Source: an optimization exercise on an open RTL-to-GDS flow (aim: small area and a short achievable clock period). Production flows keep margins and buffers that such runs may drop. Only simulation tests tie the RTL to the original design; equivalence was not proved. Not every run is shown, and edits may drop behaviour that the tests do not exercise.

--- flow/run.sh ---
#!/bin/bash
# synth_recipe.tcl (not shown) runs the flow's synth.tcl, then flattens the netlist and writes it again
# the make line also repeats each setting of config.mk as NAME=value (left out here)
make -C /OpenROAD-flow-scripts/flow DESIGN_CONFIG=/design/flow/config.mk WORK_HOME=/design/flow/orfs CLKGATE_MAP_FILE= SYNTH_SCRIPT=/design/flow/synth_recipe.tcl finish
--- flow/config.mk ---
export PLATFORM = sky130hd
export DESIGN_NAME = ex_stage
export DESIGN_NICKNAME = ex_stage
export VERILOG_FILES = /design/flow/design.v
export SDC_FILE = /design/flow/constraint.sdc
export NUM_CORES = 4
export LEC_CHECK = 0
export CAP_MARGIN = 20
export CORE_MARGIN = 2
export CORE_UTILIZATION = 50
export CTS_CLUSTER_DIAMETER = 50
export CTS_CLUSTER_SIZE = 10
export SLEW_MARGIN = 20
--- flow/constraint.sdc ---
create_clock -name core_clock -period 600.0 [get_ports {clk}]
set_input_delay 120.0000 -clock core_clock [delete_from_list [all_inputs] [get_ports {clk}]]
set_output_delay 120.0000 -clock core_clock [all_outputs]
set_load 0.01 [all_outputs]
--- flow/design.v ---
module alucontrol(
	input wire [5:0] funct,
	input wire [5:0] opcode,
	input wire aluop_in,
	output reg [4:0] aluop_out
);
localparam [4:0] ALUOP_NONE = 5'h1f;
always @* begin
	aluop_out = ALUOP_NONE;
	if (aluop_in) begin
		case (opcode)
			6'h8: aluop_out = 5'h2;
			6'hc: aluop_out = 5'h0;
			6'hd:  aluop_out = 5'h1;
			6'he: aluop_out = 5'ha;
			6'ha: aluop_out = 5'h7;
			6'h5:  aluop_out = 5'hc;
			6'h4:  aluop_out = 5'hb;
			6'h20:   aluop_out = 5'h2;
			6'h23:   aluop_out = 5'h2;
			6'h28:   aluop_out = 5'h2;
			6'h2b:   aluop_out = 5'h2;
			6'hf:  aluop_out = 5'hd;
			6'h10: aluop_out = 5'h10;
			6'h11: aluop_out = 5'h10;
			default:  aluop_out = ALUOP_NONE;
		endcase
	end else begin
		case (funct)
			6'h0: aluop_out = 5'h4;
			6'h2: aluop_out = 5'h8;
			6'h3: aluop_out = 5'h9;
			6'h20: aluop_out = 5'h2;
			6'h22: aluop_out = 5'h6;
			6'h24: aluop_out = 5'h0;
			6'h25:  aluop_out = 5'h1;
			6'h26: aluop_out = 5'ha;
			6'h27: aluop_out = 5'h3;
			6'h2a: aluop_out = 5'h7;
			6'h18: aluop_out = 5'he;
			6'h1a: aluop_out = 5'hf;
			default: aluop_out = ALUOP_NONE;
		endcase
	end
end
endmodule
module alu(
	input wire [4:0] aluop,
	input wire [N-1:0] s,
	input wire [N-1:0] t,
	input wire [4:0] shamt,
	output reg zero,
	output reg overflow,
	output reg [N-1:0] out
);
parameter N = 32;
reg [63:0] tmp;
always @* begin
	zero = 1'b0;
	overflow = 1'b0;
	out = {N{1'b0}};
	tmp = 64'd0;
	case (aluop)
		5'h4: begin
			out = s << shamt;
		end
		5'h8: begin
			out = s >> shamt;
		end
		5'h9: begin
			out = $signed(s) >>> shamt;
		end
		5'h2: begin
			out = s + t;
			if((s[31] == t[31]) && (out[31] != s[31])) overflow = 1;
		end
		5'h6: begin
			out = s - t;
			if((s[31] != t[31]) && (out[31] != s[31])) overflow = 1;
		end
		5'h0: begin
			out = s & t;
		end
		5'h1:  begin
			out = s | t;
		end
		5'ha: begin
			out = s ^ t;
		end
		5'h3: begin
			out = ~(s | t);
		end
		5'h7: begin
			out = (s[31] != t[31]) ? (s[31] > t[31]) : (s < t);
		end
		5'hb: begin
			if((s - t) == 0) zero = 1;
		end
		5'hc: begin
			if((s - t) != 0) zero = 1;
		end
		5'hd: begin
			out = {t[15:0], 16'h0000};
		end
		5'he: begin
			tmp = s * t;
			out = tmp[31:0];
			if({32{out[31]}} != tmp[63:32]) overflow = 1;
		end
		5'hf: begin
			if(t == 0)  begin
				overflow = 1;
			end else begin
				tmp = s / t;
				out = tmp[31:0];
			end
		end
		5'h10: begin
			out = s;
		end
		default: begin
			out = {N{1'b0}};
		end
	endcase
end
endmodule
module ex_stage (
	input wire clk,
	input wire reset,
	input wire we,
	output wire [4:0] reg_probe,
	output wire [31:0] data_probe,
	output wire write_probe,
	input wire alu_s,
	input wire alu_t,
	input wire alu_op,
	input wire dst_reg,
	input wire is_link,
	input wire is_jump,
	input wire dst_jump,
	input wire [31:0] pc_jump,
	input wire [31:0] pc_next,
	input wire [31:0] data_s,
	input wire [31:0] data_t,
	input wire [31:0] data_c0,
	input wire [5:0] opcode,
	input wire [5:0] funct,
	input wire [4:0] reg_s,
	input wire [4:0] reg_t,
	input wire [4:0] reg_d,
	input wire is_branch,
	input wire mem_read,
	input wire mem_write,
	input wire mem_type,
	input wire mem_to_reg,
	input wire reg_write,
	input wire [31:0] immediate,
	output reg is_branch_out,
	output reg [31:0] pc_branch,
	output reg is_jump_out,
	output reg [31:0] pc_jump_out,
	output reg alu_zero,
	output reg mem_read_out,
	output reg mem_write_out,
	output reg mem_type_out,
	output reg mem_to_reg_out,
	output reg [31:0] alu_out,
	output reg [31:0] data_t_out,
	output reg [4:0] reg_addr,
	output reg reg_write_out
);
wire aluz;
wire [4:0] aluop_out;
wire [31:0] alu_result;
reg [4:0] dst_regid;
reg [4:0] wreg;
reg [31:0] exout;
reg [31:0] data_s_alu;
reg [31:0] data_t_alu;
reg [31:0] expc_branch;
reg [31:0] exdst_jump;
assign reg_probe   = wreg;
assign data_probe  = exout;
assign write_probe = reg_write & ~mem_to_reg;
alucontrol alucontrol(
	.funct(funct),
	.opcode(opcode),
	.aluop_in(alu_op),
	.aluop_out(aluop_out)
);
alu alu(
	.aluop(aluop_out),
	.s(data_s_alu),
	.t(data_t_alu),
	.shamt(immediate[10:6]),
	.zero(aluz),
	.out(alu_result)
);
always @(*) begin
	data_s_alu  = alu_s    ? data_c0   : data_s;
	data_t_alu  = alu_t    ? immediate : data_t;
	exout       = is_link  ? pc_next   : alu_result;
	dst_regid   = dst_reg  ? reg_d     : reg_t;
	wreg        = is_link  ? 5'd31     : dst_regid;
	exdst_jump  = dst_jump ? data_s   : pc_jump;
	expc_branch = pc_next + (immediate << 2);
end
always @(posedge clk) begin
	if (reset) begin
		is_branch_out  <= 0;
		pc_branch      <= 0;
		alu_zero       <= 0;
		mem_read_out   <= 0;
		mem_write_out  <= 0;
		mem_type_out   <= 0;
		mem_to_reg_out <= 0;
		alu_out        <= 0;
		data_t_out     <= 0;
		reg_addr       <= 0;
		reg_write_out  <= 0;
		is_jump_out    <= 0;
		pc_jump_out    <= 0;
	end else if (we) begin
		is_branch_out  <= is_branch;
		pc_branch      <= expc_branch;
		alu_zero       <= aluz;
		mem_read_out   <= mem_read;
		mem_write_out  <= mem_write;
		mem_type_out   <= mem_type;
		mem_to_reg_out <= mem_to_reg;
		alu_out        <= exout;
		data_t_out     <= data_t;
		reg_addr       <= wreg;
		reg_write_out  <= reg_write;
		is_jump_out    <= is_jump;
		pc_jump_out    <= exdst_jump;
	end
end
endmodule
run_1/layer_met4.png
Cells faint in the background.
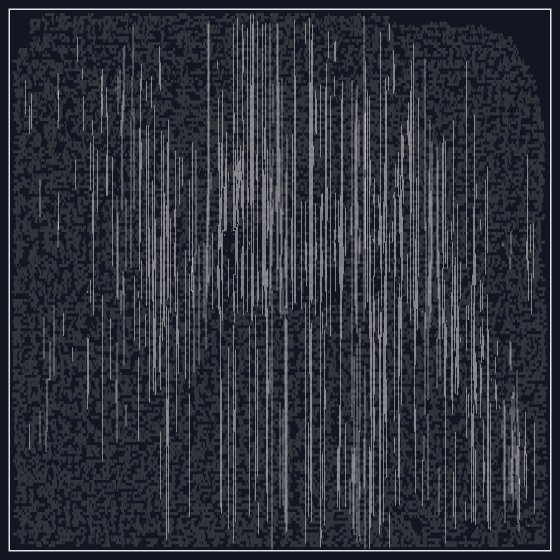
The layer carries 39.3 mm of wire. The wires run mostly vertical. The layer holds 7.6% of the routed length. The longest straight run is 332 µm.
routed via count: 132000
Post-Route WL: 518000 µm

run_1/layer_met2.png
Bar = 200 µm.
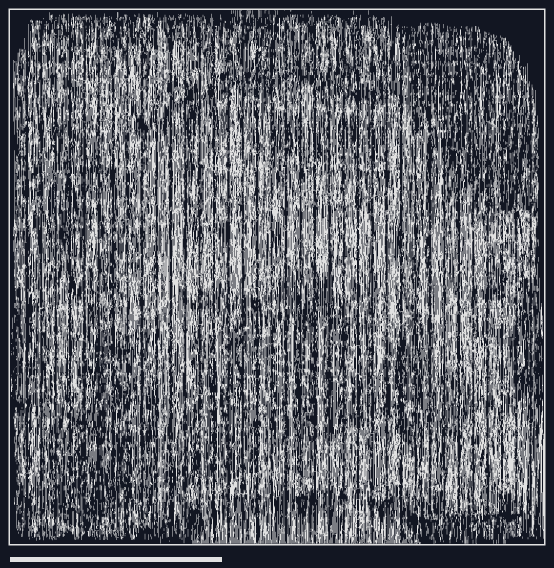
The wires run mostly vertical. 16401 nets have wire on it. The layer carries 218 mm of wire. The layer holds 42% of the routed length.
GR Layer Usage met2: 0.601

==> flow_metrics.tcl, run 1 <==
set metrics [dict create \
    met1_usage 0.514 \
    port_buffers 408 \
    drc 0 \
    grt-busiest-layer "met2" \
    async_reset_ff_frac 0 \
    clkbuf_count 31 \
    rsz0062_at_grt "no" \
    final_nets 20000 \
    multiInputGateArea_um2 116000 \
    drive_above_1_share 0.0937 \
    dpl.hpwl_um 425000 \
    multi_input_cells 15600 \
    place_ws_ps 36230 \
    start_util 0.502 \
    slowest_delay_ps 960 \
    ys_seq_area_frac 0.0226 \
    rr_endpoint "pc_branch[16]" \
    syn_inst 17400 \
    worst_pin_slew_ps 1330 \
    nFillCells 25300 \
    yosys.area_share.adder 0.248 \
    drt-pass1-iter-count 6 \
    grt_pass1_wl_um 768000 \
    setup_slack_ps 31180 \
    wl_met2_um 218000 \
    outcome "no timing/DRC/antenna violations" \
    fin_skew_ps 0 \
    cp_slowest_cell "o311ai_0" \
    grt_max_degree 100 \
    worst-r2r-cell-count 2 \
    antenna_cells 31 \
    postCtsResizedCells 0 \
    dominant_cells "multi-input combinational cells" \
    crit_path_start "alu_t" \
    route.met3.wl_um 44600 \
    viasPerCell 6.34 \
    io_pins 414 \
    arrival_ps 448820 \
    maxSlewHeadroom 0.0998 \
    max_freq_mhz 1.76 \
    fin_tns_setup_ps 0 \
    syn-mean-instance-area_um2 7.18 \
    synth_xor_area_frac 0.0781 \
    rows 183 \
    setup_viol 0 \
    hp-class "register to register" \
    placed_area_um2 133000 \
    ant_nets 0 \
    clk_latency_ps 630 \
    design.seq.count 141 \
    die_y_um 503 \
    syn-cell-area_um2 125000 \
    holdWs_ps 466 \
    path_class "input pin to output pin" \
    die_area_um2 253000 \
    gp_congestion 1.05 \
    crit_family "compound AO/OA/AOI/OAI gates" \
    antenna_found_initial 45 \
    synth_edf_count 0 \
    synth_simple_gate_area_share 0.257 \
    worstPathMaxFanout 66 \
    hold_end "reg_addr[1]" \
    maxCapViolCount 0 \
    layout_common_cells "2015 x nor2_1, 1807 x ha_1, 1584 x nand2_1, 1411 x a21oi_1, 999 x inv_1" \
    min_path_cells 2 \
    yosys-mux-area-fraction 0.0595 \
    synth_seq_cells 141 \
    synth_warnings 3 \
]
run_1/wires.png
Bar = 200 µm. Only two layers are drawn.
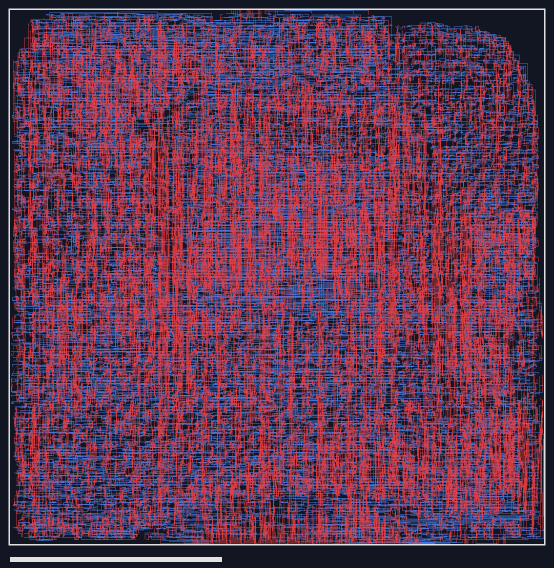
Key: metal 2 = red [wire length 218 mm]; metal 1 = blue [wire length 217 mm]
GRT Util Overall: 0.395
Routed WL per cell: 24.8 µm

run_1/placement.png
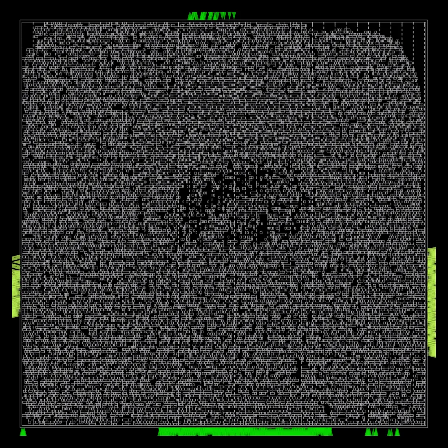
core area: 248000 µm²
Non-Filler Instances: 20900
Seq area share: 0.0211

## run 1: registers in the layout, summed over array words and instances, names as in the netlist
register / flops
alu_out: 32
data_t_out: 32
pc_branch: 32
pc_jump_out: 32
reg_addr: 5
alu_zero: 1
is_branch_out: 1
is_jump_out: 1
mem_read_out: 1
mem_to_reg_out: 1
mem_type_out: 1
mem_write_out: 1
reg_write_out: 1
## run 1: cells in the mapped netlist, drive strengths merged (147+ instances only)
cell type | instances | share of area
mux2i | 335 | 0.028
a21oi | 1436 | 0.058
nand2 | 1605 | 0.049
buf | 230 | 0.013
inv | 1009 | 0.030
o21a | 773 | 0.047
or2 | 299 | 0.015
o21ai | 767 | 0.031
mux2 | 314 | 0.028
nor2b | 164 | 0.0082
nand3 | 300 | 0.013
nor3 | 904 | 0.038
a211oi | 186 | 0.012
ha | 1807 | 0.18
and2 | 148 | 0.0077
fa | 411 | 0.066
nor2 | 2050 | 0.063
clkbuf | 404 | 0.013
xnor2 | 602 | 0.043
nor4 | 147 | 0.0095
o31ai | 390 | 0.024
a21o | 287 | 0.018
nand4 | 163 | 0.0090
xor2 | 500 | 0.035
--- run 2: outline of the changes from run 1 ---
flow/design.v: 239 -> 2697 lines; modules unchanged: 0
  alucontrol: edited, 46 -> 41 lines
  mdarr: new, 2505 lines
  alu: edited, 80 -> 33 lines
  ex_stage: edited, 113 -> 118 lines
==> module alu as of run 2 <==
module alu(
	input wire op_add, op_sub, op_slt, op_and, op_or, op_xor, op_nor,
	input wire op_sll, op_srl, op_sra, op_lui, op_mov, op_mul, op_div,
	input wire op_beq, op_bne,
	input wire [31:0] s,
	input wire [31:0] t,
	input wire [4:0] shamt,
	output wire zero,
	output wire [31:0] out
);
wire sub = op_sub | op_slt;
wire [32:0] sum = {1'b0, s} + {1'b0, t ^ {32{sub}}} + {32'd0, sub};
wire ltu = ~sum[32];
wire lts = (s[31] ^ t[31]) ? s[31] : ltu;
wire eq = (s == t);
assign zero = (op_beq & eq) | (op_bne & ~eq);
wire [31:0] shl = s << shamt;
wire [31:0] shr = $signed({op_sra & s[31], s}) >>> shamt;
wire [31:0] prod, quot;
mdarr md(.s(s), .t(t), .div(op_div), .prod(prod), .quot(quot));
assign out = ({32{op_add | op_sub}} & sum[31:0])
           | ({32{op_slt}} & {31'd0, lts})
           | ({32{op_and}} & (s & t))
           | ({32{op_or}}  & (s | t))
           | ({32{op_xor}} & (s ^ t))
           | ({32{op_nor}} & ~(s | t))
           | ({32{op_sll}} & shl)
           | ({32{op_srl | op_sra}} & shr)
           | ({32{op_lui}} & {t[15:0], 16'h0000})
           | ({32{op_mov}} & s)
           | ({32{op_mul}} & prod)
           | ({32{op_div}} & quot);
endmodule
==> module ex_stage as of run 2 <==
module ex_stage (
	input wire clk,
	input wire reset,
	input wire we,
	output wire [4:0] reg_probe,
	output wire [31:0] data_probe,
	output wire write_probe,
	input wire alu_s,
	input wire alu_t,
	input wire alu_op,
	input wire dst_reg,
	input wire is_link,
	input wire is_jump,
	input wire dst_jump,
	input wire [31:0] pc_jump,
	input wire [31:0] pc_next,
	input wire [31:0] data_s,
	input wire [31:0] data_t,
	input wire [31:0] data_c0,
	input wire [5:0] opcode,
	input wire [5:0] funct,
	input wire [4:0] reg_s,
	input wire [4:0] reg_t,
	input wire [4:0] reg_d,
	input wire is_branch,
	input wire mem_read,
	input wire mem_write,
	input wire mem_type,
	input wire mem_to_reg,
	input wire reg_write,
	input wire [31:0] immediate,
	output reg is_branch_out,
	output reg [31:0] pc_branch,
	output reg is_jump_out,
	output reg [31:0] pc_jump_out,
	output reg alu_zero,
	output reg mem_read_out,
	output reg mem_write_out,
	output reg mem_type_out,
	output reg mem_to_reg_out,
	output reg [31:0] alu_out,
	output reg [31:0] data_t_out,
	output reg [4:0] reg_addr,
	output reg reg_write_out
);
wire aluz;
wire [31:0] alu_result;
wire op_add, op_sub, op_slt, op_and, op_or, op_xor, op_nor;
wire op_sll, op_srl, op_sra, op_lui, op_mov, op_mul, op_div, op_beq, op_bne;
reg [4:0] dst_regid;
reg [4:0] wreg;
reg [31:0] exout;
reg [31:0] data_s_alu;
reg [31:0] data_t_alu;
reg [31:0] expc_branch;
reg [31:0] exdst_jump;
assign reg_probe   = wreg;
assign data_probe  = exout;
assign write_probe = reg_write & ~mem_to_reg;
alucontrol alucontrol(
	.funct(funct), .opcode(opcode), .aluop_in(alu_op),
	.op_add(op_add), .op_sub(op_sub), .op_slt(op_slt), .op_and(op_and),
	.op_or(op_or), .op_xor(op_xor), .op_nor(op_nor), .op_sll(op_sll),
	.op_srl(op_srl), .op_sra(op_sra), .op_lui(op_lui), .op_mov(op_mov),
	.op_mul(op_mul), .op_div(op_div), .op_beq(op_beq), .op_bne(op_bne)
);
alu alu(
	.op_add(op_add), .op_sub(op_sub), .op_slt(op_slt), .op_and(op_and),
	.op_or(op_or), .op_xor(op_xor), .op_nor(op_nor), .op_sll(op_sll),
	.op_srl(op_srl), .op_sra(op_sra), .op_lui(op_lui), .op_mov(op_mov),
	.op_mul(op_mul), .op_div(op_div), .op_beq(op_beq), .op_bne(op_bne),
	.s(data_s_alu),
	.t(data_t_alu),
	.shamt(immediate[10:6]),
	.zero(aluz),
	.out(alu_result)
);
always @(*) begin
	data_s_alu  = alu_s    ? data_c0   : data_s;
	data_t_alu  = alu_t    ? immediate : data_t;
	exout       = is_link  ? pc_next   : alu_result;
	dst_regid   = dst_reg  ? reg_d     : reg_t;
	wreg        = is_link  ? 5'd31     : dst_regid;
	exdst_jump  = dst_jump ? data_s   : pc_jump;
	expc_branch = pc_next + (immediate << 2);
end
always @(posedge clk) begin
	if (reset) begin
		is_branch_out  <= 0;
		pc_branch      <= 0;
		alu_zero       <= 0;
		mem_read_out   <= 0;
		mem_write_out  <= 0;
		mem_type_out   <= 0;
		mem_to_reg_out <= 0;
		alu_out        <= 0;
		data_t_out     <= 0;
		reg_addr       <= 0;
		reg_write_out  <= 0;
		is_jump_out    <= 0;
		pc_jump_out    <= 0;
	end else if (we) begin
		is_branch_out  <= is_branch;
		pc_branch      <= expc_branch;
		alu_zero       <= aluz;
		mem_read_out   <= mem_read;
		mem_write_out  <= mem_write;
		mem_type_out   <= mem_type;
		mem_to_reg_out <= mem_to_reg;
		alu_out        <= exout;
		data_t_out     <= data_t;
		reg_addr       <= wreg;
		reg_write_out  <= reg_write;
		is_jump_out    <= is_jump;
		pc_jump_out    <= exdst_jump;
	end
end
endmodule
==> module alucontrol as of run 2 <==
module alucontrol(
	input wire [5:0] funct,
	input wire [5:0] opcode,
	input wire aluop_in,
	output wire op_add,    
	output wire op_sub,    
	output wire op_slt,    
	output wire op_and,
	output wire op_or,
	output wire op_xor,
	output wire op_nor,
	output wire op_sll,
	output wire op_srl,
	output wire op_sra,
	output wire op_lui,
	output wire op_mov,
	output wire op_mul,
	output wire op_div,
	output wire op_beq,
	output wire op_bne
);
wire i = aluop_in;
wire r = ~aluop_in;
assign op_add = (i & (opcode == 6'h8 || opcode == 6'h20 || opcode == 6'h23 ||
                      opcode == 6'h28 || opcode == 6'h2b)) | (r & funct == 6'h20);
assign op_sub = r & (funct == 6'h22);
assign op_slt = (i & opcode == 6'ha) | (r & funct == 6'h2a);
assign op_and = (i & opcode == 6'hc) | (r & funct == 6'h24);
assign op_or  = (i & opcode == 6'hd)  | (r & funct == 6'h25);
assign op_xor = (i & opcode == 6'he) | (r & funct == 6'h26);
assign op_nor = r & (funct == 6'h27);
assign op_sll = r & (funct == 6'h0);
assign op_srl = r & (funct == 6'h2);
assign op_sra = r & (funct == 6'h3);
assign op_lui = i & (opcode == 6'hf);
assign op_mov = i & (opcode == 6'h10 || opcode == 6'h11);
assign op_mul = r & (funct == 6'h18);
assign op_div = r & (funct == 6'h1a);
assign op_beq = i & (opcode == 6'h4);
assign op_bne = i & (opcode == 6'h5);
endmodule
--- a/flow/config.mk
+++ b/flow/config.mk
@@ -6,4 +6,5 @@
 export NUM_CORES = 4
 export LEC_CHECK = 0
+export ABC_AREA = 1
 export CAP_MARGIN = 20
 export CORE_MARGIN = 2
run_2/layer_met2.png
Bar = 100 µm.
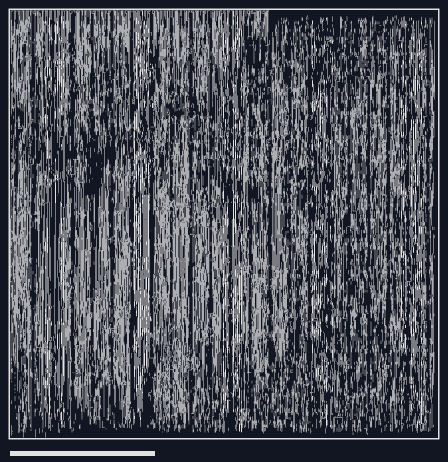
The layer holds 44% of the routed length. The longest straight run is 140 µm. The wires run mostly vertical.
routed via count: 46100
GR Layer Usage met2: 0.645
Post-Route WL: 178000 µm

run_2/ir_drop.png
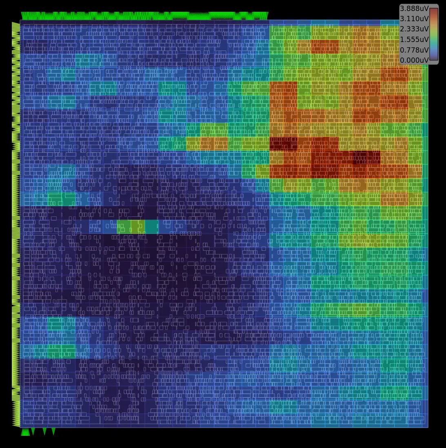

run_2/io_placement.png
Pins as bars across the die edge, other pins in gray.
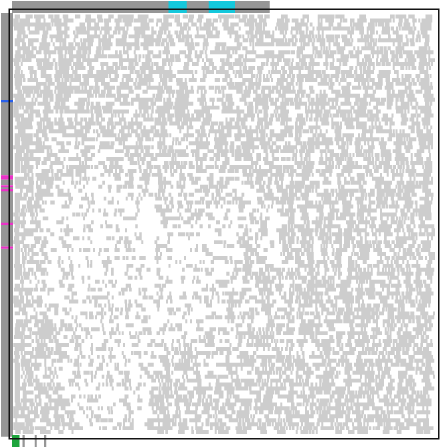
Key: funct = magenta [pins 6, direction input, edge left]; is_jump_out = blue [pins 1, direction output, edge left]; pc_next = cyan [pins 32, direction input, edge top]; reg_s = green [pins 5, direction input, edge bottom]
All pins by edge: 214 left, 192 top, 8 bottom.
port bufs: 408
die width: 294 µm

run_2/placement.png
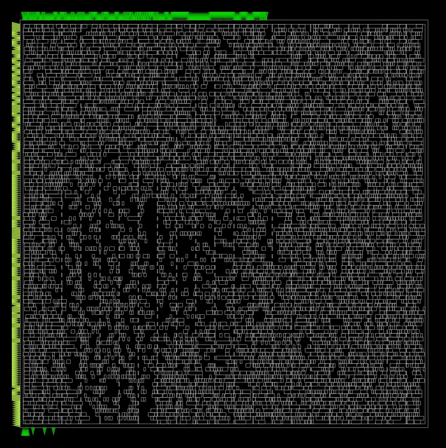
fillers: 8424
core area: 83600 µm²
Tap Count: 1080

==> flow_metrics.tcl, run 2 <==
set metrics [dict create \
    synth_simple_gate_area_share 0.319 \
    gp_congestion 1.08 \
    layout_common_cells "1734 x nand2_1, 766 x inv_1, 615 x ha_1, 443 x nand3_1, 403 x clkdlybuf4s50_1" \
    holdWs_ps 475 \
    ys_seq_area_frac 0.0670 \
    drt-pass1-iter-count 6 \
    grt_pass1_wl_um 266000 \
    min_period_ps 351650 \
    worst_pin_slew_ps 1110 \
    cts_setup_buffers 0 \
    ctsRootBufferMaster "clkbuf_16" \
    grt_pass1_vias 43300 \
    rsz0062_at_grt "no" \
    stdcell_area_um2 47800 \
    die_area_um2 86600 \
    place_ws_ps 250390 \
    post-route-util 0.572 \
    hold_end "alu_zero" \
    synth_edf_count 0 \
    setup_viol 0 \
    path_clk_slew_ps 70 \
    syn-cell-area_um2 42100 \
    crit_cells 1144 \
    cts_max_level 4 \
    grt-ovfl-total 0 \
    antenna_found_initial 7 \
    critPathLaunchType "input pin" \
    drive_above_1_share 0.113 \
    rows 106 \
    worst-r2r-cell-count 4 \
    synth_seq_cells 141 \
    synth_top_cell_area_share 0.183 \
    clk_latency_ps 450 \
    fin_skew_ps 0 \
    hp-class "register to register" \
    rr_endpoint "pc_branch[22]" \
    finalCritPeriodShare 0.586 \
    synthDistinctLibCells 83 \
    outcome "no timing/DRC/antenna violations" \
    crit_path_start "alu_t" \
    cts_buffers 17 \
    rrSetupSlack_ps 599220 \
    cts_tree "yes" \
    yosys.area_share.adder 0.233 \
    layout_commonest_cell "nand2_1" \
    cp_slowest_cell "clkinv_1" \
    io_pins 414 \
    crit_family "simple AND/OR/NAND/NOR gates" \
    timing.critical_path.buf_inv 83 \
    synth_compound_area_frac 0.183 \
    yosysTopAreaCell "ha_1" \
    max_freq_mhz 2.84 \
    required_ps 480000 \
    fin_tns_setup_ps 0 \
    synth_xor_area_frac 0.0778 \
    synth-main-ff-cell "dfxtp_1" \
    routedWlPerCell_um 22.3 \
    final_nets 7873 \
    placed_area_um2 47100 \
    final_max_slew_viol_count 0 \
    final_cells 8015 \
    async_reset_ff_frac 0 \
    synth_common_cells "1734 x nand2_1, 769 x inv_1, 615 x ha_1" \
    endpoint "data_probe[22]" \
    reg2reg_from "pc_branch[22]" \
    path_class "input pin to output pin" \
    ant_nets 0 \
    worstPathMaxFanout 43 \
    yosys-mux-area-fraction 0.00475 \
    setup_slack_ps 248360 \
    synth.area.top_cells "ha_1 18%, nand2_1 15%, inv_1 6.9%" \
    hold_violations 0 \
    clock-sinks 141 \
    start_util 0.504 \
    crit_path_frequent_cell "nand2_1" \
    end_kind "output pin" \
    synth_warnings 1 \
    holdBufCountCts 0 \
    viasPerCell 5.75 \
    drtIter0Drc 3767 \
    syn_to_final_growth_pct 13.4 \
    grt_max_degree 78 \
    postCtsResizedCells 0 \
    syn-mean-instance-area_um2 6.38 \
    yosysMostFrequentCell "nand2_1" \
    drc 0 \
    place_inst 7976 \
    synth_top_family_by_area "simple AND/OR/NAND/NOR gates" \
    maxSlewHeadroom 0.243 \
    clockBufferDepth 2 \
    arrival_ps 231640 \
    holdCritStartpoint "alu_zero" \
    min_path_cells 2 \
    syn_inst 6604 \
    slowest_delay_ps 750 \
    maxCapViolCount 0 \
    dpl.hpwl_um 146000 \
    grt_use_total 0.404 \
]
[run 2: final cells by class]
class / count / area, µm²
repair buffers: 554 / 5170
diodes: 4 / 10.0
well taps: 1080 / 1350
fillers: 8424 / 35800
multi-input cells: 5375 / 34700
flip-flops and latches: 141 / 2820
clock buffers: 18 / 429
clock inverters: 14 / 124
inverters: 829 / 3130
[run 2: kinds of logic after synthesis]
kind of cell | Yosys count
AO/OA/AOI/OAI | 1250
buffers and inverters | 1088
flip-flops | 141
multiplexers | 20
XOR/XNOR | 373
AND/OR/NAND/NOR | 3012
adder cells (fa/ha/maj) | 720
[run 2: layer usage]
metal | vias to the layer above | routed length [µm] | part of all wire | global-route usage
met1 | 21300 | 73500 | 0.41 | 0.511
li1 | 22400 | - | - | -
met4 | 2 | 12800 | 0.072 | 0.254
met2 | 1962 | 78200 | 0.44 | 0.645
met5 | - | 13 | 0.000073 | 0
met3 | 440 | 13800 | 0.078 | 0.0600
==> run 2 -> run 3 <==
--- a/flow/design.v
+++ b/flow/design.v
@@ -2545,4 +2545,22 @@
 assign quot = (thigh[1] | t[0]) ? q : 32'd0;
 endmodule
+module rca #(parameter N = 32) (
+	input wire [N-1:0] a,
+	input wire [N-1:0] b,
+	input wire ci,
+	output wire [N-1:0] y,
+	output wire co
+);
+wire [N:0] c;
+assign c[0] = ci;
+genvar j;
+generate
+	for (j = 0; j < N; j = j + 1) begin : fa
+		assign y[j] = a[j] ^ b[j] ^ c[j];
+		assign c[j+1] = (a[j] & b[j]) | (a[j] & c[j]) | (b[j] & c[j]);
+	end
+endgenerate
+assign co = c[N];
+endmodule
 module alu(
 	input wire op_add, op_sub, op_slt, op_and, op_or, op_xor, op_nor,
@@ -2555,26 +2573,31 @@
 	output wire [31:0] out
 );
-wire sub = op_sub | op_slt;
-wire [32:0] sum = {1'b0, s} + {1'b0, t ^ {32{sub}}} + {32'd0, sub};
-wire ltu = ~sum[32];
-wire lts = (s[31] ^ t[31]) ? s[31] : ltu;
-wire eq = (s == t);
+wire sub = op_sub | op_slt | op_beq | op_bne;
+wire [31:0] sum;
+wire co;
+rca #(32) add(.a(s), .b(t ^ {32{sub}}), .ci(sub), .y(sum), .co(co));
+wire lts = (s[31] ^ t[31]) ? s[31] : ~co;
+wire eq = ~|sum;
 assign zero = (op_beq & eq) | (op_bne & ~eq);
-wire [31:0] shl = s << shamt;
-wire [31:0] shr = $signed({op_sra & s[31], s}) >>> shamt;
+wire shft = op_sll | op_srl | op_sra;
+wire neg = op_sra & s[31];
+wire [31:0] md_t = shft ? (32'd1 << shamt) : t;
+wire [31:0] md_s = s ^ {32{neg}};
+wire md_div = op_div | op_srl | op_sra;
 wire [31:0] prod, quot;
-mdarr md(.s(s), .t(t), .div(op_div), .prod(prod), .quot(quot));
-assign out = ({32{op_add | op_sub}} & sum[31:0])
-           | ({32{op_slt}} & {31'd0, lts})
-           | ({32{op_and}} & (s & t))
-           | ({32{op_or}}  & (s | t))
-           | ({32{op_xor}} & (s ^ t))
-           | ({32{op_nor}} & ~(s | t))
-           | ({32{op_sll}} & shl)
-           | ({32{op_srl | op_sra}} & shr)
+mdarr md(.s(md_s), .t(md_t), .div(md_div), .prod(prod), .quot(quot));
+wire c11 = op_and | op_or | op_mov;
+wire c10 = op_or | op_xor | op_mov;
+wire c01 = op_or | op_xor;
+wire c00 = op_nor;
+wire [31:0] lg = (s & t & {32{c11}}) | (s & ~t & {32{c10}}) | (~s & t & {32{c01}}) | (~s & ~t & {32{c00}});
+wire sel_q = op_div | op_srl | (op_sra & ~s[31]);
+assign out = ({32{op_add | op_sub}} & sum)
+           | {31'd0, op_slt & lts}
+           | lg
            | ({32{op_lui}} & {t[15:0], 16'h0000})
-           | ({32{op_mov}} & s)
-           | ({32{op_mul}} & prod)
-           | ({32{op_div}} & quot);
+           | ({32{op_mul | op_sll}} & prod)
+           | ({32{sel_q}} & quot)
+           | ({32{neg}} & ~quot);
 endmodule
 module ex_stage (
@@ -2655,5 +2678,8 @@
 	.out(alu_result)
 );
+wire [29:0] pcb_hi;
+rca #(30) pcadd(.a(pc_next[31:2]), .b(immediate[29:0]), .ci(1'b0), .y(pcb_hi), .co());
 always @(*) begin
+	expc_branch = {pcb_hi, pc_next[1:0]};
 	data_s_alu  = alu_s    ? data_c0   : data_s;
 	data_t_alu  = alu_t    ? immediate : data_t;
@@ -2662,6 +2688,5 @@
 	wreg        = is_link  ? 5'd31     : dst_regid;
 	exdst_jump  = dst_jump ? data_s   : pc_jump;
-	expc_branch = pc_next + (immediate << 2);
-end
+	end
 always @(posedge clk) begin
 	if (reset) begin
run_3/wires.png
Bar = 100 µm. Only two layers are drawn.
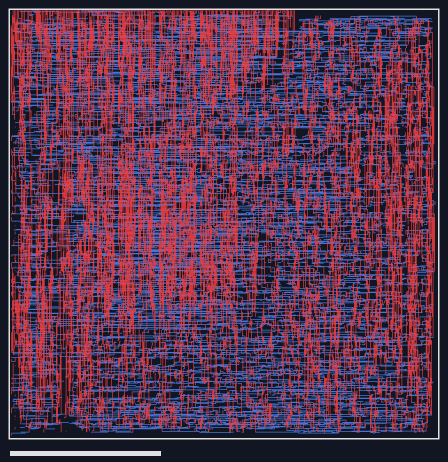
Key: metal 2 = red [wire length 61.4 mm]; metal 1 = blue [wire length 59.9 mm]
GRT Util Overall: 0.339
Post-Route WL: 136000 µm
routed via count: 38000
Routed WL per cell: 19.4 µm

run_3/layer_met4.png
Cells faint in the background.
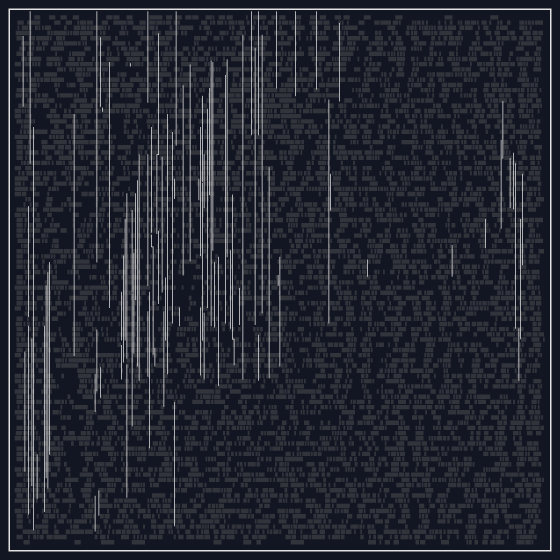
The longest straight run is 211 µm. The layer carries 6260 µm of wire. 83 nets have wire on it.

run_3/layer_met2.png
Bar = 100 µm.
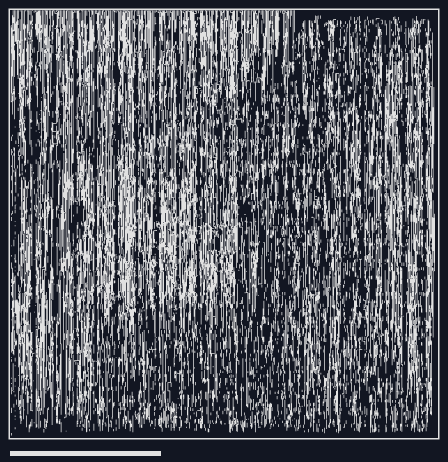
GR Layer Usage met2: 0.553

run_3/io_placement.png
Pins as bars across the die edge, other pins in gray.
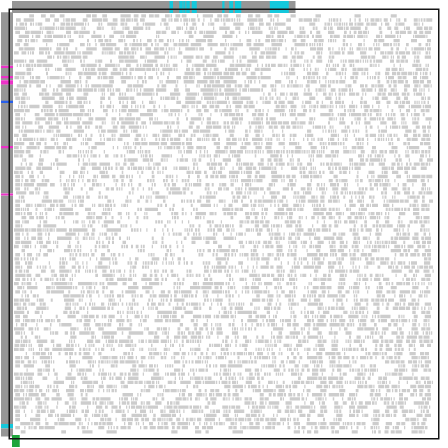
die width: 283 µm
Die Y: 283 µm

==> flow_metrics.tcl, run 3 <==
set metrics [dict create \
    outcome "no timing/DRC/antenna violations" \
    maxCapViolCount 0 \
    grt_pass1_vias 35600 \
    crit_family "compound AO/OA/AOI/OAI gates" \
    min_path_cells 2 \
    hold_end "alu_zero" \
    port_buffers 408 \
    rr_endpoint "alu_out[4]" \
    endpoint "data_probe[13]" \
    cts_setup_buffers 0 \
    met3_usage 0.0507 \
    grt-busiest-layer "met2" \
    min_period_ps 351830 \
    hp-class "register to register" \
    num-nonclk-buffers 494 \
    end_kind "output pin" \
    clkbuf_count 18 \
    final_cells 7007 \
    setup_slack_ps 248170 \
    async_reset_ff_frac 0 \
    drtIter0Drc 2651 \
    cp_slowest_cell "o21ai_0" \
    inverters 717 \
    final_nets 6845 \
    cts_max_level 4 \
    max_freq_mhz 2.84 \
    antenna_found_initial 5 \
    holdCritStartpoint "alu_zero" \
    crit_path_frequent_cell "nand2_1" \
    drc 0 \
    slowest_delay_ps 900 \
    clock-sinks 141 \
    multi_input_cells 4581 \
    ys_seq_area_frac 0.0727 \
    drive_above_1_share 0.160 \
    route.met3.wl_um 8280 \
    place_inst 6973 \
    clockBufferDepth 2 \
    clk_latency_ps 450 \
    crit_cells 1146 \
    dominant_cells "multi-input combinational cells" \
    multi_input_area_share 0.722 \
    synthDistinctLibCells 80 \
    fin_tns_setup_ps 0 \
    ctsRootBufferMaster "clkbuf_16" \
    clk_share 0.0138 \
    wl_met2_um 61400 \
    worst_pin_slew_ps 1230 \
    syn_to_final_growth_pct 13.1 \
    start_util 0.503 \
    final_max_slew_viol_count 0 \
    fin_skew_ps 0 \
    io_pins 414 \
    timing.critical_path.buf_inv 88 \
    synth_top_cell_area_share 0.160 \
    antenna_cells 2 \
    rows 102 \
    syn_inst 5655 \
    postCtsResizedCells 0 \
    bufAreaShareNonClock 0.108 \
    synth_common_cells "1259 x nand2_1, 653 x inv_1, 496 x ha_1" \
    met1_usage 0.445 \
    core_um2 77200 \
    seqCellArea_um2 2820 \
    crit_path_start "alu_t" \
    grt_pass1_wl_um 209000 \
    syn-mean-instance-area_um2 6.87 \
    synth-main-ff-cell "dfxtp_1" \
    arrival_ps 231830 \
    layout_common_cells "1259 x nand2_1, 651 x inv_1, 496 x ha_1, 405 x clkdlybuf4s50_1, 368 x nand3_1" \
    synth.area.top_cells "ha_1 16%, nand2_1 12%, fa_1 8.4%" \
    path_clk_slew_ps 60 \
    path_class "input pin to output pin" \
    holdBufCountCts 0 \
    highest_layer "met5" \
    design.seq.count 141 \
    critPathLaunchType "input pin" \
    die_area_um2 79900 \
    place_ws_ps 248260 \
    multiInputGateArea_um2 31700 \
    required_ps 480000 \
    hold_violations 0 \
    worstPathMaxFanout 64 \
    gp_congestion 1.00 \
    wl_met1_um 59900 \
    tap_cells 1040 \
    viasPerCell 5.42 \
    grt_max_degree 129 \
    yosysTopAreaCell "ha_1" \
    syn-cell-area_um2 38800 \
    grt-ovfl-total 0 \
    cts_tree "yes" \
    cts_buffers 17 \
    synth_seq_cells 141 \
    drt-pass1-iter-count 6 \
    setup_viol 0 \
    rrSetupSlack_ps 599250 \
    ant_nets 0 \
    layout_commonest_cell "nand2_1" \
    nFillCells 7737 \
    reg2reg_from "alu_out[4]" \
    maxSlewHeadroom 0.170 \
    rsz0062_at_grt "no" \
    yosysMostFrequentCell "nand2_1" \
    dpl.hpwl_um 111000 \
    synth_edf_count 0 \
    synth_warnings 1 \
    finalCritPeriodShare 0.586 \
    worst-r2r-cell-count 4 \
    seq_share 0.0643 \
]
run 3: cell types whose count changed after synthesis, sizes merged, moves of 57 or more:
cell,change
ha,-119
nand2,-340
inv,-111
nor2,-63
nand3,-103
a21oi,-81
fa,+57
run 3: metrics by stage:
stage | hold WS (ps) | util | instance area (µm²)
2_1_floorplan | 485 | - | 38800
3_3_place_gp | 461 | 0.560 | 43300
3_5_place_dp | 462 | 0.561 | 43300
4_1_cts | 472 | 0.569 | 43900
5_1_grt | 488 | 0.569 | 43900
6_report | 471 | 0.569 | 43900
run 3: cells by family (layout without fill, tap and decap cells):
kind of cell | count (synthesis) | in the layout | share of synthesized area
DFF | 141 | 141 | 0.0727
muxes | 1 | 1 | 0.000258
and+or+nand+nor | 2458 | 2458 | 0.293
xor gates and xnor gates | 361 | 361 | 0.0822
buffers and inverters | 933 | 1243 | 0.119
adders and majority gates | 658 | 658 | 0.243
AOI/OAI and AO/OA | 1103 | 1103 | 0.190
other | 0 | 2 | 0
==> run 3 -> run 4 <==
--- a/flow/design.v
+++ b/flow/design.v
@@ -2570,4 +2570,6 @@
 	input wire [31:0] t,
 	input wire [4:0] shamt,
+	input wire link,
+	input wire [31:0] pc_next,
 	output wire zero,
 	output wire [31:0] out
@@ -2581,10 +2583,10 @@
 assign zero = (op_beq & eq) | (op_bne & ~eq);
 wire shft = op_sll | op_srl | op_sra;
-wire neg = op_sra & s[31];
 wire [31:0] md_t = shft ? (32'd1 << shamt) : t;
-wire [31:0] md_s = s ^ {32{neg}};
 wire md_div = op_div | op_srl | op_sra;
 wire [31:0] prod, quot;
-mdarr md(.s(md_s), .t(md_t), .div(md_div), .prod(prod), .quot(quot));
+mdarr md(.s(s), .t(md_t), .div(md_div), .prod(prod), .quot(quot));
+wire neg = op_sra & s[31];
+wire [31:0] sra_fill = ~(32'hffffffff >> shamt);
 wire c11 = op_and | op_or | op_mov;
 wire c10 = op_or | op_xor | op_mov;
@@ -2592,12 +2594,13 @@
 wire c00 = op_nor;
 wire [31:0] lg = (s & t & {32{c11}}) | (s & ~t & {32{c10}}) | (~s & t & {32{c01}}) | (~s & ~t & {32{c00}});
-wire sel_q = op_div | op_srl | (op_sra & ~s[31]);
-assign out = ({32{op_add | op_sub}} & sum)
-           | {31'd0, op_slt & lts}
-           | lg
-           | ({32{op_lui}} & {t[15:0], 16'h0000})
-           | ({32{op_mul | op_sll}} & prod)
-           | ({32{sel_q}} & quot)
-           | ({32{neg}} & ~quot);
+wire nl = ~link;
+assign out = ({32{(op_add | op_sub) & nl}} & sum)
+           | {31'd0, op_slt & nl & lts}
+           | ({32{nl}} & lg)
+           | ({32{op_lui & nl}} & {t[15:0], 16'h0000})
+           | ({32{(op_mul | op_sll) & nl}} & prod)
+           | ({32{md_div & nl}} & quot)
+           | ({32{neg & nl}} & sra_fill)
+           | ({32{link}} & pc_next);
 endmodule
 module ex_stage (
@@ -2675,4 +2678,6 @@
 	.t(data_t_alu),
 	.shamt(immediate[10:6]),
+	.link(is_link),
+	.pc_next(pc_next),
 	.zero(aluz),
 	.out(alu_result)
@@ -2684,5 +2689,5 @@
 	data_s_alu  = alu_s    ? data_c0   : data_s;
 	data_t_alu  = alu_t    ? immediate : data_t;
-	exout       = is_link  ? pc_next   : alu_result;
+	exout       = alu_result;
 	dst_regid   = dst_reg  ? reg_d     : reg_t;
 	wreg        = is_link  ? 5'd31     : dst_regid;
--- a/flow/config.mk
+++ b/flow/config.mk
@@ -9,6 +9,7 @@
 export CAP_MARGIN = 20
 export CORE_MARGIN = 2
-export CORE_UTILIZATION = 50
+export CORE_UTILIZATION = 70
 export CTS_CLUSTER_DIAMETER = 50
 export CTS_CLUSTER_SIZE = 10
+export PLACE_DENSITY = 0.8
 export SLEW_MARGIN = 20
run_4/layer_met2.png
Bar = 50 µm.
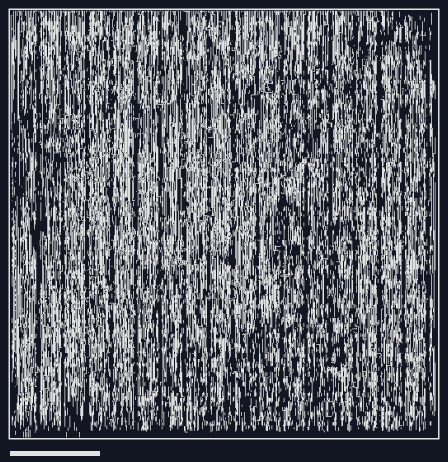
GR Layer Usage met2: 0.716
routed via count: 39400
Post-Route WL: 129000 µm

run_4/placement.png
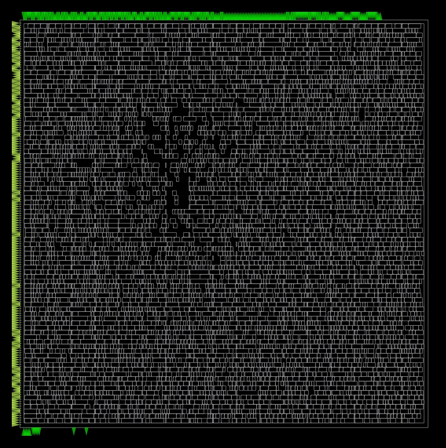
Tap Count: 704
fillers: 4143

run_4/ir_drop.png
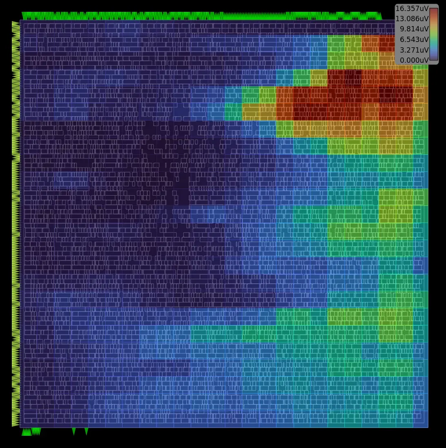

run_4/io_placement.png
Pins as bars across the die edge, other pins in gray.
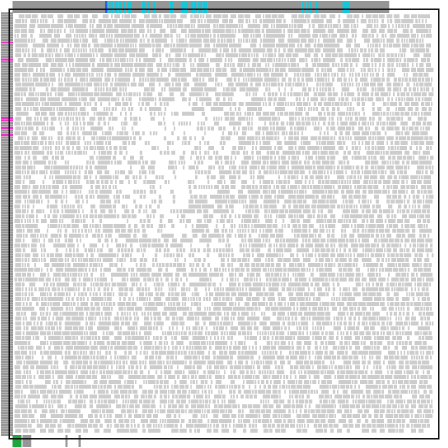
Key: reg_s = green [pins 5, direction input, edge bottom]; funct = magenta [pins 6, direction input, edge left]; is_jump_out = blue [pins 1, direction output, edge top]; pc_next = cyan [pins 32, direction input, edge top]
All pins by edge: 228 top, 174 left, 12 bottom.
Die Y: 239 µm
die width: 239 µm

==> flow_metrics.tcl, run 4 <==
set metrics [dict create \
    ctsRootBufferMaster "clkbuf_16" \
    holdCritStartpoint "pc_jump_out[30]" \
    worstPathMaxFanout 61 \
    rows 86 \
    outcome "no timing/DRC/antenna violations" \
    final_cells 6501 \
    hp-class "register to register" \
    async_reset_ff_frac 0 \
    syn_inst 5486 \
    antenna_found_initial 7 \
    syn-cell-area_um2 38600 \
    timing.critical_path.buf_inv 76 \
    hold_end "pc_jump_out[30]" \
    gp_congestion 1.07 \
    clock-sinks 141 \
    grt_pass1_wl_um 201000 \
    synth_top_cell_area_share 0.161 \
    ant_nets 0 \
    synth_top_family_by_area "simple AND/OR/NAND/NOR gates" \
    fin_tns_setup_ps 0 \
    synth.area.top_cells "ha_1 16%, nand2_1 11%, fa_1 8.4%" \
    synth-main-ff-cell "dfxtp_1" \
    drt-pass1-iter-count 8 \
    layout_common_cells "1095 x nand2_1, 573 x inv_1, 496 x ha_1, 404 x clkdlybuf4s50_1, 342 x nand3_1" \
    synth_common_cells "1095 x nand2_1, 577 x inv_1, 496 x ha_1" \
    yosysTopAreaCell "ha_1" \
    dpl.hpwl_um 102000 \
    synth_simple_gate_area_share 0.275 \
    arrival_ps 235130 \
    place_inst 6466 \
    grt-ovfl-total 0 \
    post-route-util 0.786 \
    fin_skew_ps 0 \
    crit_path_start "alu_op" \
    crit_family "compound AO/OA/AOI/OAI gates" \
    final_nets 6675 \
    holdBufCountCts 0 \
    grt_pass1_vias 37500 \
    min_period_ps 355130 \
    ys_seq_area_frac 0.0732 \
    core_um2 54800 \
    synth_edf_count 0 \
    holdWs_ps 487 \
    die_area_um2 57000 \
    cts_tree "yes" \
    drive_above_1_share 0.173 \
    critPathLaunchType "input pin" \
    path_class "input pin to output pin" \
    synth_warnings 1 \
    viasPerCell 6.06 \
    synthDistinctLibCells 80 \
    drc 0 \
    synth_seq_cells 141 \
    slowest_delay_ps 800 \
    required_ps 480000 \
    final_max_slew_viol_count 0 \
    endpoint "data_probe[12]" \
    maxCapViolCount 0 \
    grt_use_total 0.448 \
    rrSetupSlack_ps 599220 \
    layout_commonest_cell "nand2_1" \
    worst_pin_slew_ps 1190 \
    yosys-mux-area-fraction 0.00269 \
    rr_endpoint "data_t_out[9]" \
    finalCritPeriodShare 0.592 \
    synth_compound_area_frac 0.211 \
    crit_cells 1145 \
    path_clk_slew_ps 70 \
    cts_buffers 17 \
    cp_slowest_cell "o21ai_4" \
    rsz0062_at_grt "no" \
    worst-r2r-cell-count 2 \
    yosys.area_share.adder 0.245 \
    setup_viol 0 \
    routedWlPerCell_um 19.8 \
    syn_to_final_growth_pct 11.5 \
    reg2reg_from "data_t_out[9]" \
    end_kind "output pin" \
    min_path_cells 2 \
    synth_xor_area_frac 0.0774 \
    maxSlewHeadroom 0.200 \
    start_util 0.705 \
    cts_max_level 4 \
    postCtsResizedCells 0 \
    clk_latency_ps 470 \
    hold_violations 0 \
    grt_max_degree 102 \
    cts_setup_buffers 0 \
    clockBufferDepth 2 \
    port_buffers 408 \
    max_freq_mhz 2.82 \
    io_pins 414 \
    drtIter0Drc 3728 \
    yosysMostFrequentCell "nand2_1" \
    syn-mean-instance-area_um2 7.03 \
    crit_path_frequent_cell "nand2_1" \
]
==> run 4: logic make-up after synthesis <==
family                     count (synthesis)
DFF                                      141
buffers and inverters                    856
AOI/OAI and AO/OA                       1171
adders and majority gates                658
muxes                                     10
and+or+nand+nor                         2309
xor gates and xnor gates                 341
==> run 4: cell type report <==
cell class	count	area, µm²
Inverter	643	2470
Antenna cell	2	5.00
Timing Repair Buffer	490	4680
Fill cell	4143	11700
Tap cell	704	881
Multi-Input combinational cell	4489	31600
Clock inverter	14	179
Clock buffer	18	439
Sequential cell	141	2820
==> run 4: through the flow <==
step                      instance area, µm²  setup slack, ps
after floorplan                        38600           268560
after global placement                 42400           249670
after detailed placement               42400           247150
after CTS                              43000           246600
after global routing                   43000           235350
final                                  43000           244870
==> run 4: layer usage <==
layer,global-route usage,vias up,part of all wire
met5,0,-,0.00043
met4,0.275,8,0.072
met3,0.110,530,0.10
met2,0.716,1919,0.44
met1,0.544,18200,0.38
li1,-,18800,-
==> run 4 -> run 5 <==
==> flow/flow/run.sh (new file) <==
#!/bin/bash
# Standard ORFS layout, but the port buffers that global placement inserts use the
# smallest plain buffer (buf_1) instead of the default choice (a delay-cell buffer).
set -euo pipefail
bash standard.sh 'BUFFER_PORTS_ARGS=-buffer_cell sky130_fd_sc_hd__buf_1' finish > flow_make.log 2>&1
==> flow/standard.sh (new file) <==
#!/bin/bash
# synth_recipe.tcl (not shown) runs the flow's synth.tcl, then flattens the netlist and writes it again
# the make line also repeats each setting of config.mk as NAME=value (left out here)
make -C /OpenROAD-flow-scripts/flow DESIGN_CONFIG=/design/flow/config.mk WORK_HOME=/design/flow/orfs CLKGATE_MAP_FILE= SYNTH_SCRIPT=/design/flow/synth_recipe.tcl "${@:-finish}"
removed: flow/run.sh
run_5/ir_drop.png
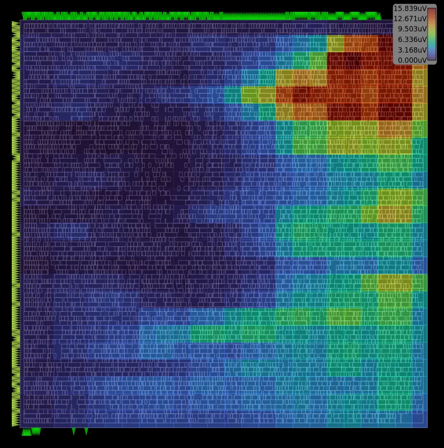

run_5/layer_met2.png
Bar = 50 µm.
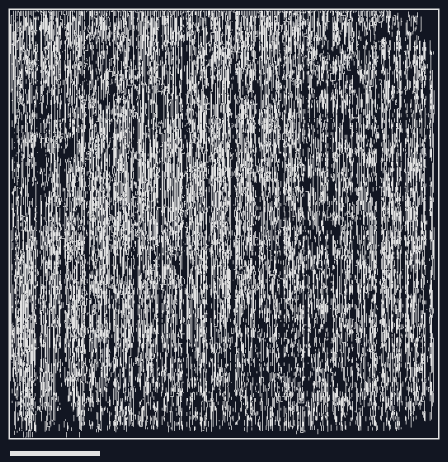
The layer carries 55.6 mm of wire. The longest straight run is 71.9 µm. The wires run mostly vertical.
GR Layer Usage met2: 0.700
Post-Route WL: 126000 µm

run_5/io_placement.png
Pins as bars across the die edge, other pins in gray.
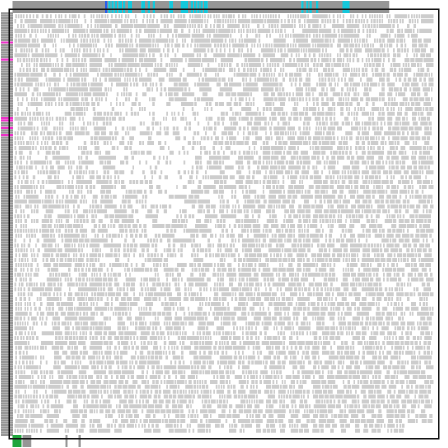

run_5/layer_met4.png
Cells faint in the background.
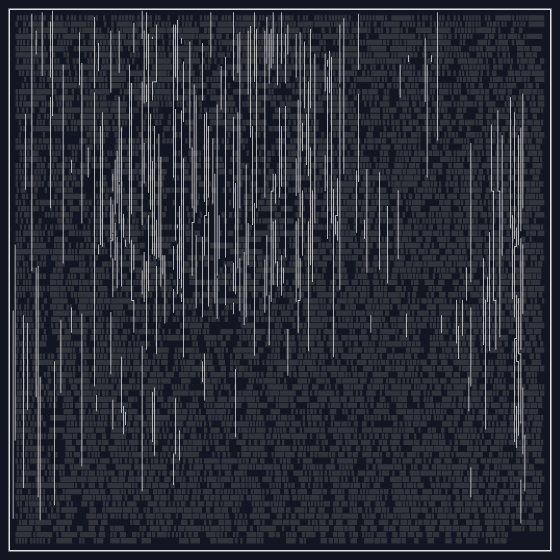
routed via count: 39200

==> flow_metrics.tcl, run 5 <==
set metrics [dict create \
    gp_congestion 1.05 \
    rsz0062_at_grt "no" \
    endpoint "data_probe[14]" \
    syn-cell-area_um2 38600 \
    hp-class "register to register" \
    grt_pass1_wl_um 197000 \
    ctsRootBufferMaster "clkbuf_16" \
    maxCapViolCount 0 \
    die_y_um 239 \
    yosys-mux-area-fraction 0.00269 \
    timing.critical_path.buf_inv 79 \
    critPathLaunchType "input pin" \
    synth_simple_gate_area_share 0.275 \
    syn_inst 5486 \
    holdCritStartpoint "alu_zero" \
    drc 0 \
    clock-sinks 141 \
    grt-ovfl-total 0 \
    slowest_delay_ps 960 \
    yosysTopAreaCell "ha_1" \
    synth_warnings 1 \
    dpl.hpwl_um 100000 \
    grt_use_total 0.439 \
    cts_tree "yes" \
    die_area_um2 57000 \
    met3_usage 0.107 \
    layout_commonest_cell "nand2_1" \
    worst-r2r-cell-count 4 \
    final_nets 6677 \
    core_um2 54800 \
    met1_usage 0.540 \
    place_ws_ps 247560 \
    clockBufferDepth 2 \
    grt_pass1_vias 37000 \
    cts_buffers 17 \
    clk_latency_ps 470 \
    finalCritPeriodShare 0.590 \
    port_buffers 408 \
    min_path_cells 2 \
    syn_to_final_growth_pct 5.01 \
    synth_seq_cells 141 \
    synthDistinctLibCells 80 \
    hold_violations 0 \
    io_pins 414 \
    crit_path_frequent_cell "nand2_1" \
    worst_pin_slew_ps 1240 \
    antenna_found_initial 9 \
    fin_tns_setup_ps 0 \
    syn-mean-instance-area_um2 7.03 \
    synth_common_cells "1095 x nand2_1, 577 x inv_1, 496 x ha_1" \
    path_clk_slew_ps 70 \
    required_ps 480000 \
    outcome "no timing/DRC/antenna violations" \
    crit_family "compound AO/OA/AOI/OAI gates" \
    hold_end "alu_zero" \
    synth_top_family_by_area "simple AND/OR/NAND/NOR gates" \
    synth.area.top_cells "ha_1 16%, nand2_1 11%, fa_1 8.4%" \
    synth_top_cell_area_share 0.161 \
    viasPerCell 6.02 \
    yosys.area_share.adder 0.245 \
    fin_skew_ps 0 \
    setup_viol 0 \
    rows 86 \
    crit_path_start "alu_t" \
    synth_xor_area_frac 0.0774 \
    rrSetupSlack_ps 599220 \
    drive_above_1_share 0.173 \
    setup_slack_ps 245700 \
    layout_common_cells "1095 x nand2_1, 573 x inv_1, 496 x ha_1, 403 x buf_1, 342 x nand3_1" \
    rr_endpoint "alu_out[1]" \
    min_period_ps 354300 \
    routedWlPerCell_um 19.4 \
    synth_compound_area_frac 0.211 \
    start_util 0.705 \
    maxSlewHeadroom 0.163 \
    reg2reg_from "alu_out[1]" \
    final_max_slew_viol_count 0 \
    ys_seq_area_frac 0.0732 \
    grt-busiest-layer "met2" \
    cts_max_level 4 \
    crit_cells 1145 \
    synth-main-ff-cell "dfxtp_1" \
    worstPathMaxFanout 58 \
    grt_max_degree 103 \
    cp_slowest_cell "o21ai_0" \
    drtIter0Drc 3509 \
    cts_setup_buffers 0 \
    drt-pass1-iter-count 8 \
    arrival_ps 234300 \
    max_freq_mhz 2.82 \
    holdWs_ps 487 \
    end_kind "output pin" \
    synth_edf_count 0 \
    ant_nets 0 \
    postCtsResizedCells 0 \
    yosysMostFrequentCell "nand2_1" \
    die_w_um 239 \
    async_reset_ff_frac 0 \
    path_class "input pin to output pin" \
    holdBufCountCts 0 \
]
run 5: cell counts after synthesis:
No cell type changed its count.
run 5: layout make-up:
class | count | area [µm²]
antenna | 5 | 12.5
clock buffer | 18 | 439
clock inverter | 14 | 188
fill | 4659 | 14200
inverter | 643 | 2470
multi-input combinational | 4489 | 31500
sequential | 141 | 2820
tap | 704 | 881
timing repair buffer | 492 | 2170
run 5: logic make-up (layout without fill, tap and decap cells):
| logic type | after synthesis | count (layout) |
|---|---|---|
| simple gates | 2309 | 2309 |
| compound gates | 1171 | 1171 |
| buf+inv | 856 | 1167 |
| fa+ha+maj | 658 | 658 |
| xor+xnor | 341 | 341 |
| flops | 141 | 141 |
| mux | 10 | 10 |
| other cells | 0 | 5 |
run 5: routing by layer:
layer  vias up  part of all wire
met4         8             0.067
met1     18100              0.39
met3       510             0.099
met2      1805              0.44
met5         -           0.00045
li1      18800                 -
run 5: per-stage QoR:
stage,area [µm²],util,std cells
after CTS,40500,0.740,6501
after detailed placement,39900,0.728,6469
after global placement,39900,0.728,6469
after floorplan,38600,-,5486
after global routing,40500,0.740,6505
final,40500,0.740,6506
==> run 6: too many edits to list; what changed since run 5 <==
flow/design.v: 2727 -> 3322 lines; modules unchanged: 3
  mdarr: edited, 2505 -> 3100 lines
  alu: edited, 41 -> 41 lines
==> module alu as of run 6 <==
module alu(
	input wire op_add, op_sub, op_slt, op_and, op_or, op_xor, op_nor,
	input wire op_sll, op_srl, op_sra, op_lui, op_mov, op_mul, op_div,
	input wire op_beq, op_bne,
	input wire [31:0] s,
	input wire [31:0] t,
	input wire [4:0] shamt,
	input wire link,
	input wire [31:0] pc_next,
	output wire zero,
	output wire [31:0] out
);
wire shft = op_sll | op_srl | op_sra;
wire [31:0] md_t = shft ? (32'd1 << shamt) : t;
wire md_div = op_div | op_srl | op_sra;
wire cmp = op_slt | op_beq | op_bne;
wire md_add = op_add | op_sub | cmp;
wire md_sub = op_sub | cmp | md_div;
wire [31:0] prod, quot;
wire co;
mdarr md(.s(s), .t(md_t), .div(md_div), .sub(md_sub), .add(md_add),
         .prod(prod), .quot(quot), .cout(co));
wire lts = (s[31] ^ t[31]) ? s[31] : ~co;
wire eq = ~|prod;
assign zero = (op_beq & eq) | (op_bne & ~eq);
wire neg = op_sra & s[31];
wire [31:0] sra_fill = ~(32'hffffffff >> shamt);
wire c11 = op_and | op_or | op_mov;
wire c10 = op_or | op_xor | op_mov;
wire c01 = op_or | op_xor;
wire c00 = op_nor;
wire [31:0] lg = (s & t & {32{c11}}) | (s & ~t & {32{c10}}) | (~s & t & {32{c01}}) | (~s & ~t & {32{c00}});
wire nl = ~link;
assign out = ({32{(op_add | op_sub | op_mul | op_sll) & nl}} & prod)
           | {31'd0, op_slt & nl & lts}
           | ({32{nl}} & lg)
           | ({32{op_lui & nl}} & {t[15:0], 16'h0000})
           | ({32{md_div & nl}} & quot)
           | ({32{neg & nl}} & sra_fill)
           | ({32{link}} & pc_next);
endmodule
==> flow/flow/run.sh (replaced) <==
#!/bin/bash
# Standard ORFS layout with two changes:
#  - synthesis is the standard flow's own script (synth_recipe.tcl), but ABC maps the logic with
#    flow/abc.script, which gives ABC a delay target so that it recovers area instead
#    of sizing every path for minimum delay;
#  - the port buffers that global placement inserts use buf_1 instead of a delay-cell buffer.
set -euo pipefail
W=$PWD
cat > "$W/flow_synth.tcl" <<EOT
proc abc {args} {
  set i [lsearch -exact \$args -script]
  if {\$i >= 0} { lset args [expr {\$i+1}] {$W/flow/abc.script} }
  yosys abc {*}\$args
}
source {$W/synth_recipe.tcl}
EOT
sed "s#SYNTH_SCRIPT=[^ ]*#SYNTH_SCRIPT=$W/flow_synth.tcl#" standard.sh > standard_abc.sh
grep -q "SYNTH_SCRIPT=$W/flow_synth.tcl" standard_abc.sh
bash standard_abc.sh 'BUFFER_PORTS_ARGS=-buffer_cell sky130_fd_sc_hd__buf_1' finish > flow_make.log 2>&1
==> flow/flow/abc.script (new file) <==
strash
dch
map -D 10000
topo
stime -c
buffer -c
upsize -c -D 10000
dnsize -c -D 10000
--- a/flow/config.mk
+++ b/flow/config.mk
@@ -10,4 +10,5 @@
 export CORE_MARGIN = 2
 export CORE_UTILIZATION = 70
+export CTS_BUF_LIST = sky130_fd_sc_hd__clkbuf_8
 export CTS_CLUSTER_DIAMETER = 50
 export CTS_CLUSTER_SIZE = 10
run_6/layer_met2.png
Bar = 50 µm.
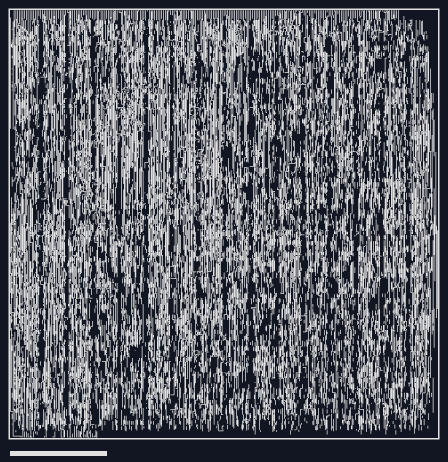
5135 nets have wire on it. The layer holds 42% of the routed length. The wires run mostly vertical. The longest straight run is 75.5 µm. The layer carries 51.4 mm of wire.
Post-Route WL: 123000 µm
routed via count: 37900
GR Layer Usage met2: 0.738

run_6/layer_met4.png
Cells faint in the background.
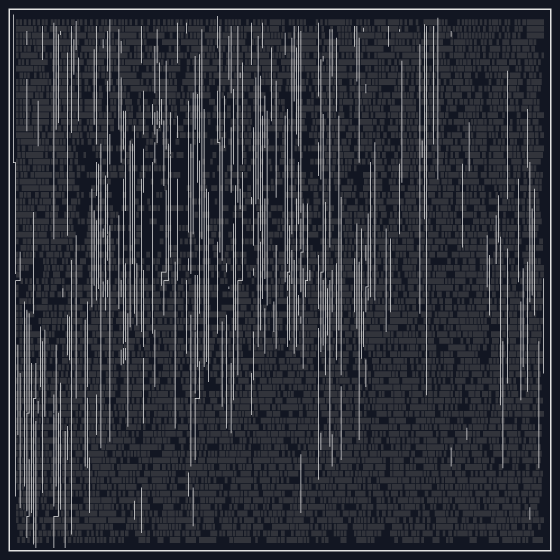
215 nets have wire on it. The wires run mostly vertical.

run_6/ir_drop.png
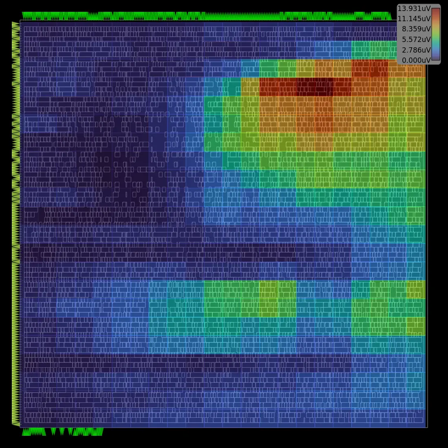

run_6/wires.png
Bar = 50 µm. Only two layers are drawn.
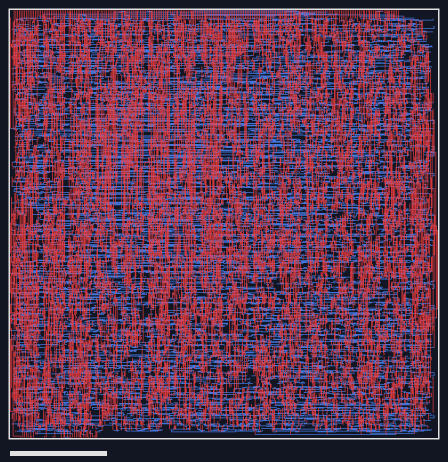
Key: metal 1 = blue [wire length 46.8 mm]; metal 2 = red [wire length 51.4 mm]
Routed WL per cell: 20.3 µm
GRT Util Overall: 0.487

==> flow_metrics.tcl, run 6 <==
set metrics [dict create \
    outcome "no timing/DRC/antenna violations" \
    syn_to_final_growth_pct 8.94 \
    ys_seq_area_frac 0.0854 \
    finalCritPeriodShare 0.608 \
    port_buffers 408 \
    arrival_ps 245070 \
    holdBufCountCts 0 \
    hold_violations 0 \
    final_nets 6306 \
    clock-sinks 141 \
    gp_congestion 1.12 \
    reg2reg_from "pc_jump_out[27]" \
    rr_endpoint "pc_jump_out[27]" \
    min_path_cells 2 \
    drtIter0Drc 3805 \
    viasPerCell 6.25 \
    core_um2 46600 \
    cp_slowest_cell "o21ai_2" \
    drt-pass1-iter-count 8 \
    synthDistinctLibCells 51 \
    crit_path_frequent_cell "nand2_1" \
    synth_warnings 1 \
    place_inst 6031 \
    cts_buffers 17 \
    stdcell_area_um2 36000 \
    path_clk_slew_ps 90 \
    synth_seq_cells 141 \
    drive_above_1_share 0.0429 \
    ctsRootBufferMaster "clkbuf_8" \
    cts_setup_buffers 0 \
    setup_slack_ps 234940 \
    clockBufferDepth 2 \
    synth-main-ff-cell "dfxtp_1" \
    seqCellArea_um2 2820 \
    syn-mean-instance-area_um2 6.45 \
    final_cells 6073 \
    rsz0062_at_grt "no" \
    synth_edf_count 0 \
    maxSlewHeadroom 0.158 \
    yosysTopAreaCell "ha_1" \
    hp-class "register to register" \
    dpl.hpwl_um 97400 \
    synth_common_cells "951 x nand2_1, 687 x o21ai_0, 595 x nor2_1" \
    required_ps 480000 \
    rrSetupSlack_ps 599060 \
    die_y_um 221 \
    layout_commonest_cell "nand2_1" \
    fin_tns_setup_ps 0 \
    syn_inst 5124 \
    synth.area.top_cells "ha_1 19%, nand2_1 11%, o21ai_0 10%" \
    timing.critical_path.buf_inv 213 \
    holdCritStartpoint "alu_zero" \
    postCtsResizedCells 0 \
    start_util 0.710 \
    crit_cells 1148 \
    end_kind "output pin" \
    setup_viol 0 \
    crit_family "compound AO/OA/AOI/OAI gates" \
    multiInputGateArea_um2 27700 \
    antenna_found_initial 12 \
    slowest_delay_ps 790 \
    layout_common_cells "950 x nand2_1, 678 x o21ai_0, 592 x nor2_1, 518 x inv_1, 496 x ha_1" \
    crit_path_start "immediate[8]" \
    ant_nets 0 \
    syn-cell-area_um2 33000 \
    async_reset_ff_frac 0 \
    endpoint "data_probe[25]" \
    io_pins 414 \
    fin_skew_ps 0 \
    worst_pin_slew_ps 1250 \
    min_period_ps 365070 \
    max_freq_mhz 2.74 \
    place_ws_ps 237980 \
    rows 79 \
    hold_end "alu_zero" \
    clk_latency_ps 540 \
    grt_pass1_vias 35400 \
    final_max_slew_viol_count 0 \
    grt_pass1_wl_um 189000 \
    grt_max_degree 93 \
    cts_tree "yes" \
    die_area_um2 49000 \
    yosysMostFrequentCell "nand2_1" \
    placed_area_um2 35600 \
    grt-ovfl-total 0 \
    path_class "input pin to output pin" \
    drc 0 \
    synth_top_cell_area_share 0.188 \
    post-route-util 0.773 \
    maxCapViolCount 0 \
    worstPathMaxFanout 45 \
    die_w_um 221 \
    holdWs_ps 491 \
    cts_max_level 4 \
    nFillCells 3737 \
    critPathLaunchType "input pin" \
    worst-r2r-cell-count 2 \
]
-- run 6: cell count changes in the layout (fill, tap and decap cells not counted), moves of 87 or more --
cell and delta:
nand2_1 -145, o21ai_1 -87, nor2_1 +264, o21ai_0 +434, o21ai_2 -242, nand3_1 -265, nand2_2 -260, a21oi_1 +183
-- run 6: per-layer routing --
metal | wire length (µm) | global-route usage
met1 | 46800 | 0.579
met2 | 51400 | 0.738
met3 | 15200 | 0.168
met4 | 9970 | 0.334
met5 | 99 | 0
-- run 6: logic make-up after synthesis --
family / synth area share
buffers and inverters: 0.0838
AOI/OAI and AO/OA: 0.253
and+or+nand+nor: 0.214
adders and majority gates: 0.267
DFF: 0.0854
muxes: 0.00765
xor gates and xnor gates: 0.0885
-- run 6: final cells by class --
| cell class | count | area share |
|---|---|---|
| Clock inverter | 14 | 0.00355 |
| Sequential cell | 141 | 0.0784 |
| Clock buffer | 17 | 0.00650 |
| Antenna cell | 10 | 0.000695 |
| Tap cell | 607 | 0.0211 |
| Inverter | 530 | 0.0553 |
| Multi-Input combinational cell | 4246 | 0.771 |
| Timing Repair Buffer | 508 | 0.0636 |
==> run 6 -> run 7 <==
==> flow/flow/run.sh (replaced) <==
#!/bin/bash
# Standard ORFS layout (standard.sh, unchanged synthesis) with two changes:
#  - after synthesis, every combinational cell is swapped to the smallest-area cell of
#    its own family (same function and pins, e.g. nand2_4 -> nand2_1); the placer's
#    repair_design still sizes up what slew or load limits need;
#  - the port buffers that global placement inserts use buf_1 instead of a delay-cell buffer.
set -euo pipefail
W=$PWD
R=$W/orfs/results/$FLOW_PLATFORM/ex_stage/base
bash standard.sh synth > flow_synth.log 2>&1
cat > "$W/downsize_run.tcl" <<EOT
read_db $R/1_synth.odb
source $W/flow/downsize.tcl
downsize_all
write_db $R/1_synth.odb
EOT
openroad -no_init -exit "$W/downsize_run.tcl" > downsize.log 2>&1
bash standard.sh 'BUFFER_PORTS_ARGS=-buffer_cell sky130_fd_sc_hd__buf_1' finish > flow_make.log 2>&1
==> flow/flow/downsize.tcl (new file) <==
# Swap every combinational cell to the smallest-area cell of the same family (same function,
# same pins): sky130_fd_sc_hd__<base>_<N> -> the <base>_<M> with least area. Flip-flops stay.
proc downsize_all {} {
  set db [ord::get_db]
  set masters {}
  foreach lib [$db getLibs] {
    foreach m [$lib getMasters] { lappend masters $m }
  }
  array set best {}
  foreach m $masters {
    set n [$m getName]
    if {![regexp {^(sky130_fd_sc_hd__[a-z0-9]+)_([0-9]+)$} $n -> base sz]} { continue }
    set a [expr {[$m getWidth] * [$m getHeight]}]
    if {![info exists best($base)] || $a < [lindex $best($base) 1]} { set best($base) [list $m $a] }
  }
  set n 0
  foreach inst [[ord::get_db_block] getInsts] {
    set m [$inst getMaster]
    set name [$m getName]
    if {![regexp {^(sky130_fd_sc_hd__[a-z0-9]+)_([0-9]+)$} $name -> base sz]} { continue }
    if {[regexp {df|dl|edf|sdf|tap|fill|decap|conb|clkdly|dlygate|dlymetal} $base]} { continue }
    if {![info exists best($base)]} { continue }
    set bm [lindex $best($base) 0]
    if {[$bm getName] ne $name} {
      if {[$inst swapMaster $bm]} { incr n }
    }
  }
  puts "downsize_all: swapped $n instances"
}
--- a/flow/config.mk
+++ b/flow/config.mk
@@ -13,4 +13,5 @@
 export CTS_CLUSTER_DIAMETER = 50
 export CTS_CLUSTER_SIZE = 10
+export GPL_TIMING_DRIVEN = 0
 export PLACE_DENSITY = 0.8
 export SLEW_MARGIN = 20
removed: flow/flow/abc.script
run_7/placement.png
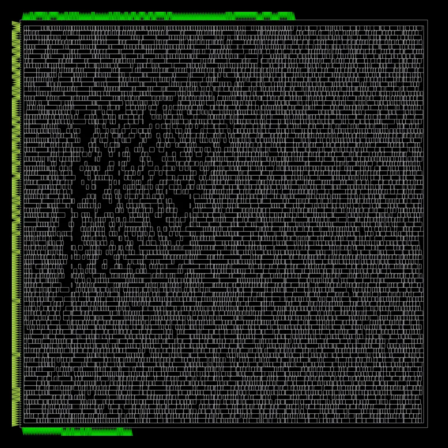
Seq area share: 0.0670
Row Count: 85
flip-flop and latch count: 141
fillers: 4234

run_7/layer_met4.png
Cells faint in the background.
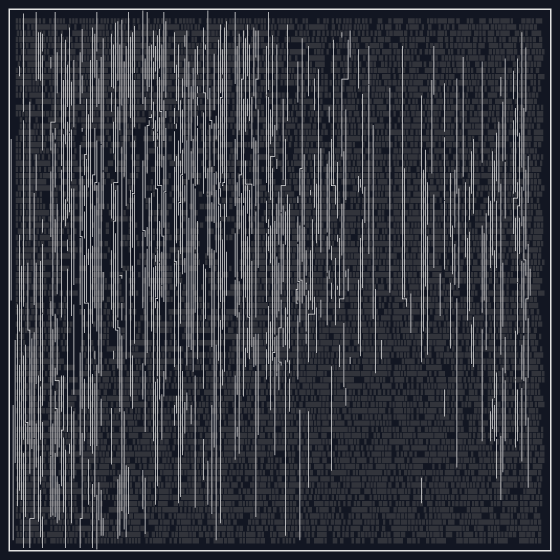
The wires run mostly vertical. The layer carries 18000 µm of wire. 421 nets have wire on it. The longest straight run is 169 µm.
routed via count: 48400
Post-Route WL: 161000 µm

run_7/ir_drop.png
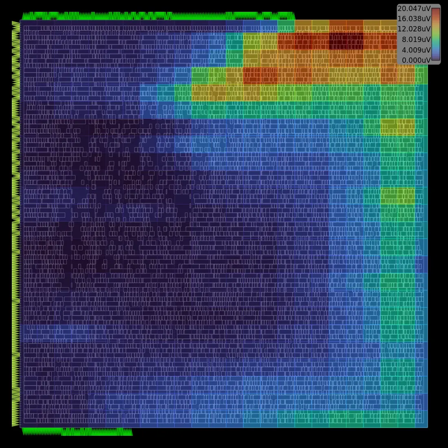

run_7/layer_met2.png
Bar = 50 µm.
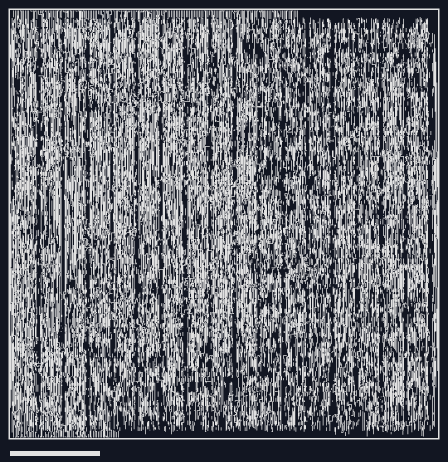
GR Layer Usage met2: 0.815

==> flow_metrics.tcl, run 7 <==
set metrics [dict create \
    die_w_um 237 \
    clockBufferDepth 2 \
    viasPerCell 6.39 \
    grt-ovfl-total 0 \
    clock-sinks 141 \
    ant_nets 0 \
    min_period_ps 343290 \
    worst_pin_slew_ps 1410 \
    drive_above_1_share 0.0187 \
    end_kind "output pin" \
    place_ws_ps 263100 \
    finalCritPeriodShare 0.572 \
    crit_path_frequent_cell "nand2_1" \
    final_cells 7570 \
    stdcell_area_um2 42100 \
    dpl.hpwl_um 132000 \
    required_ps 480000 \
    path_clk_slew_ps 90 \
    fin_tns_setup_ps 0 \
    max_freq_mhz 2.91 \
    holdBufCountCts 0 \
    outcome "no timing/DRC/antenna violations" \
    cts_buffers 17 \
    final_max_slew_viol_count 0 \
    grt_pass1_vias 44700 \
    core_um2 53800 \
    seqCellArea_um2 2820 \
    start_util 0.708 \
    layout_common_cells "1713 x nand2_1, 765 x nand3_1, 726 x inv_1, 515 x buf_1, 496 x ha_1" \
    routedWlPerCell_um 21.2 \
    maxSlewHeadroom 0.0328 \
    syn_inst 6378 \
    placed_area_um2 41600 \
    final_nets 7706 \
    cts_setup_buffers 0 \
    die_area_um2 56300 \
    setup_slack_ps 256710 \
    post-route-util 0.783 \
    arrival_ps 223280 \
    place_inst 7521 \
    clk_latency_ps 500 \
    fin_skew_ps 0 \
    slowest_delay_ps 990 \
    critPathLaunchType "input pin" \
    worstPathMaxFanout 28 \
    drtIter0Drc 6301 \
    rsz0062_at_grt "no" \
    path_class "input pin to output pin" \
    ctsRootBufferMaster "clkbuf_8" \
    setup_viol 0 \
    hold_violations 0 \
    syn-mean-instance-area_um2 5.98 \
    synth_warnings 1 \
    port_buffers 404 \
    maxCapViolCount 0 \
    grt_pass1_wl_um 245000 \
    multiInputGateArea_um2 32200 \
    drc 0 \
    antenna_found_initial 22 \
    die_y_um 237 \
]
[run 7: cell type report]
class / instances / share of cell area
Antenna cell: 17 / 0.00101
Buffer: 216 / 0.0193
Clock buffer: 17 / 0.00556
Clock inverter: 15 / 0.00407
Inverter: 739 / 0.0659
Multi-Input combinational cell: 5282 / 0.764
Sequential cell: 141 / 0.0670
Tap cell: 696 / 0.0207
Timing Repair Buffer: 447 / 0.0524
[run 7: path summary, 6_finish.rpt]
path	startpoint	slack [ps]	endpoint	cells past startpoint
worst max-delay path	alu_op	256710	data_probe[18]	538
worst min-delay path	pc_jump_out[4]	490	pc_jump_out[4]	2
worst max register to register	reg_addr[4]	599060	reg_addr[4]	4
worst min register to register	pc_jump_out[4]	490	pc_jump_out[4]	2
[run 7: routing by layer]
layer  share of wire  up-vias  track usage  wire length, µm
met5          0.0010        -       0.0156              164
met4            0.11       14        0.495            18000
met3            0.15     1213        0.235            24000
met2            0.40     3545        0.815            63800
met1            0.34    21600        0.617            54800
li1                -    22000            -                -
[run 7: worst max-delay path: cells and delay by family]
family	cells	cell delay (ps)
buf+inv	79	19140
simple gates	300	39470
xor+xnor	3	1330
fa+ha+maj	35	11010
compound gates	121	32000
==> run 7 -> run 8 <==
--- a/flow/config.mk
+++ b/flow/config.mk
@@ -10,8 +10,6 @@
 export CORE_MARGIN = 2
 export CORE_UTILIZATION = 70
-export CTS_BUF_LIST = sky130_fd_sc_hd__clkbuf_8
 export CTS_CLUSTER_DIAMETER = 50
 export CTS_CLUSTER_SIZE = 10
-export GPL_TIMING_DRIVEN = 0
 export PLACE_DENSITY = 0.8
 export SLEW_MARGIN = 20
run_8/wires.png
Bar = 50 µm. Only two layers are drawn.
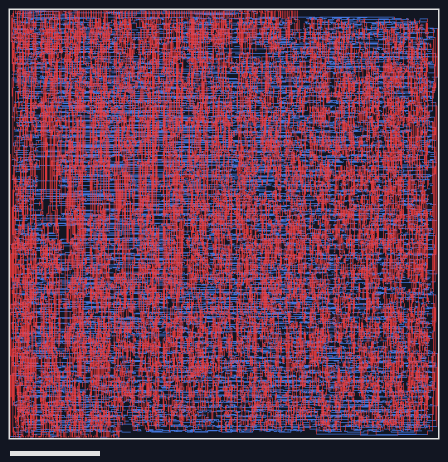
Key: metal 1 = blue [wire length 52.5 mm]; metal 2 = red [wire length 61.8 mm]
routed via count: 46400
Post-Route WL: 150000 µm
Routed WL per cell: 20.2 µm
GRT Util Overall: 0.518

run_8/layer_met2.png
Bar = 50 µm.
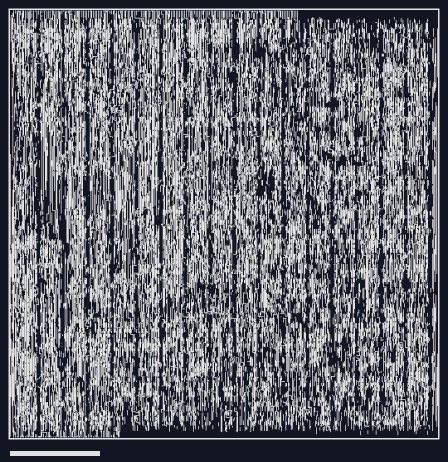
The layer carries 61.8 mm of wire. The wires run mostly vertical. 6245 nets have wire on it. The layer holds 41% of the routed length. The longest straight run is 93.2 µm.
GR Layer Usage met2: 0.786

run_8/layer_met4.png
Cells faint in the background.
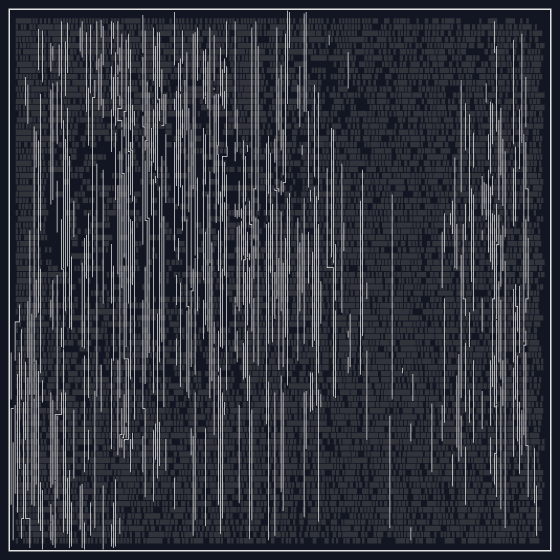
The layer holds 10% of the routed length. The layer carries 15300 µm of wire. 331 nets have wire on it.

run_8/ir_drop.png
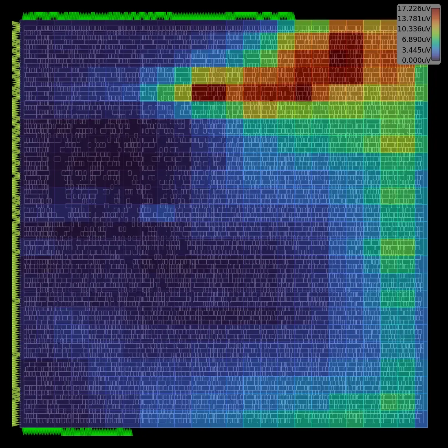

==> flow_metrics.tcl, run 8 <==
set metrics [dict create \
    clk_share 0.0151 \
    syn-mean-instance-area_um2 5.98 \
    timing.critical_path.buf_inv 73 \
    bufAreaShareNonClock 0.0570 \
    end_kind "output pin" \
    cts_max_level 4 \
    path_clk_slew_ps 60 \
    cts_setup_buffers 0 \
    outcome "no timing/DRC/antenna violations" \
    clockBufferDepth 2 \
    fin_tns_setup_ps 0 \
    die_area_um2 56300 \
    setup_viol 0 \
    antenna_found_initial 8 \
    highest_layer "met5" \
    core_um2 53800 \
    crit_family "simple AND/OR/NAND/NOR gates" \
    finalCritPeriodShare 0.561 \
    multi_input_cells 5282 \
    hold_violations 0 \
    route.met3.wl_um 19900 \
    grt_max_degree 107 \
    wl_met1_um 52500 \
    grt-ovfl-total 0 \
    layout_common_cells "1711 x nand2_1, 765 x nand3_1, 723 x inv_1, 496 x ha_1, 468 x nor2_1" \
    clk_latency_ps 460 \
    multiInputGateArea_um2 32000 \
    crit_path_frequent_cell "nand2_1" \
    wl_met2_um 61800 \
    met1_usage 0.606 \
    cts_buffers 17 \
    io_pins 414 \
    arrival_ps 216780 \
    ant_nets 0 \
    met3_usage 0.148 \
    post-route-util 0.770 \
    start_util 0.708 \
    inverters 739 \
    holdWs_ps 471 \
    drtIter0Drc 5253 \
    cts_tree "yes" \
    required_ps 480000 \
    rsz0062_at_grt "no" \
    final_max_slew_viol_count 0 \
    design.seq.count 141 \
    port_buffers 408 \
    drc 0 \
    placed_area_um2 40800 \
    max_freq_mhz 2.97 \
    antenna_cells 7 \
    gp_congestion 1.11 \
    worst_pin_slew_ps 1290 \
    slowest_delay_ps 850 \
    drive_above_1_share 0.0267 \
    final_cells 7415 \
    maxCapViolCount 0 \
    holdBufCountCts 0 \
    seq_share 0.0681 \
    path_class "input pin to output pin" \
    syn_inst 6378 \
    drt-pass1-iter-count 13 \
    die_w_um 237 \
    setup_slack_ps 263220 \
    ctsRootBufferMaster "clkbuf_16" \
    grt-busiest-layer "met2" \
    synth_warnings 1 \
    place_ws_ps 267700 \
    grt_pass1_wl_um 230000 \
    syn_to_final_growth_pct 8.73 \
    postCtsResizedCells 0 \
    cp_slowest_cell "o21ai_0" \
    maxSlewHeadroom 0.131 \
    grt_pass1_vias 43400 \
    clkbuf_count 17 \
    hp-class "register to register" \
    viasPerCell 6.26 \
    critPathLaunchType "input pin" \
    place_inst 7376 \
    stdcell_area_um2 41400 \
    min_period_ps 336780 \
    final_nets 7561 \
    syn-cell-area_um2 38100 \
    rows 85 \
    die_y_um 237 \
    layout_commonest_cell "nand2_1" \
    seqCellArea_um2 2820 \
    dpl.hpwl_um 117000 \
    multi_input_area_share 0.771 \
    fin_skew_ps 0 \
    nFillCells 4285 \
    num-nonclk-buffers 518 \
    clock-sinks 141 \
    tap_cells 696 \
    dominant_cells "multi-input combinational cells" \
    worstPathMaxFanout 37 \
]
[run 8: cell count changes in the layout (fill, tap and decap cells not counted), moves of 11 or more]
| cell | before | now |
|---|---|---|
| buf_1 | 515 | 405 |
| buf_4 | 7 | 109 |
| clkbuf_1 | 102 | 0 |
| clkbuf_16 | 0 | 17 |
| clkbuf_8 | 17 | 0 |
| o21ai_1 | 18 | 3 |
| o21ai_0 | 406 | 420 |
| buf_16 | 12 | 0 |
| buf_6 | 11 | 0 |
[run 8: path summary, 6_finish.rpt]
path / from / to / slack, ps / depth (start not counted)
max: alu_op / data_probe[11] / 263220 / 553
min: alu_zero / alu_zero / 470 / 2
max reg2reg: alu_out[23] / alu_out[23] / 599190 / 4
min reg2reg: alu_zero / alu_zero / 470 / 2
[run 8: worst min-delay path: cells and delay by family (launching register included)]
kind | cells | cell delay (ps)
AOI/OAI and AO/OA | 1 | 50
DFF | 1 | 310
and+or+nand+nor | 1 | 60
==> run 9: too many edits to list; what changed since run 8 <==
flow/design.v: 3322 -> 3330 lines; modules unchanged: 3
  mdarr: edited, 3100 -> 45 lines
  mdgrp31: new, 816 lines
  mdgrp15: new, 2247 lines
  alu: edited, 41 -> 41 lines
==> module alu as of run 9 <==
module alu(
	input wire op_add, op_sub, op_slt, op_and, op_or, op_xor, op_nor,
	input wire op_sll, op_srl, op_sra, op_lui, op_mov, op_mul, op_div,
	input wire op_beq, op_bne,
	input wire [31:0] s,
	input wire [31:0] t,
	input wire [4:0] shamt,
	input wire link,
	input wire [31:0] pc_next,
	output wire zero,
	output wire [31:0] out
);
wire sub = op_sub | op_slt | op_beq | op_bne;
wire [31:0] sum;
wire co;
rca #(32) add(.a(s), .b(t ^ {32{sub}}), .ci(sub), .y(sum), .co(co));
wire lts = (s[31] ^ t[31]) ? s[31] : ~co;
wire eq = ~|sum;
assign zero = (op_beq & eq) | (op_bne & ~eq);
wire shft = op_sll | op_srl | op_sra;
wire [31:0] md_t = shft ? (32'd1 << shamt) : t;
wire md_div = op_div | op_srl | op_sra;
wire [31:0] prod, quot;
mdarr md(.s(s), .t(md_t), .div(md_div), .prod(prod), .quot(quot));
wire neg = op_sra & s[31];
wire [31:0] sra_fill = ~(32'hffffffff >> shamt);
wire c11 = op_and | op_or | op_mov;
wire c10 = op_or | op_xor | op_mov;
wire c01 = op_or | op_xor;
wire c00 = op_nor;
wire [31:0] lg = (s & t & {32{c11}}) | (s & ~t & {32{c10}}) | (~s & t & {32{c01}}) | (~s & ~t & {32{c00}});
wire nl = ~link;
assign out = ({32{(op_add | op_sub) & nl}} & sum)
           | {31'd0, op_slt & nl & lts}
           | ({32{nl}} & lg)
           | ({32{op_lui & nl}} & {t[15:0], 16'h0000})
           | ({32{(op_mul | op_sll) & nl}} & prod)
           | ({32{md_div & nl}} & quot)
           | ({32{neg & nl}} & sra_fill)
           | ({32{link}} & pc_next);
endmodule
==> module mdarr as of run 9 <==
module mdarr(input wire [31:0] s, input wire [31:0] t, input wire div,
             output wire [31:0] prod, output wire [31:0] quot);
wire [31:0] bv = t ^ {32{div}};
wire [32:1] thigh;
assign thigh[32] = 1'b0;
assign thigh[31] = thigh[32] | t[31];
assign thigh[30] = thigh[31] | t[30];
assign thigh[29] = thigh[30] | t[29];
assign thigh[28] = thigh[29] | t[28];
assign thigh[27] = thigh[28] | t[27];
assign thigh[26] = thigh[27] | t[26];
assign thigh[25] = thigh[26] | t[25];
assign thigh[24] = thigh[25] | t[24];
assign thigh[23] = thigh[24] | t[23];
assign thigh[22] = thigh[23] | t[22];
assign thigh[21] = thigh[22] | t[21];
assign thigh[20] = thigh[21] | t[20];
assign thigh[19] = thigh[20] | t[19];
assign thigh[18] = thigh[19] | t[18];
assign thigh[17] = thigh[18] | t[17];
assign thigh[16] = thigh[17] | t[16];
assign thigh[15] = thigh[16] | t[15];
assign thigh[14] = thigh[15] | t[14];
assign thigh[13] = thigh[14] | t[13];
assign thigh[12] = thigh[13] | t[12];
assign thigh[11] = thigh[12] | t[11];
assign thigh[10] = thigh[11] | t[10];
assign thigh[9] = thigh[10] | t[9];
assign thigh[8] = thigh[9] | t[8];
assign thigh[7] = thigh[8] | t[7];
assign thigh[6] = thigh[7] | t[6];
assign thigh[5] = thigh[6] | t[5];
wire th4_tree = |t[31:4];
assign thigh[4] = th4_tree;
assign thigh[3] = thigh[4] | t[3];
assign thigh[2] = thigh[3] | t[2];
assign thigh[1] = thigh[2] | t[1];
wire [31:0] q;
wire [15:0] g31_o;
mdgrp31 ug31(.bv(bv), .thigh(thigh), .div(div), .sb(s[31:16]), .gq(q[31:16]), .g_out(g31_o));
wire [31:0] g15_o;
mdgrp15 ug15(.g_in(g31_o), .bv(bv), .thigh(thigh), .div(div), .sb(s[15:0]), .gq(q[15:0]), .g_out(g15_o));
assign prod = g15_o;
assign quot = (thigh[1] | t[0]) ? q : 32'd0;
endmodule
==> flow/flow/run.sh (replaced) <==
#!/bin/bash
# Standard ORFS layout, but the port buffers that global placement inserts use the
# smallest plain buffer (buf_1) instead of the default choice (a delay-cell buffer).
set -euo pipefail
bash standard.sh 'BUFFER_PORTS_ARGS=-buffer_cell sky130_fd_sc_hd__buf_1' finish > flow_make.log 2>&1
--- a/flow/config.mk
+++ b/flow/config.mk
@@ -14,2 +14,4 @@
 export PLACE_DENSITY = 0.8
 export SLEW_MARGIN = 20
+export SYNTH_HIERARCHICAL = 1
+export SYNTH_MINIMUM_KEEP_SIZE = 0
removed: flow/flow/downsize.tcl
run_9/layer_met4.png
Cells faint in the background.
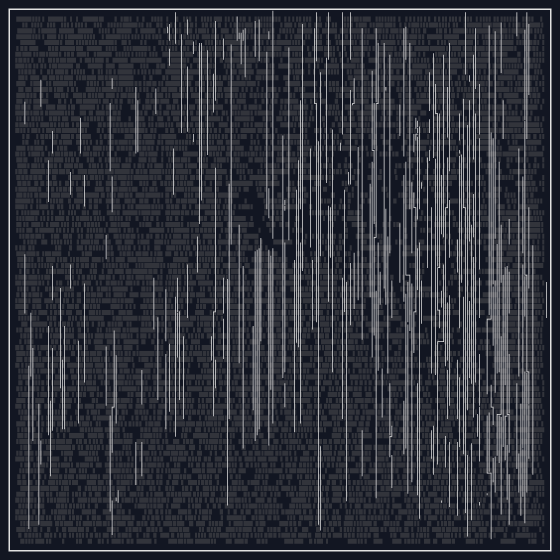
Post-Route WL: 151000 µm
routed via count: 46700

run_9/ir_drop.png
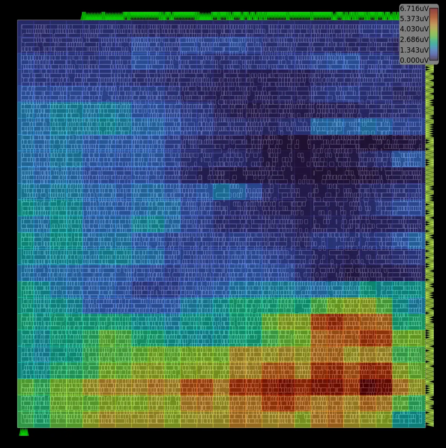

run_9/wires.png
Bar = 100 µm. Only two layers are drawn.
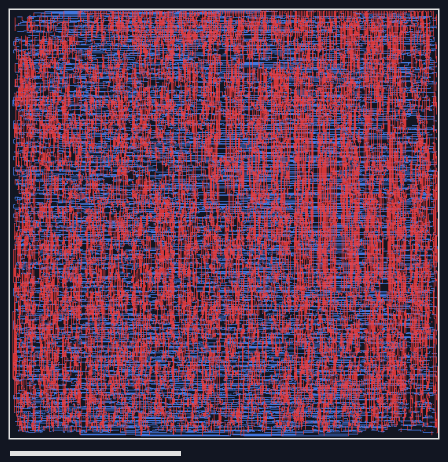
Key: metal 2 = red [wire length 63.3 mm]; metal 1 = blue [wire length 57.7 mm]
GRT Util Overall: 0.469
Routed WL per cell: 19.2 µm

run_9/placement.png
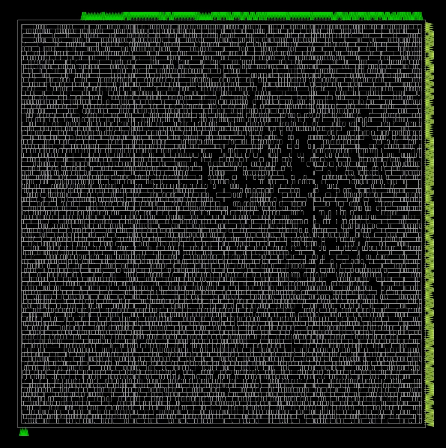
Tap Count: 782
Seq area share: 0.0629
Core Util, Final: 0.747
Row Count: 90

==> flow_metrics.tcl, run 9 <==
set metrics [dict create \
    outcome "no timing/DRC/antenna violations" \
    worst-r2r-cell-count 4 \
    ant_nets 0 \
    clock-sinks 141 \
    reg2reg_from "pc_jump_out[23]" \
    multi_input_area_share 0.780 \
    syn_inst 6762 \
    layout_common_cells "1970 x nand2_1, 851 x inv_1, 743 x nand3_1, 495 x ha_1, 416 x nor2_1" \
    worstPathMaxFanout 35 \
    finalCritPeriodShare 0.536 \
    final_cells 7859 \
    rr_endpoint "pc_jump_out[23]" \
    nFillCells 5119 \
    rrSetupSlack_ps 599230 \
    ctsRootBufferMaster "clkbuf_16" \
    hold_end "alu_out[31]" \
    fin_skew_ps 0 \
    layout_commonest_cell "nand2_1" \
    syn_to_final_growth_pct 5.65 \
    required_ps 480000 \
    seqCellArea_um2 2820 \
    rsz0062_at_grt "no" \
    path_clk_slew_ps 70 \
    arrival_ps 201680 \
    final_nets 7984 \
    die_y_um 250 \
    maxCapViolCount 0 \
    antenna_found_initial 8 \
    multiInputGateArea_um2 35000 \
    syn-mean-instance-area_um2 6.28 \
    holdBufCountCts 0 \
    critPathLaunchType "input pin" \
    drt-pass1-iter-count 7 \
    clk_share 0.0134 \
    grt-ovfl-total 0 \
    worst_pin_slew_ps 1090 \
    min_period_ps 321680 \
    grt_pass1_vias 42600 \
    inverters 890 \
    core_um2 60100 \
    dpl.hpwl_um 122000 \
    num-nonclk-buffers 481 \
    cts_setup_buffers 0 \
    maxSlewHeadroom 0.267 \
    port_buffers 408 \
    max_freq_mhz 3.11 \
    drtIter0Drc 4752 \
    end_kind "output pin" \
    drc 0 \
    crit_path_frequent_cell "nand2_1" \
    cp_slowest_cell "o21ai_0" \
    hold_violations 0 \
    path_class "input pin to output pin" \
    io_pins 414 \
    min_path_cells 2 \
    dominant_cells "multi-input combinational cells" \
    slowest_delay_ps 880 \
    endpoint "data_probe[23]" \
    setup_viol 0 \
]
==> run 9: changes by cell type in the layout (fill, tap and decap cells not counted), moves of 66 or more <==
cell      previous run  this run
and2_1               0       101
fa_1               131       197
inv_1              723       851
nand2_1           1711      1970
nand2_2              1       130
nand3_2              0        82
o211ai_1            81         8
o21ai_0            420       186
or2_0              203         4
or2_2                0       112
==> run 9: worst max-delay path: cells and delay by family <==
kind / cells / cell delay [ps]
simple gates: 372 / 40130
xor+xnor: 1 / 200
buf+inv: 54 / 10720
compound gates: 100 / 18870
fa+ha+maj: 36 / 11100
==> run 9: through the flow <==
step | setup WS [ps] | instance area [µm²] | utilization
floorplan | 297280 | 42500 | -
global placement | 282210 | 44300 | 0.736
detailed placement | 280300 | 44300 | 0.736
CTS | 280040 | 44900 | 0.746
global route | 270980 | 44900 | 0.746
finish | 278320 | 44900 | 0.747
==> run 9: layer usage <==
metal / up-vias / part of all wire / global-route usage
li1: 22400 / - / -
met1: 21300 / 0.38 / 0.587
met2: 2483 / 0.42 / 0.717
met3: 600 / 0.12 / 0.110
met4: 6 / 0.082 / 0.322
met5: - / 0.00034 / 0
==> run 10: too many edits to list; what changed since run 9 <==
flow/design.v: 3330 -> 3210 lines; modules unchanged: 3
  mdarr: edited, 45 -> 2988 lines
  alu: edited, 41 -> 41 lines
  removed: mdgrp31, mdgrp15
==> module alu as of run 10 <==
module alu(
	input wire op_add, op_sub, op_slt, op_and, op_or, op_xor, op_nor,
	input wire op_sll, op_srl, op_sra, op_lui, op_mov, op_mul, op_div,
	input wire op_beq, op_bne,
	input wire [31:0] s,
	input wire [31:0] t,
	input wire [4:0] shamt,
	input wire link,
	input wire [31:0] pc_next,
	output wire zero,
	output wire [31:0] out
);
wire shft = op_sll | op_srl | op_sra;
wire [31:0] md_t = shft ? (32'd1 << shamt) : t;
wire md_div = op_div | op_srl | op_sra;
wire cmp = op_slt | op_beq | op_bne;
wire md_add = op_add | op_sub | cmp;
wire md_sub = op_sub | cmp | md_div;
wire [31:0] prod, quot;
wire co, tnz;
mdarr md(.s(s), .t(md_t), .div(md_div), .sub(md_sub), .add(md_add),
         .prod(prod), .quot(quot), .cout(co), .tnz(tnz));
wire lts = (s[31] ^ t[31]) ? s[31] : ~co;
wire eq = ~|prod;
assign zero = (op_beq & eq) | (op_bne & ~eq);
wire neg = op_sra & s[31];
wire [31:0] sra_fill = ~(32'hffffffff >> shamt);
wire c11 = op_and | op_or | op_mov;
wire c10 = op_or | op_xor | op_mov;
wire c01 = op_or | op_xor;
wire c00 = op_nor;
wire [31:0] lg = (s & t & {32{c11}}) | (s & ~t & {32{c10}}) | (~s & t & {32{c01}}) | (~s & ~t & {32{c00}});
wire nl = ~link;
assign out = ({32{(op_add | op_sub | op_mul | op_sll) & nl}} & prod)
           | {31'd0, op_slt & nl & lts}
           | ({32{nl}} & lg)
           | ({32{op_lui & nl}} & {t[15:0], 16'h0000})
           | ({32{md_div & tnz & nl}} & quot)
           | ({32{neg & nl}} & sra_fill)
           | ({32{link}} & pc_next);
endmodule
==> flow/flow/run.sh (replaced) <==
#!/bin/bash
# Standard ORFS layout (standard.sh, unchanged synthesis) with two changes:
#  - after synthesis, every combinational cell is swapped to the smallest-area cell of
#    its own family (same function and pins, e.g. nand2_4 -> nand2_1); the placer's
#    repair_design still sizes up what slew or load limits need;
#  - the port buffers that global placement inserts use buf_1 instead of a delay-cell buffer.
set -euo pipefail
W=$PWD
R=$W/orfs/results/$FLOW_PLATFORM/ex_stage/base
bash standard.sh synth > flow_synth.log 2>&1
cat > "$W/downsize_run.tcl" <<EOT
read_db $R/1_synth.odb
source $W/flow/downsize.tcl
downsize_all
write_db $R/1_synth.odb
EOT
openroad -no_init -exit "$W/downsize_run.tcl" > downsize.log 2>&1
bash standard.sh 'BUFFER_PORTS_ARGS=-buffer_cell sky130_fd_sc_hd__buf_1' finish > flow_make.log 2>&1
==> flow/flow/downsize.tcl (new file) <==
# Swap every combinational cell to the smallest-area cell of the same family (same function,
# same pins): sky130_fd_sc_hd__<base>_<N> -> the <base>_<M> with least area. Flip-flops stay.
proc downsize_all {} {
  set db [ord::get_db]
  set masters {}
  foreach lib [$db getLibs] {
    foreach m [$lib getMasters] { lappend masters $m }
  }
  array set best {}
  foreach m $masters {
    set n [$m getName]
    if {![regexp {^(sky130_fd_sc_hd__[a-z0-9]+)_([0-9]+)$} $n -> base sz]} { continue }
    set a [expr {[$m getWidth] * [$m getHeight]}]
    if {![info exists best($base)] || $a < [lindex $best($base) 1]} { set best($base) [list $m $a] }
  }
  set n 0
  foreach inst [[ord::get_db_block] getInsts] {
    set m [$inst getMaster]
    set name [$m getName]
    if {![regexp {^(sky130_fd_sc_hd__[a-z0-9]+)_([0-9]+)$} $name -> base sz]} { continue }
    if {[regexp {df|dl|edf|sdf|tap|fill|decap|conb|clkdly|dlygate|dlymetal} $base]} { continue }
    if {![info exists best($base)]} { continue }
    set bm [lindex $best($base) 0]
    if {[$bm getName] ne $name} {
      if {[$inst swapMaster $bm]} { incr n }
    }
  }
  puts "downsize_all: swapped $n instances"
}
--- a/flow/config.mk
+++ b/flow/config.mk
@@ -14,4 +14,2 @@
 export PLACE_DENSITY = 0.8
 export SLEW_MARGIN = 20
-export SYNTH_HIERARCHICAL = 1
-export SYNTH_MINIMUM_KEEP_SIZE = 0
run_10/placement.png
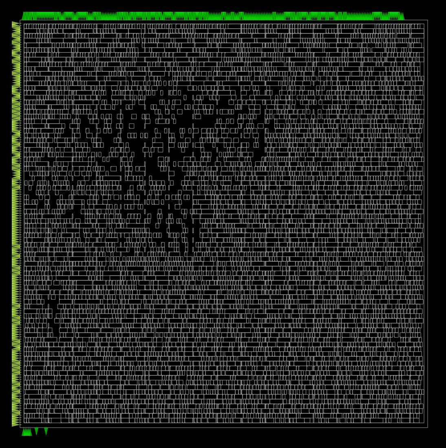
Tap Count: 688
Non-Filler Instances: 7127
fillers: 4125
Seq area share: 0.0702
core area: 52300 µm²

run_10/layer_met2.png
Bar = 50 µm.
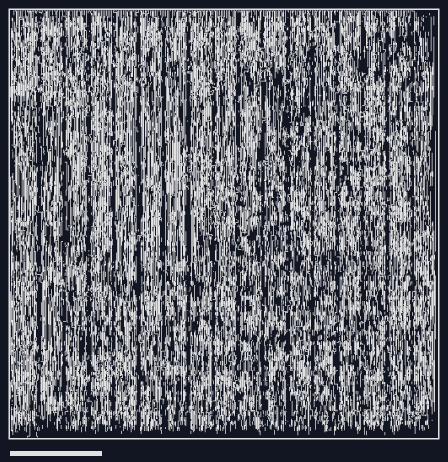
The layer carries 60.0 mm of wire. The layer holds 42% of the routed length.
GR Layer Usage met2: 0.777
Post-Route WL: 144000 µm
routed via count: 44500

run_10/layer_met4.png
Cells faint in the background.
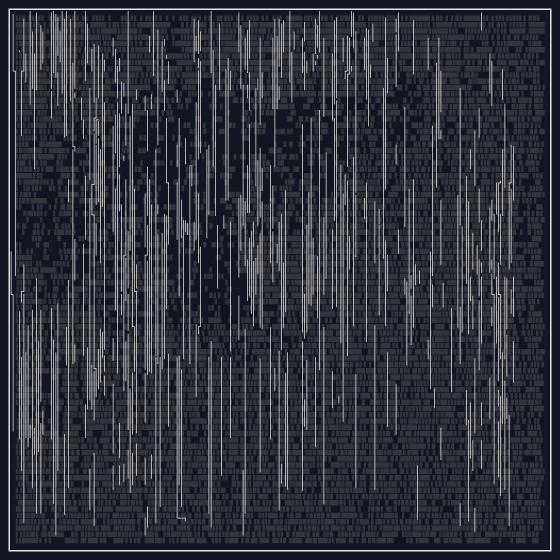
318 nets have wire on it. The layer holds 9.0% of the routed length. The wires run mostly vertical.

run_10/ir_drop.png
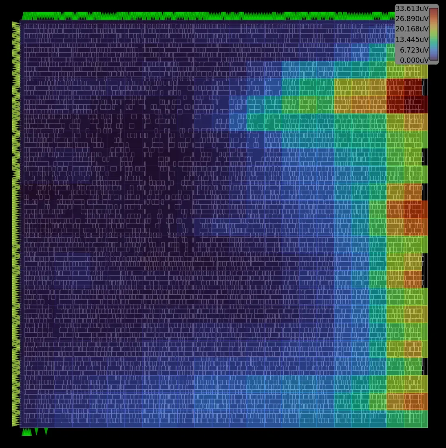

==> flow_metrics.tcl, run 10 <==
set metrics [dict create \
    outcome "no timing/DRC/antenna violations" \
    viasPerCell 6.24 \
    rows 84 \
    place_ws_ps 261140 \
    slowest_delay_ps 820 \
    setup_slack_ps 257370 \
    rsz0062_at_grt "no" \
    cts_buffers 17 \
    syn-mean-instance-area_um2 6.06 \
    multiInputGateArea_um2 30700 \
    cp_slowest_cell "o21ai_0" \
    maxCapViolCount 0 \
    end_kind "output pin" \
    hp-class "register to register" \
    reg2reg_from "alu_out[23]" \
    holdCritStartpoint "alu_zero" \
    die_w_um 233 \
    final_max_slew_viol_count 0 \
    final_nets 7273 \
    postCtsResizedCells 0 \
    antenna_found_initial 9 \
    max_freq_mhz 2.92 \
    hold_end "alu_zero" \
    die_y_um 233 \
    syn-cell-area_um2 36900 \
    crit_path_frequent_cell "nand2_1" \
    post-route-util 0.768 \
    cts_tree "yes" \
    dpl.hpwl_um 114000 \
    clk_latency_ps 480 \
    min_period_ps 342630 \
    hold_violations 0 \
    path_class "input pin to output pin" \
    seqCellArea_um2 2820 \
    grt_pass1_vias 41100 \
    drt-pass1-iter-count 10 \
    drive_above_1_share 0.0292 \
    crit_cells 624 \
    crit_path_start "alu_op" \
    synth_warnings 1 \
    drc 0 \
    setup_viol 0 \
    finalCritPeriodShare 0.571 \
    io_pins 414 \
    rrSetupSlack_ps 599170 \
    gp_congestion 1.11 \
    syn_inst 6080 \
    clock-sinks 141 \
    port_buffers 408 \
    layout_common_cells "1658 x nand2_1, 707 x inv_1, 673 x nand3_1, 466 x ha_1, 433 x nor2_1" \
    fin_skew_ps 0 \
    grt_pass1_wl_um 219000 \
    maxSlewHeadroom 0.161 \
    grt-ovfl-total 0 \
    die_area_um2 54500 \
    worstPathMaxFanout 37 \
    clockBufferDepth 2 \
    ant_nets 0 \
    grt_max_degree 104 \
    drtIter0Drc 5236 \
    placed_area_um2 39500 \
    stdcell_area_um2 40200 \
    cts_max_level 4 \
    ctsRootBufferMaster "clkbuf_16" \
    cts_setup_buffers 0 \
    crit_family "simple AND/OR/NAND/NOR gates" \
    routedWlPerCell_um 20.2 \
    holdWs_ps 486 \
    holdBufCountCts 0 \
    place_inst 7083 \
    worst_pin_slew_ps 1250 \
    required_ps 480000 \
    path_clk_slew_ps 80 \
    syn_to_final_growth_pct 9.06 \
    endpoint "data_probe[30]" \
    critPathLaunchType "input pin" \
    arrival_ps 222630 \
    layout_commonest_cell "nand2_1" \
    fin_tns_setup_ps 0 \
    worst-r2r-cell-count 4 \
    start_util 0.704 \
    grt_use_total 0.518 \
    min_path_cells 2 \
    timing.critical_path.buf_inv 67 \
    rr_endpoint "alu_out[23]" \
]
==> run 10: changes by cell type in the layout (fill, tap and decap cells not counted), sizes merged, moves of 43 or more <==
| cell | change |
|---|---|
| a21oi | -54 |
| or2 | +52 |
| inv | -168 |
| o211ai | +52 |
| nand3 | -154 |
| o21ai | +187 |
| nand2 | -454 |
| and2 | -67 |
| buf | +43 |
| xor2 | -58 |
==> run 10: per-layer routing <==
| layer | wire, µm | global-route usage | part of all wire | vias to the layer above |
|---|---|---|---|---|
| li1 | - | - | - | 20700 |
| met1 | 51000 | 0.599 | 0.35 | 20000 |
| met2 | 60000 | 0.777 | 0.42 | 2867 |
| met3 | 19500 | 0.193 | 0.14 | 906 |
| met4 | 13000 | 0.381 | 0.090 | 14 |
| met5 | 433 | 0.0496 | 0.0030 | - |
==> run 10: cell type report <==
type                            count  share of cell area
Multi-Input combinational cell   5005               0.765
Sequential cell                   141              0.0702
Inverter                          727              0.0679
Timing Repair Buffer              523              0.0597
Tap cell                          688              0.0214
Clock buffer                       17              0.0106
Clock inverter                     15             0.00479
Antenna cell                       11            0.000685
==> run 10 -> run 11 <==
--- a/flow/config.mk
+++ b/flow/config.mk
@@ -9,7 +9,7 @@
 export CAP_MARGIN = 20
 export CORE_MARGIN = 2
-export CORE_UTILIZATION = 70
+export CORE_UTILIZATION = 60
 export CTS_CLUSTER_DIAMETER = 50
 export CTS_CLUSTER_SIZE = 10
-export PLACE_DENSITY = 0.8
+export PLACE_DENSITY = 0.7
 export SLEW_MARGIN = 20
run_11/placement.png
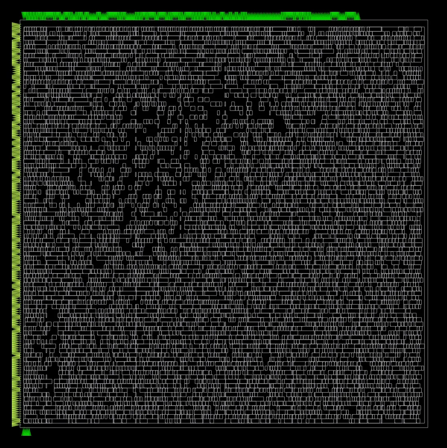
Non-Filler Instances: 7224
Seq area share: 0.0699
Tap Count: 782
core area: 60600 µm²

run_11/layer_met2.png
Bar = 100 µm.
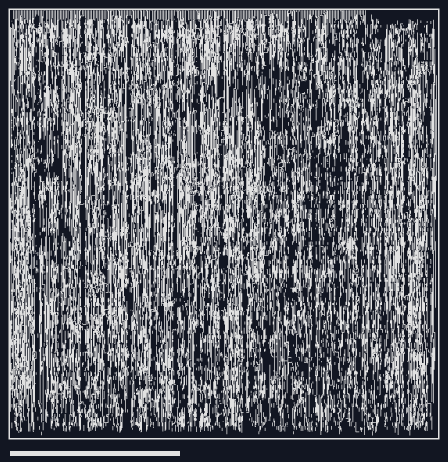
The longest straight run is 84.0 µm. 5824 nets have wire on it. The wires run mostly vertical.
routed via count: 42400
GR Layer Usage met2: 0.700

run_11/io_placement.png
Pins as bars across the die edge, other pins in gray.
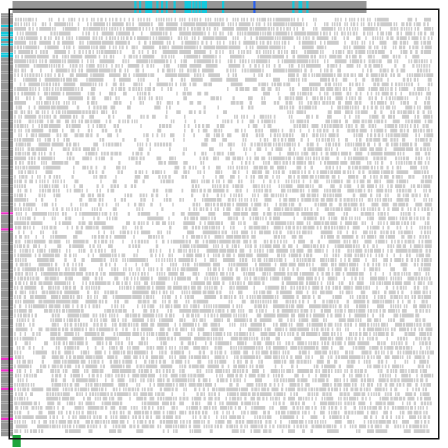
Key: is_jump_out = blue [pins 1, direction output, edge top]; pc_next = cyan [pins 32, direction input, edge 25 top, 7 left]; funct = magenta [pins 6, direction input, edge left]; reg_s = green [pins 5, direction input, edge bottom]
All pins by edge: 226 top, 183 left, 5 bottom.
Die Y: 252 µm
die width: 252 µm

run_11/wires.png
Bar = 100 µm. Only two layers are drawn.
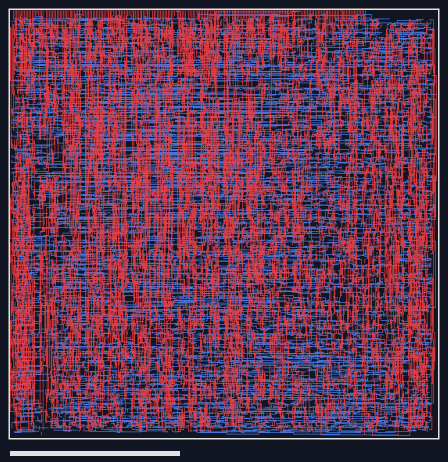
Key: metal 2 = red [wire length 61.0 mm]; metal 1 = blue [wire length 55.4 mm]
GRT Util Overall: 0.437
Routed WL per cell: 19.5 µm
Post-Route WL: 141000 µm

==> flow_metrics.tcl, run 11 <==
set metrics [dict create \
    start_util 0.608 \
    ctsRootBufferMaster "clkbuf_16" \
    clockBufferDepth 2 \
    rsz0062_at_grt "no" \
    reg2reg_from "alu_out[9]" \
    postCtsResizedCells 0 \
    maxCapViolCount 0 \
    min_period_ps 341880 \
    grt_pass1_wl_um 216000 \
    syn_inst 6080 \
    hp-class "register to register" \
    cts_max_level 4 \
    seqCellArea_um2 2820 \
    final_nets 7281 \
    critPathLaunchType "input pin" \
    grt-ovfl-total 0 \
    worst_pin_slew_ps 1270 \
    crit_path_frequent_cell "nand2_1" \
    worst-r2r-cell-count 4 \
    syn_to_final_growth_pct 9.54 \
    drtIter0Drc 4076 \
    rows 90 \
    fin_tns_setup_ps 0 \
    nFillCells 5806 \
    synth_warnings 1 \
    dpl.hpwl_um 114000 \
    cts_tree "yes" \
    ant_nets 0 \
    timing.critical_path.buf_inv 71 \
    rrSetupSlack_ps 599270 \
    clk_latency_ps 480 \
    drt-pass1-iter-count 9 \
    drc 0 \
    port_buffers 408 \
    drive_above_1_share 0.0306 \
    cp_slowest_cell "o21ai_0" \
    holdCritStartpoint "alu_zero" \
    syn-cell-area_um2 36900 \
    grt_max_degree 103 \
    end_kind "output pin" \
    crit_cells 624 \
    hold_violations 0 \
    viasPerCell 5.88 \
    maxSlewHeadroom 0.142 \
    syn-mean-instance-area_um2 6.06 \
    outcome "no timing/DRC/antenna violations" \
    holdBufCountCts 0 \
    die_area_um2 63400 \
    hold_end "alu_zero" \
    cts_buffers 17 \
    min_path_cells 2 \
    layout_common_cells "1658 x nand2_1, 707 x inv_1, 673 x nand3_1, 466 x ha_1, 433 x nor2_1" \
    gp_congestion 1.08 \
    finalCritPeriodShare 0.570 \
    crit_path_start "alu_op" \
    clock-sinks 141 \
    max_freq_mhz 2.93 \
    arrival_ps 221880 \
    multiInputGateArea_um2 30800 \
    io_pins 414 \
    antenna_found_initial 10 \
    grt_pass1_vias 39300 \
    endpoint "data_probe[16]" \
    cts_setup_buffers 0 \
    required_ps 480000 \
    crit_family "simple AND/OR/NAND/NOR gates" \
    worstPathMaxFanout 39 \
    path_clk_slew_ps 80 \
    setup_viol 0 \
    rr_endpoint "alu_out[9]" \
    path_class "input pin to output pin" \
    holdWs_ps 473 \
    fin_skew_ps 0 \
    layout_commonest_cell "nand2_1" \
    slowest_delay_ps 760 \
    final_max_slew_viol_count 0 \
]
-- run 11: per-layer routing --
metal	vias to the layer above	routed length, µm	track usage
met5	-	110	0
met4	12	10500	0.268
met3	550	13700	0.0987
met2	1978	61000	0.700
met1	19200	55400	0.534
li1	20700	-	-
-- run 11: cell type report --
cell class | count | share of cell area
diodes | 6 | 0.000372
clock buffers | 17 | 0.0105
clock inverters | 15 | 0.00449
inverters | 727 | 0.0676
multi-input cells | 5005 | 0.762
flip-flops and latches | 141 | 0.0699
well taps | 782 | 0.0242
repair buffers | 531 | 0.0610
-- run 11: through the flow --
| stage | util | setup slack, ps | std cells | area (µm²) |
|---|---|---|---|---|
| floorplan | - | 283980 | 6080 | 36900 |
| global placement | 0.656 | 262000 | 7186 | 39700 |
| detailed placement | 0.656 | 260500 | 7186 | 39700 |
| CTS | 0.666 | 259990 | 7218 | 40300 |
| global route | 0.666 | 248830 | 7222 | 40400 |
| finish | 0.666 | 258120 | 7224 | 40400 |
==> run 11 -> run 12 <==
--- a/flow/config.mk
+++ b/flow/config.mk
@@ -10,6 +10,7 @@
 export CORE_MARGIN = 2
 export CORE_UTILIZATION = 60
-export CTS_CLUSTER_DIAMETER = 50
-export CTS_CLUSTER_SIZE = 10
+export CTS_BUF_LIST = sky130_fd_sc_hd__clkbuf_8
+export CTS_CLUSTER_DIAMETER = 40
+export CTS_CLUSTER_SIZE = 8
 export PLACE_DENSITY = 0.7
 export SLEW_MARGIN = 20
run_12/io_placement.png
Pins as bars across the die edge, other pins in gray.
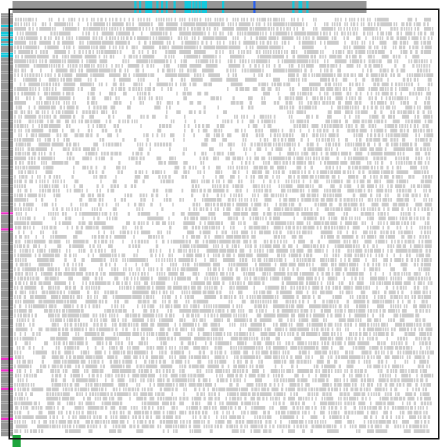
Key: reg_s = green [pins 5, direction input, edge bottom]; funct = magenta [pins 6, direction input, edge left]; is_jump_out = blue [pins 1, direction output, edge top]; pc_next = cyan [pins 32, direction input, edge 25 top, 7 left]
All pins by edge: 226 top, 183 left, 5 bottom.

run_12/layer_met4.png
Cells faint in the background.
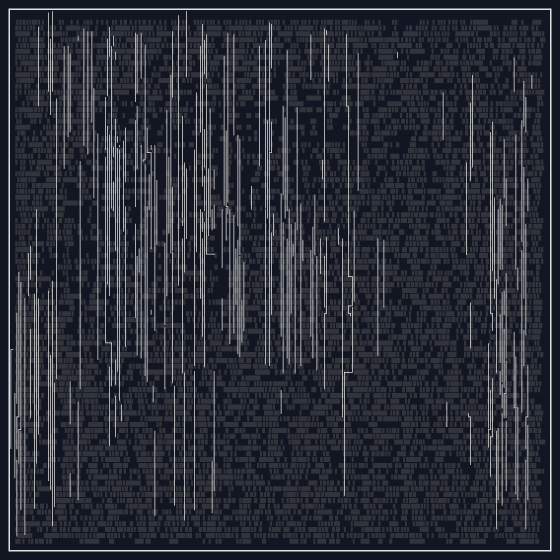
routed via count: 42500
Post-Route WL: 140000 µm

run_12/wires.png
Bar = 100 µm. Only two layers are drawn.
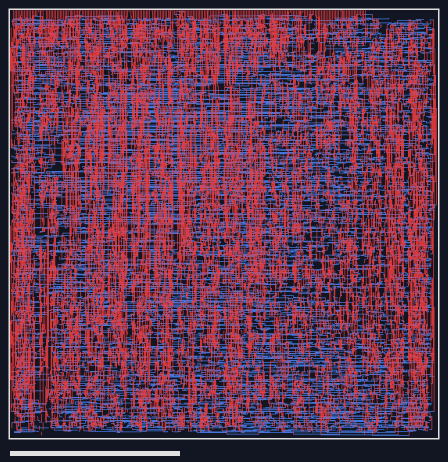
Key: metal 1 = blue [wire length 55.3 mm]; metal 2 = red [wire length 61.4 mm]
GRT Util Overall: 0.436
Routed WL per cell: 19.4 µm

run_12/layer_met2.png
Bar = 100 µm.
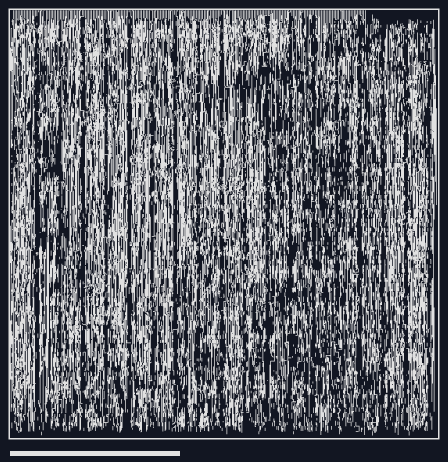
5805 nets have wire on it. The layer carries 61.4 mm of wire. The wires run mostly vertical. The longest straight run is 92.1 µm.
GR Layer Usage met2: 0.699

==> flow_metrics.tcl, run 12 <==
set metrics [dict create \
    maxSlewHeadroom 0.167 \
    critPathLaunchType "input pin" \
    syn_inst 6080 \
    nFillCells 5845 \
    place_inst 7186 \
    rsz0062_at_grt "no" \
    final_cells 7226 \
    cts_max_level 4 \
    die_area_um2 63400 \
    maxCapViolCount 0 \
    drive_above_1_share 0.0306 \
    hold_violations 0 \
    syn-cell-area_um2 36900 \
    cts_buffers 17 \
    postCtsResizedCells 0 \
    cts_setup_buffers 0 \
    holdBufCountCts 0 \
    arrival_ps 221860 \
    required_ps 480000 \
    outcome "no timing/DRC/antenna violations" \
    fin_skew_ps 0 \
    synth_warnings 1 \
    max_freq_mhz 2.93 \
    core_um2 60600 \
    layout_common_cells "1658 x nand2_1, 707 x inv_1, 673 x nand3_1, 466 x ha_1, 433 x nor2_1" \
    syn-mean-instance-area_um2 6.06 \
    setup_slack_ps 258140 \
    timing.critical_path.buf_inv 71 \
    grt-ovfl-total 0 \
    cp_slowest_cell "o31ai_1" \
    rrSetupSlack_ps 599240 \
    die_w_um 252 \
    cts_tree "yes" \
    dpl.hpwl_um 114000 \
    gp_congestion 1.08 \
    drt-pass1-iter-count 7 \
    final_nets 7281 \
    place_ws_ps 260500 \
    path_class "input pin to output pin" \
    clockBufferDepth 2 \
    drtIter0Drc 4179 \
    drc 0 \
    end_kind "output pin" \
    viasPerCell 5.88 \
    clk_latency_ps 540 \
    crit_path_start "alu_op" \
    worstPathMaxFanout 39 \
    rows 90 \
    holdCritStartpoint "alu_zero" \
    antenna_found_initial 13 \
    grt_pass1_vias 39100 \
    syn_to_final_growth_pct 9.03 \
    endpoint "data_probe[21]" \
    grt_max_degree 103 \
    worst_pin_slew_ps 1240 \
    ctsRootBufferMaster "clkbuf_8" \
    worst-r2r-cell-count 4 \
    slowest_delay_ps 770 \
    path_clk_slew_ps 110 \
    start_util 0.608 \
    fin_tns_setup_ps 0 \
    min_period_ps 341860 \
    crit_path_frequent_cell "nand2_1" \
    reg2reg_from "alu_out[9]" \
    crit_cells 624 \
    grt_pass1_wl_um 216000 \
    crit_family "simple AND/OR/NAND/NOR gates" \
    final_max_slew_viol_count 0 \
    setup_viol 0 \
    clock-sinks 141 \
    layout_commonest_cell "nand2_1" \
    ant_nets 0 \
    io_pins 414 \
    finalCritPeriodShare 0.570 \
    min_path_cells 2 \
    die_y_um 252 \
    hold_end "alu_zero" \
    port_buffers 408 \
    hp-class "register to register" \
    rr_endpoint "alu_out[9]" \
]
==> run 12: routing by layer <==
metal  vias up  GRT usage  wire (µm)
met5         -          0         99
met4        14      0.269      10100
met3       504     0.0918      13500
met2      2005      0.699      61400
met1     19300      0.535      55300
li1      20700          -          -
==> run 12: layout make-up <==
type	count	area, µm²	share of cell area
clock inverters	15	181	0.00451
clock buffers	17	234	0.00582
well taps	782	978	0.0243
flip-flops and latches	141	2820	0.0702
repair buffers	531	2460	0.0613
inverters	727	2730	0.0679
multi-input cells	5005	30800	0.765
diodes	8	20.0	0.000498
==> run 12: metrics by stage <==
step | hold WS [ps] | util | cell area, µm²
finish | 487 | 0.663 | 40200
global placement | 459 | 0.656 | 39700
floorplan | 490 | - | 36900
CTS | 482 | 0.663 | 40200
global route | 508 | 0.663 | 40200
detailed placement | 466 | 0.656 | 39700

afterwards: timing with drivers on the ports:
Ports are ideal in the flow. The routed layouts listed here were re-timed in OpenROAD. Step 1, drivers: a clkbuf_16 drives clk and a buf_2 each remaining input, both assumed. Step 2 times the ports against the registers' clock, not the clock port: input delays grow and output delays shrink by t, the midpoint of the rising clock arrivals with the driver on. a / b / c = no drivers / after step 1 / after step 2; a / b = the first two.
| run | t (ns) | setup slack, ns | slew at the worst register clock pin (ns) |
|---|---|---|---|
| run 1 | 0.668 | 31.177 / 31.054 / 31.054 | 0.14 / 0.14 |
| run 2 | 0.514 | 248.355 / 248.325 / 248.325 | 0.08 / 0.08 |
| run 3 | 0.517 | 248.170 / 248.138 / 248.138 | 0.08 / 0.08 |
| run 4 | 0.538 | 244.867 / 244.843 / 244.843 | 0.08 / 0.08 |
| run 5 | 0.546 | 245.702 / 245.674 / 245.674 | 0.09 / 0.09 |
| run 6 | 0.611 | 234.935 / 234.866 / 234.865 | 0.11 / 0.11 |
| run 7 | 0.553 | 256.715 / 256.694 / 256.694 | 0.12 / 0.12 |
| run 8 | 0.502 | 263.216 / 263.190 / 263.190 | 0.09 / 0.09 |
| run 9 | 0.512 | 278.320 / 278.282 / 278.282 | 0.08 / 0.08 |
| run 10 | 0.543 | 257.367 / 257.341 / 257.341 | 0.08 / 0.08 |
| run 11 | 0.540 | 258.119 / 258.080 / 258.080 | 0.08 / 0.08 |
| run 12 | 0.585 | 258.145 / 258.107 / 258.107 | 0.11 / 0.11 |
After both steps setup and hold are still met in every run listed. For run 1, which loses most, drivers alone change the setup slack by -0.123 ns; drivers and shift together by -0.123 ns.
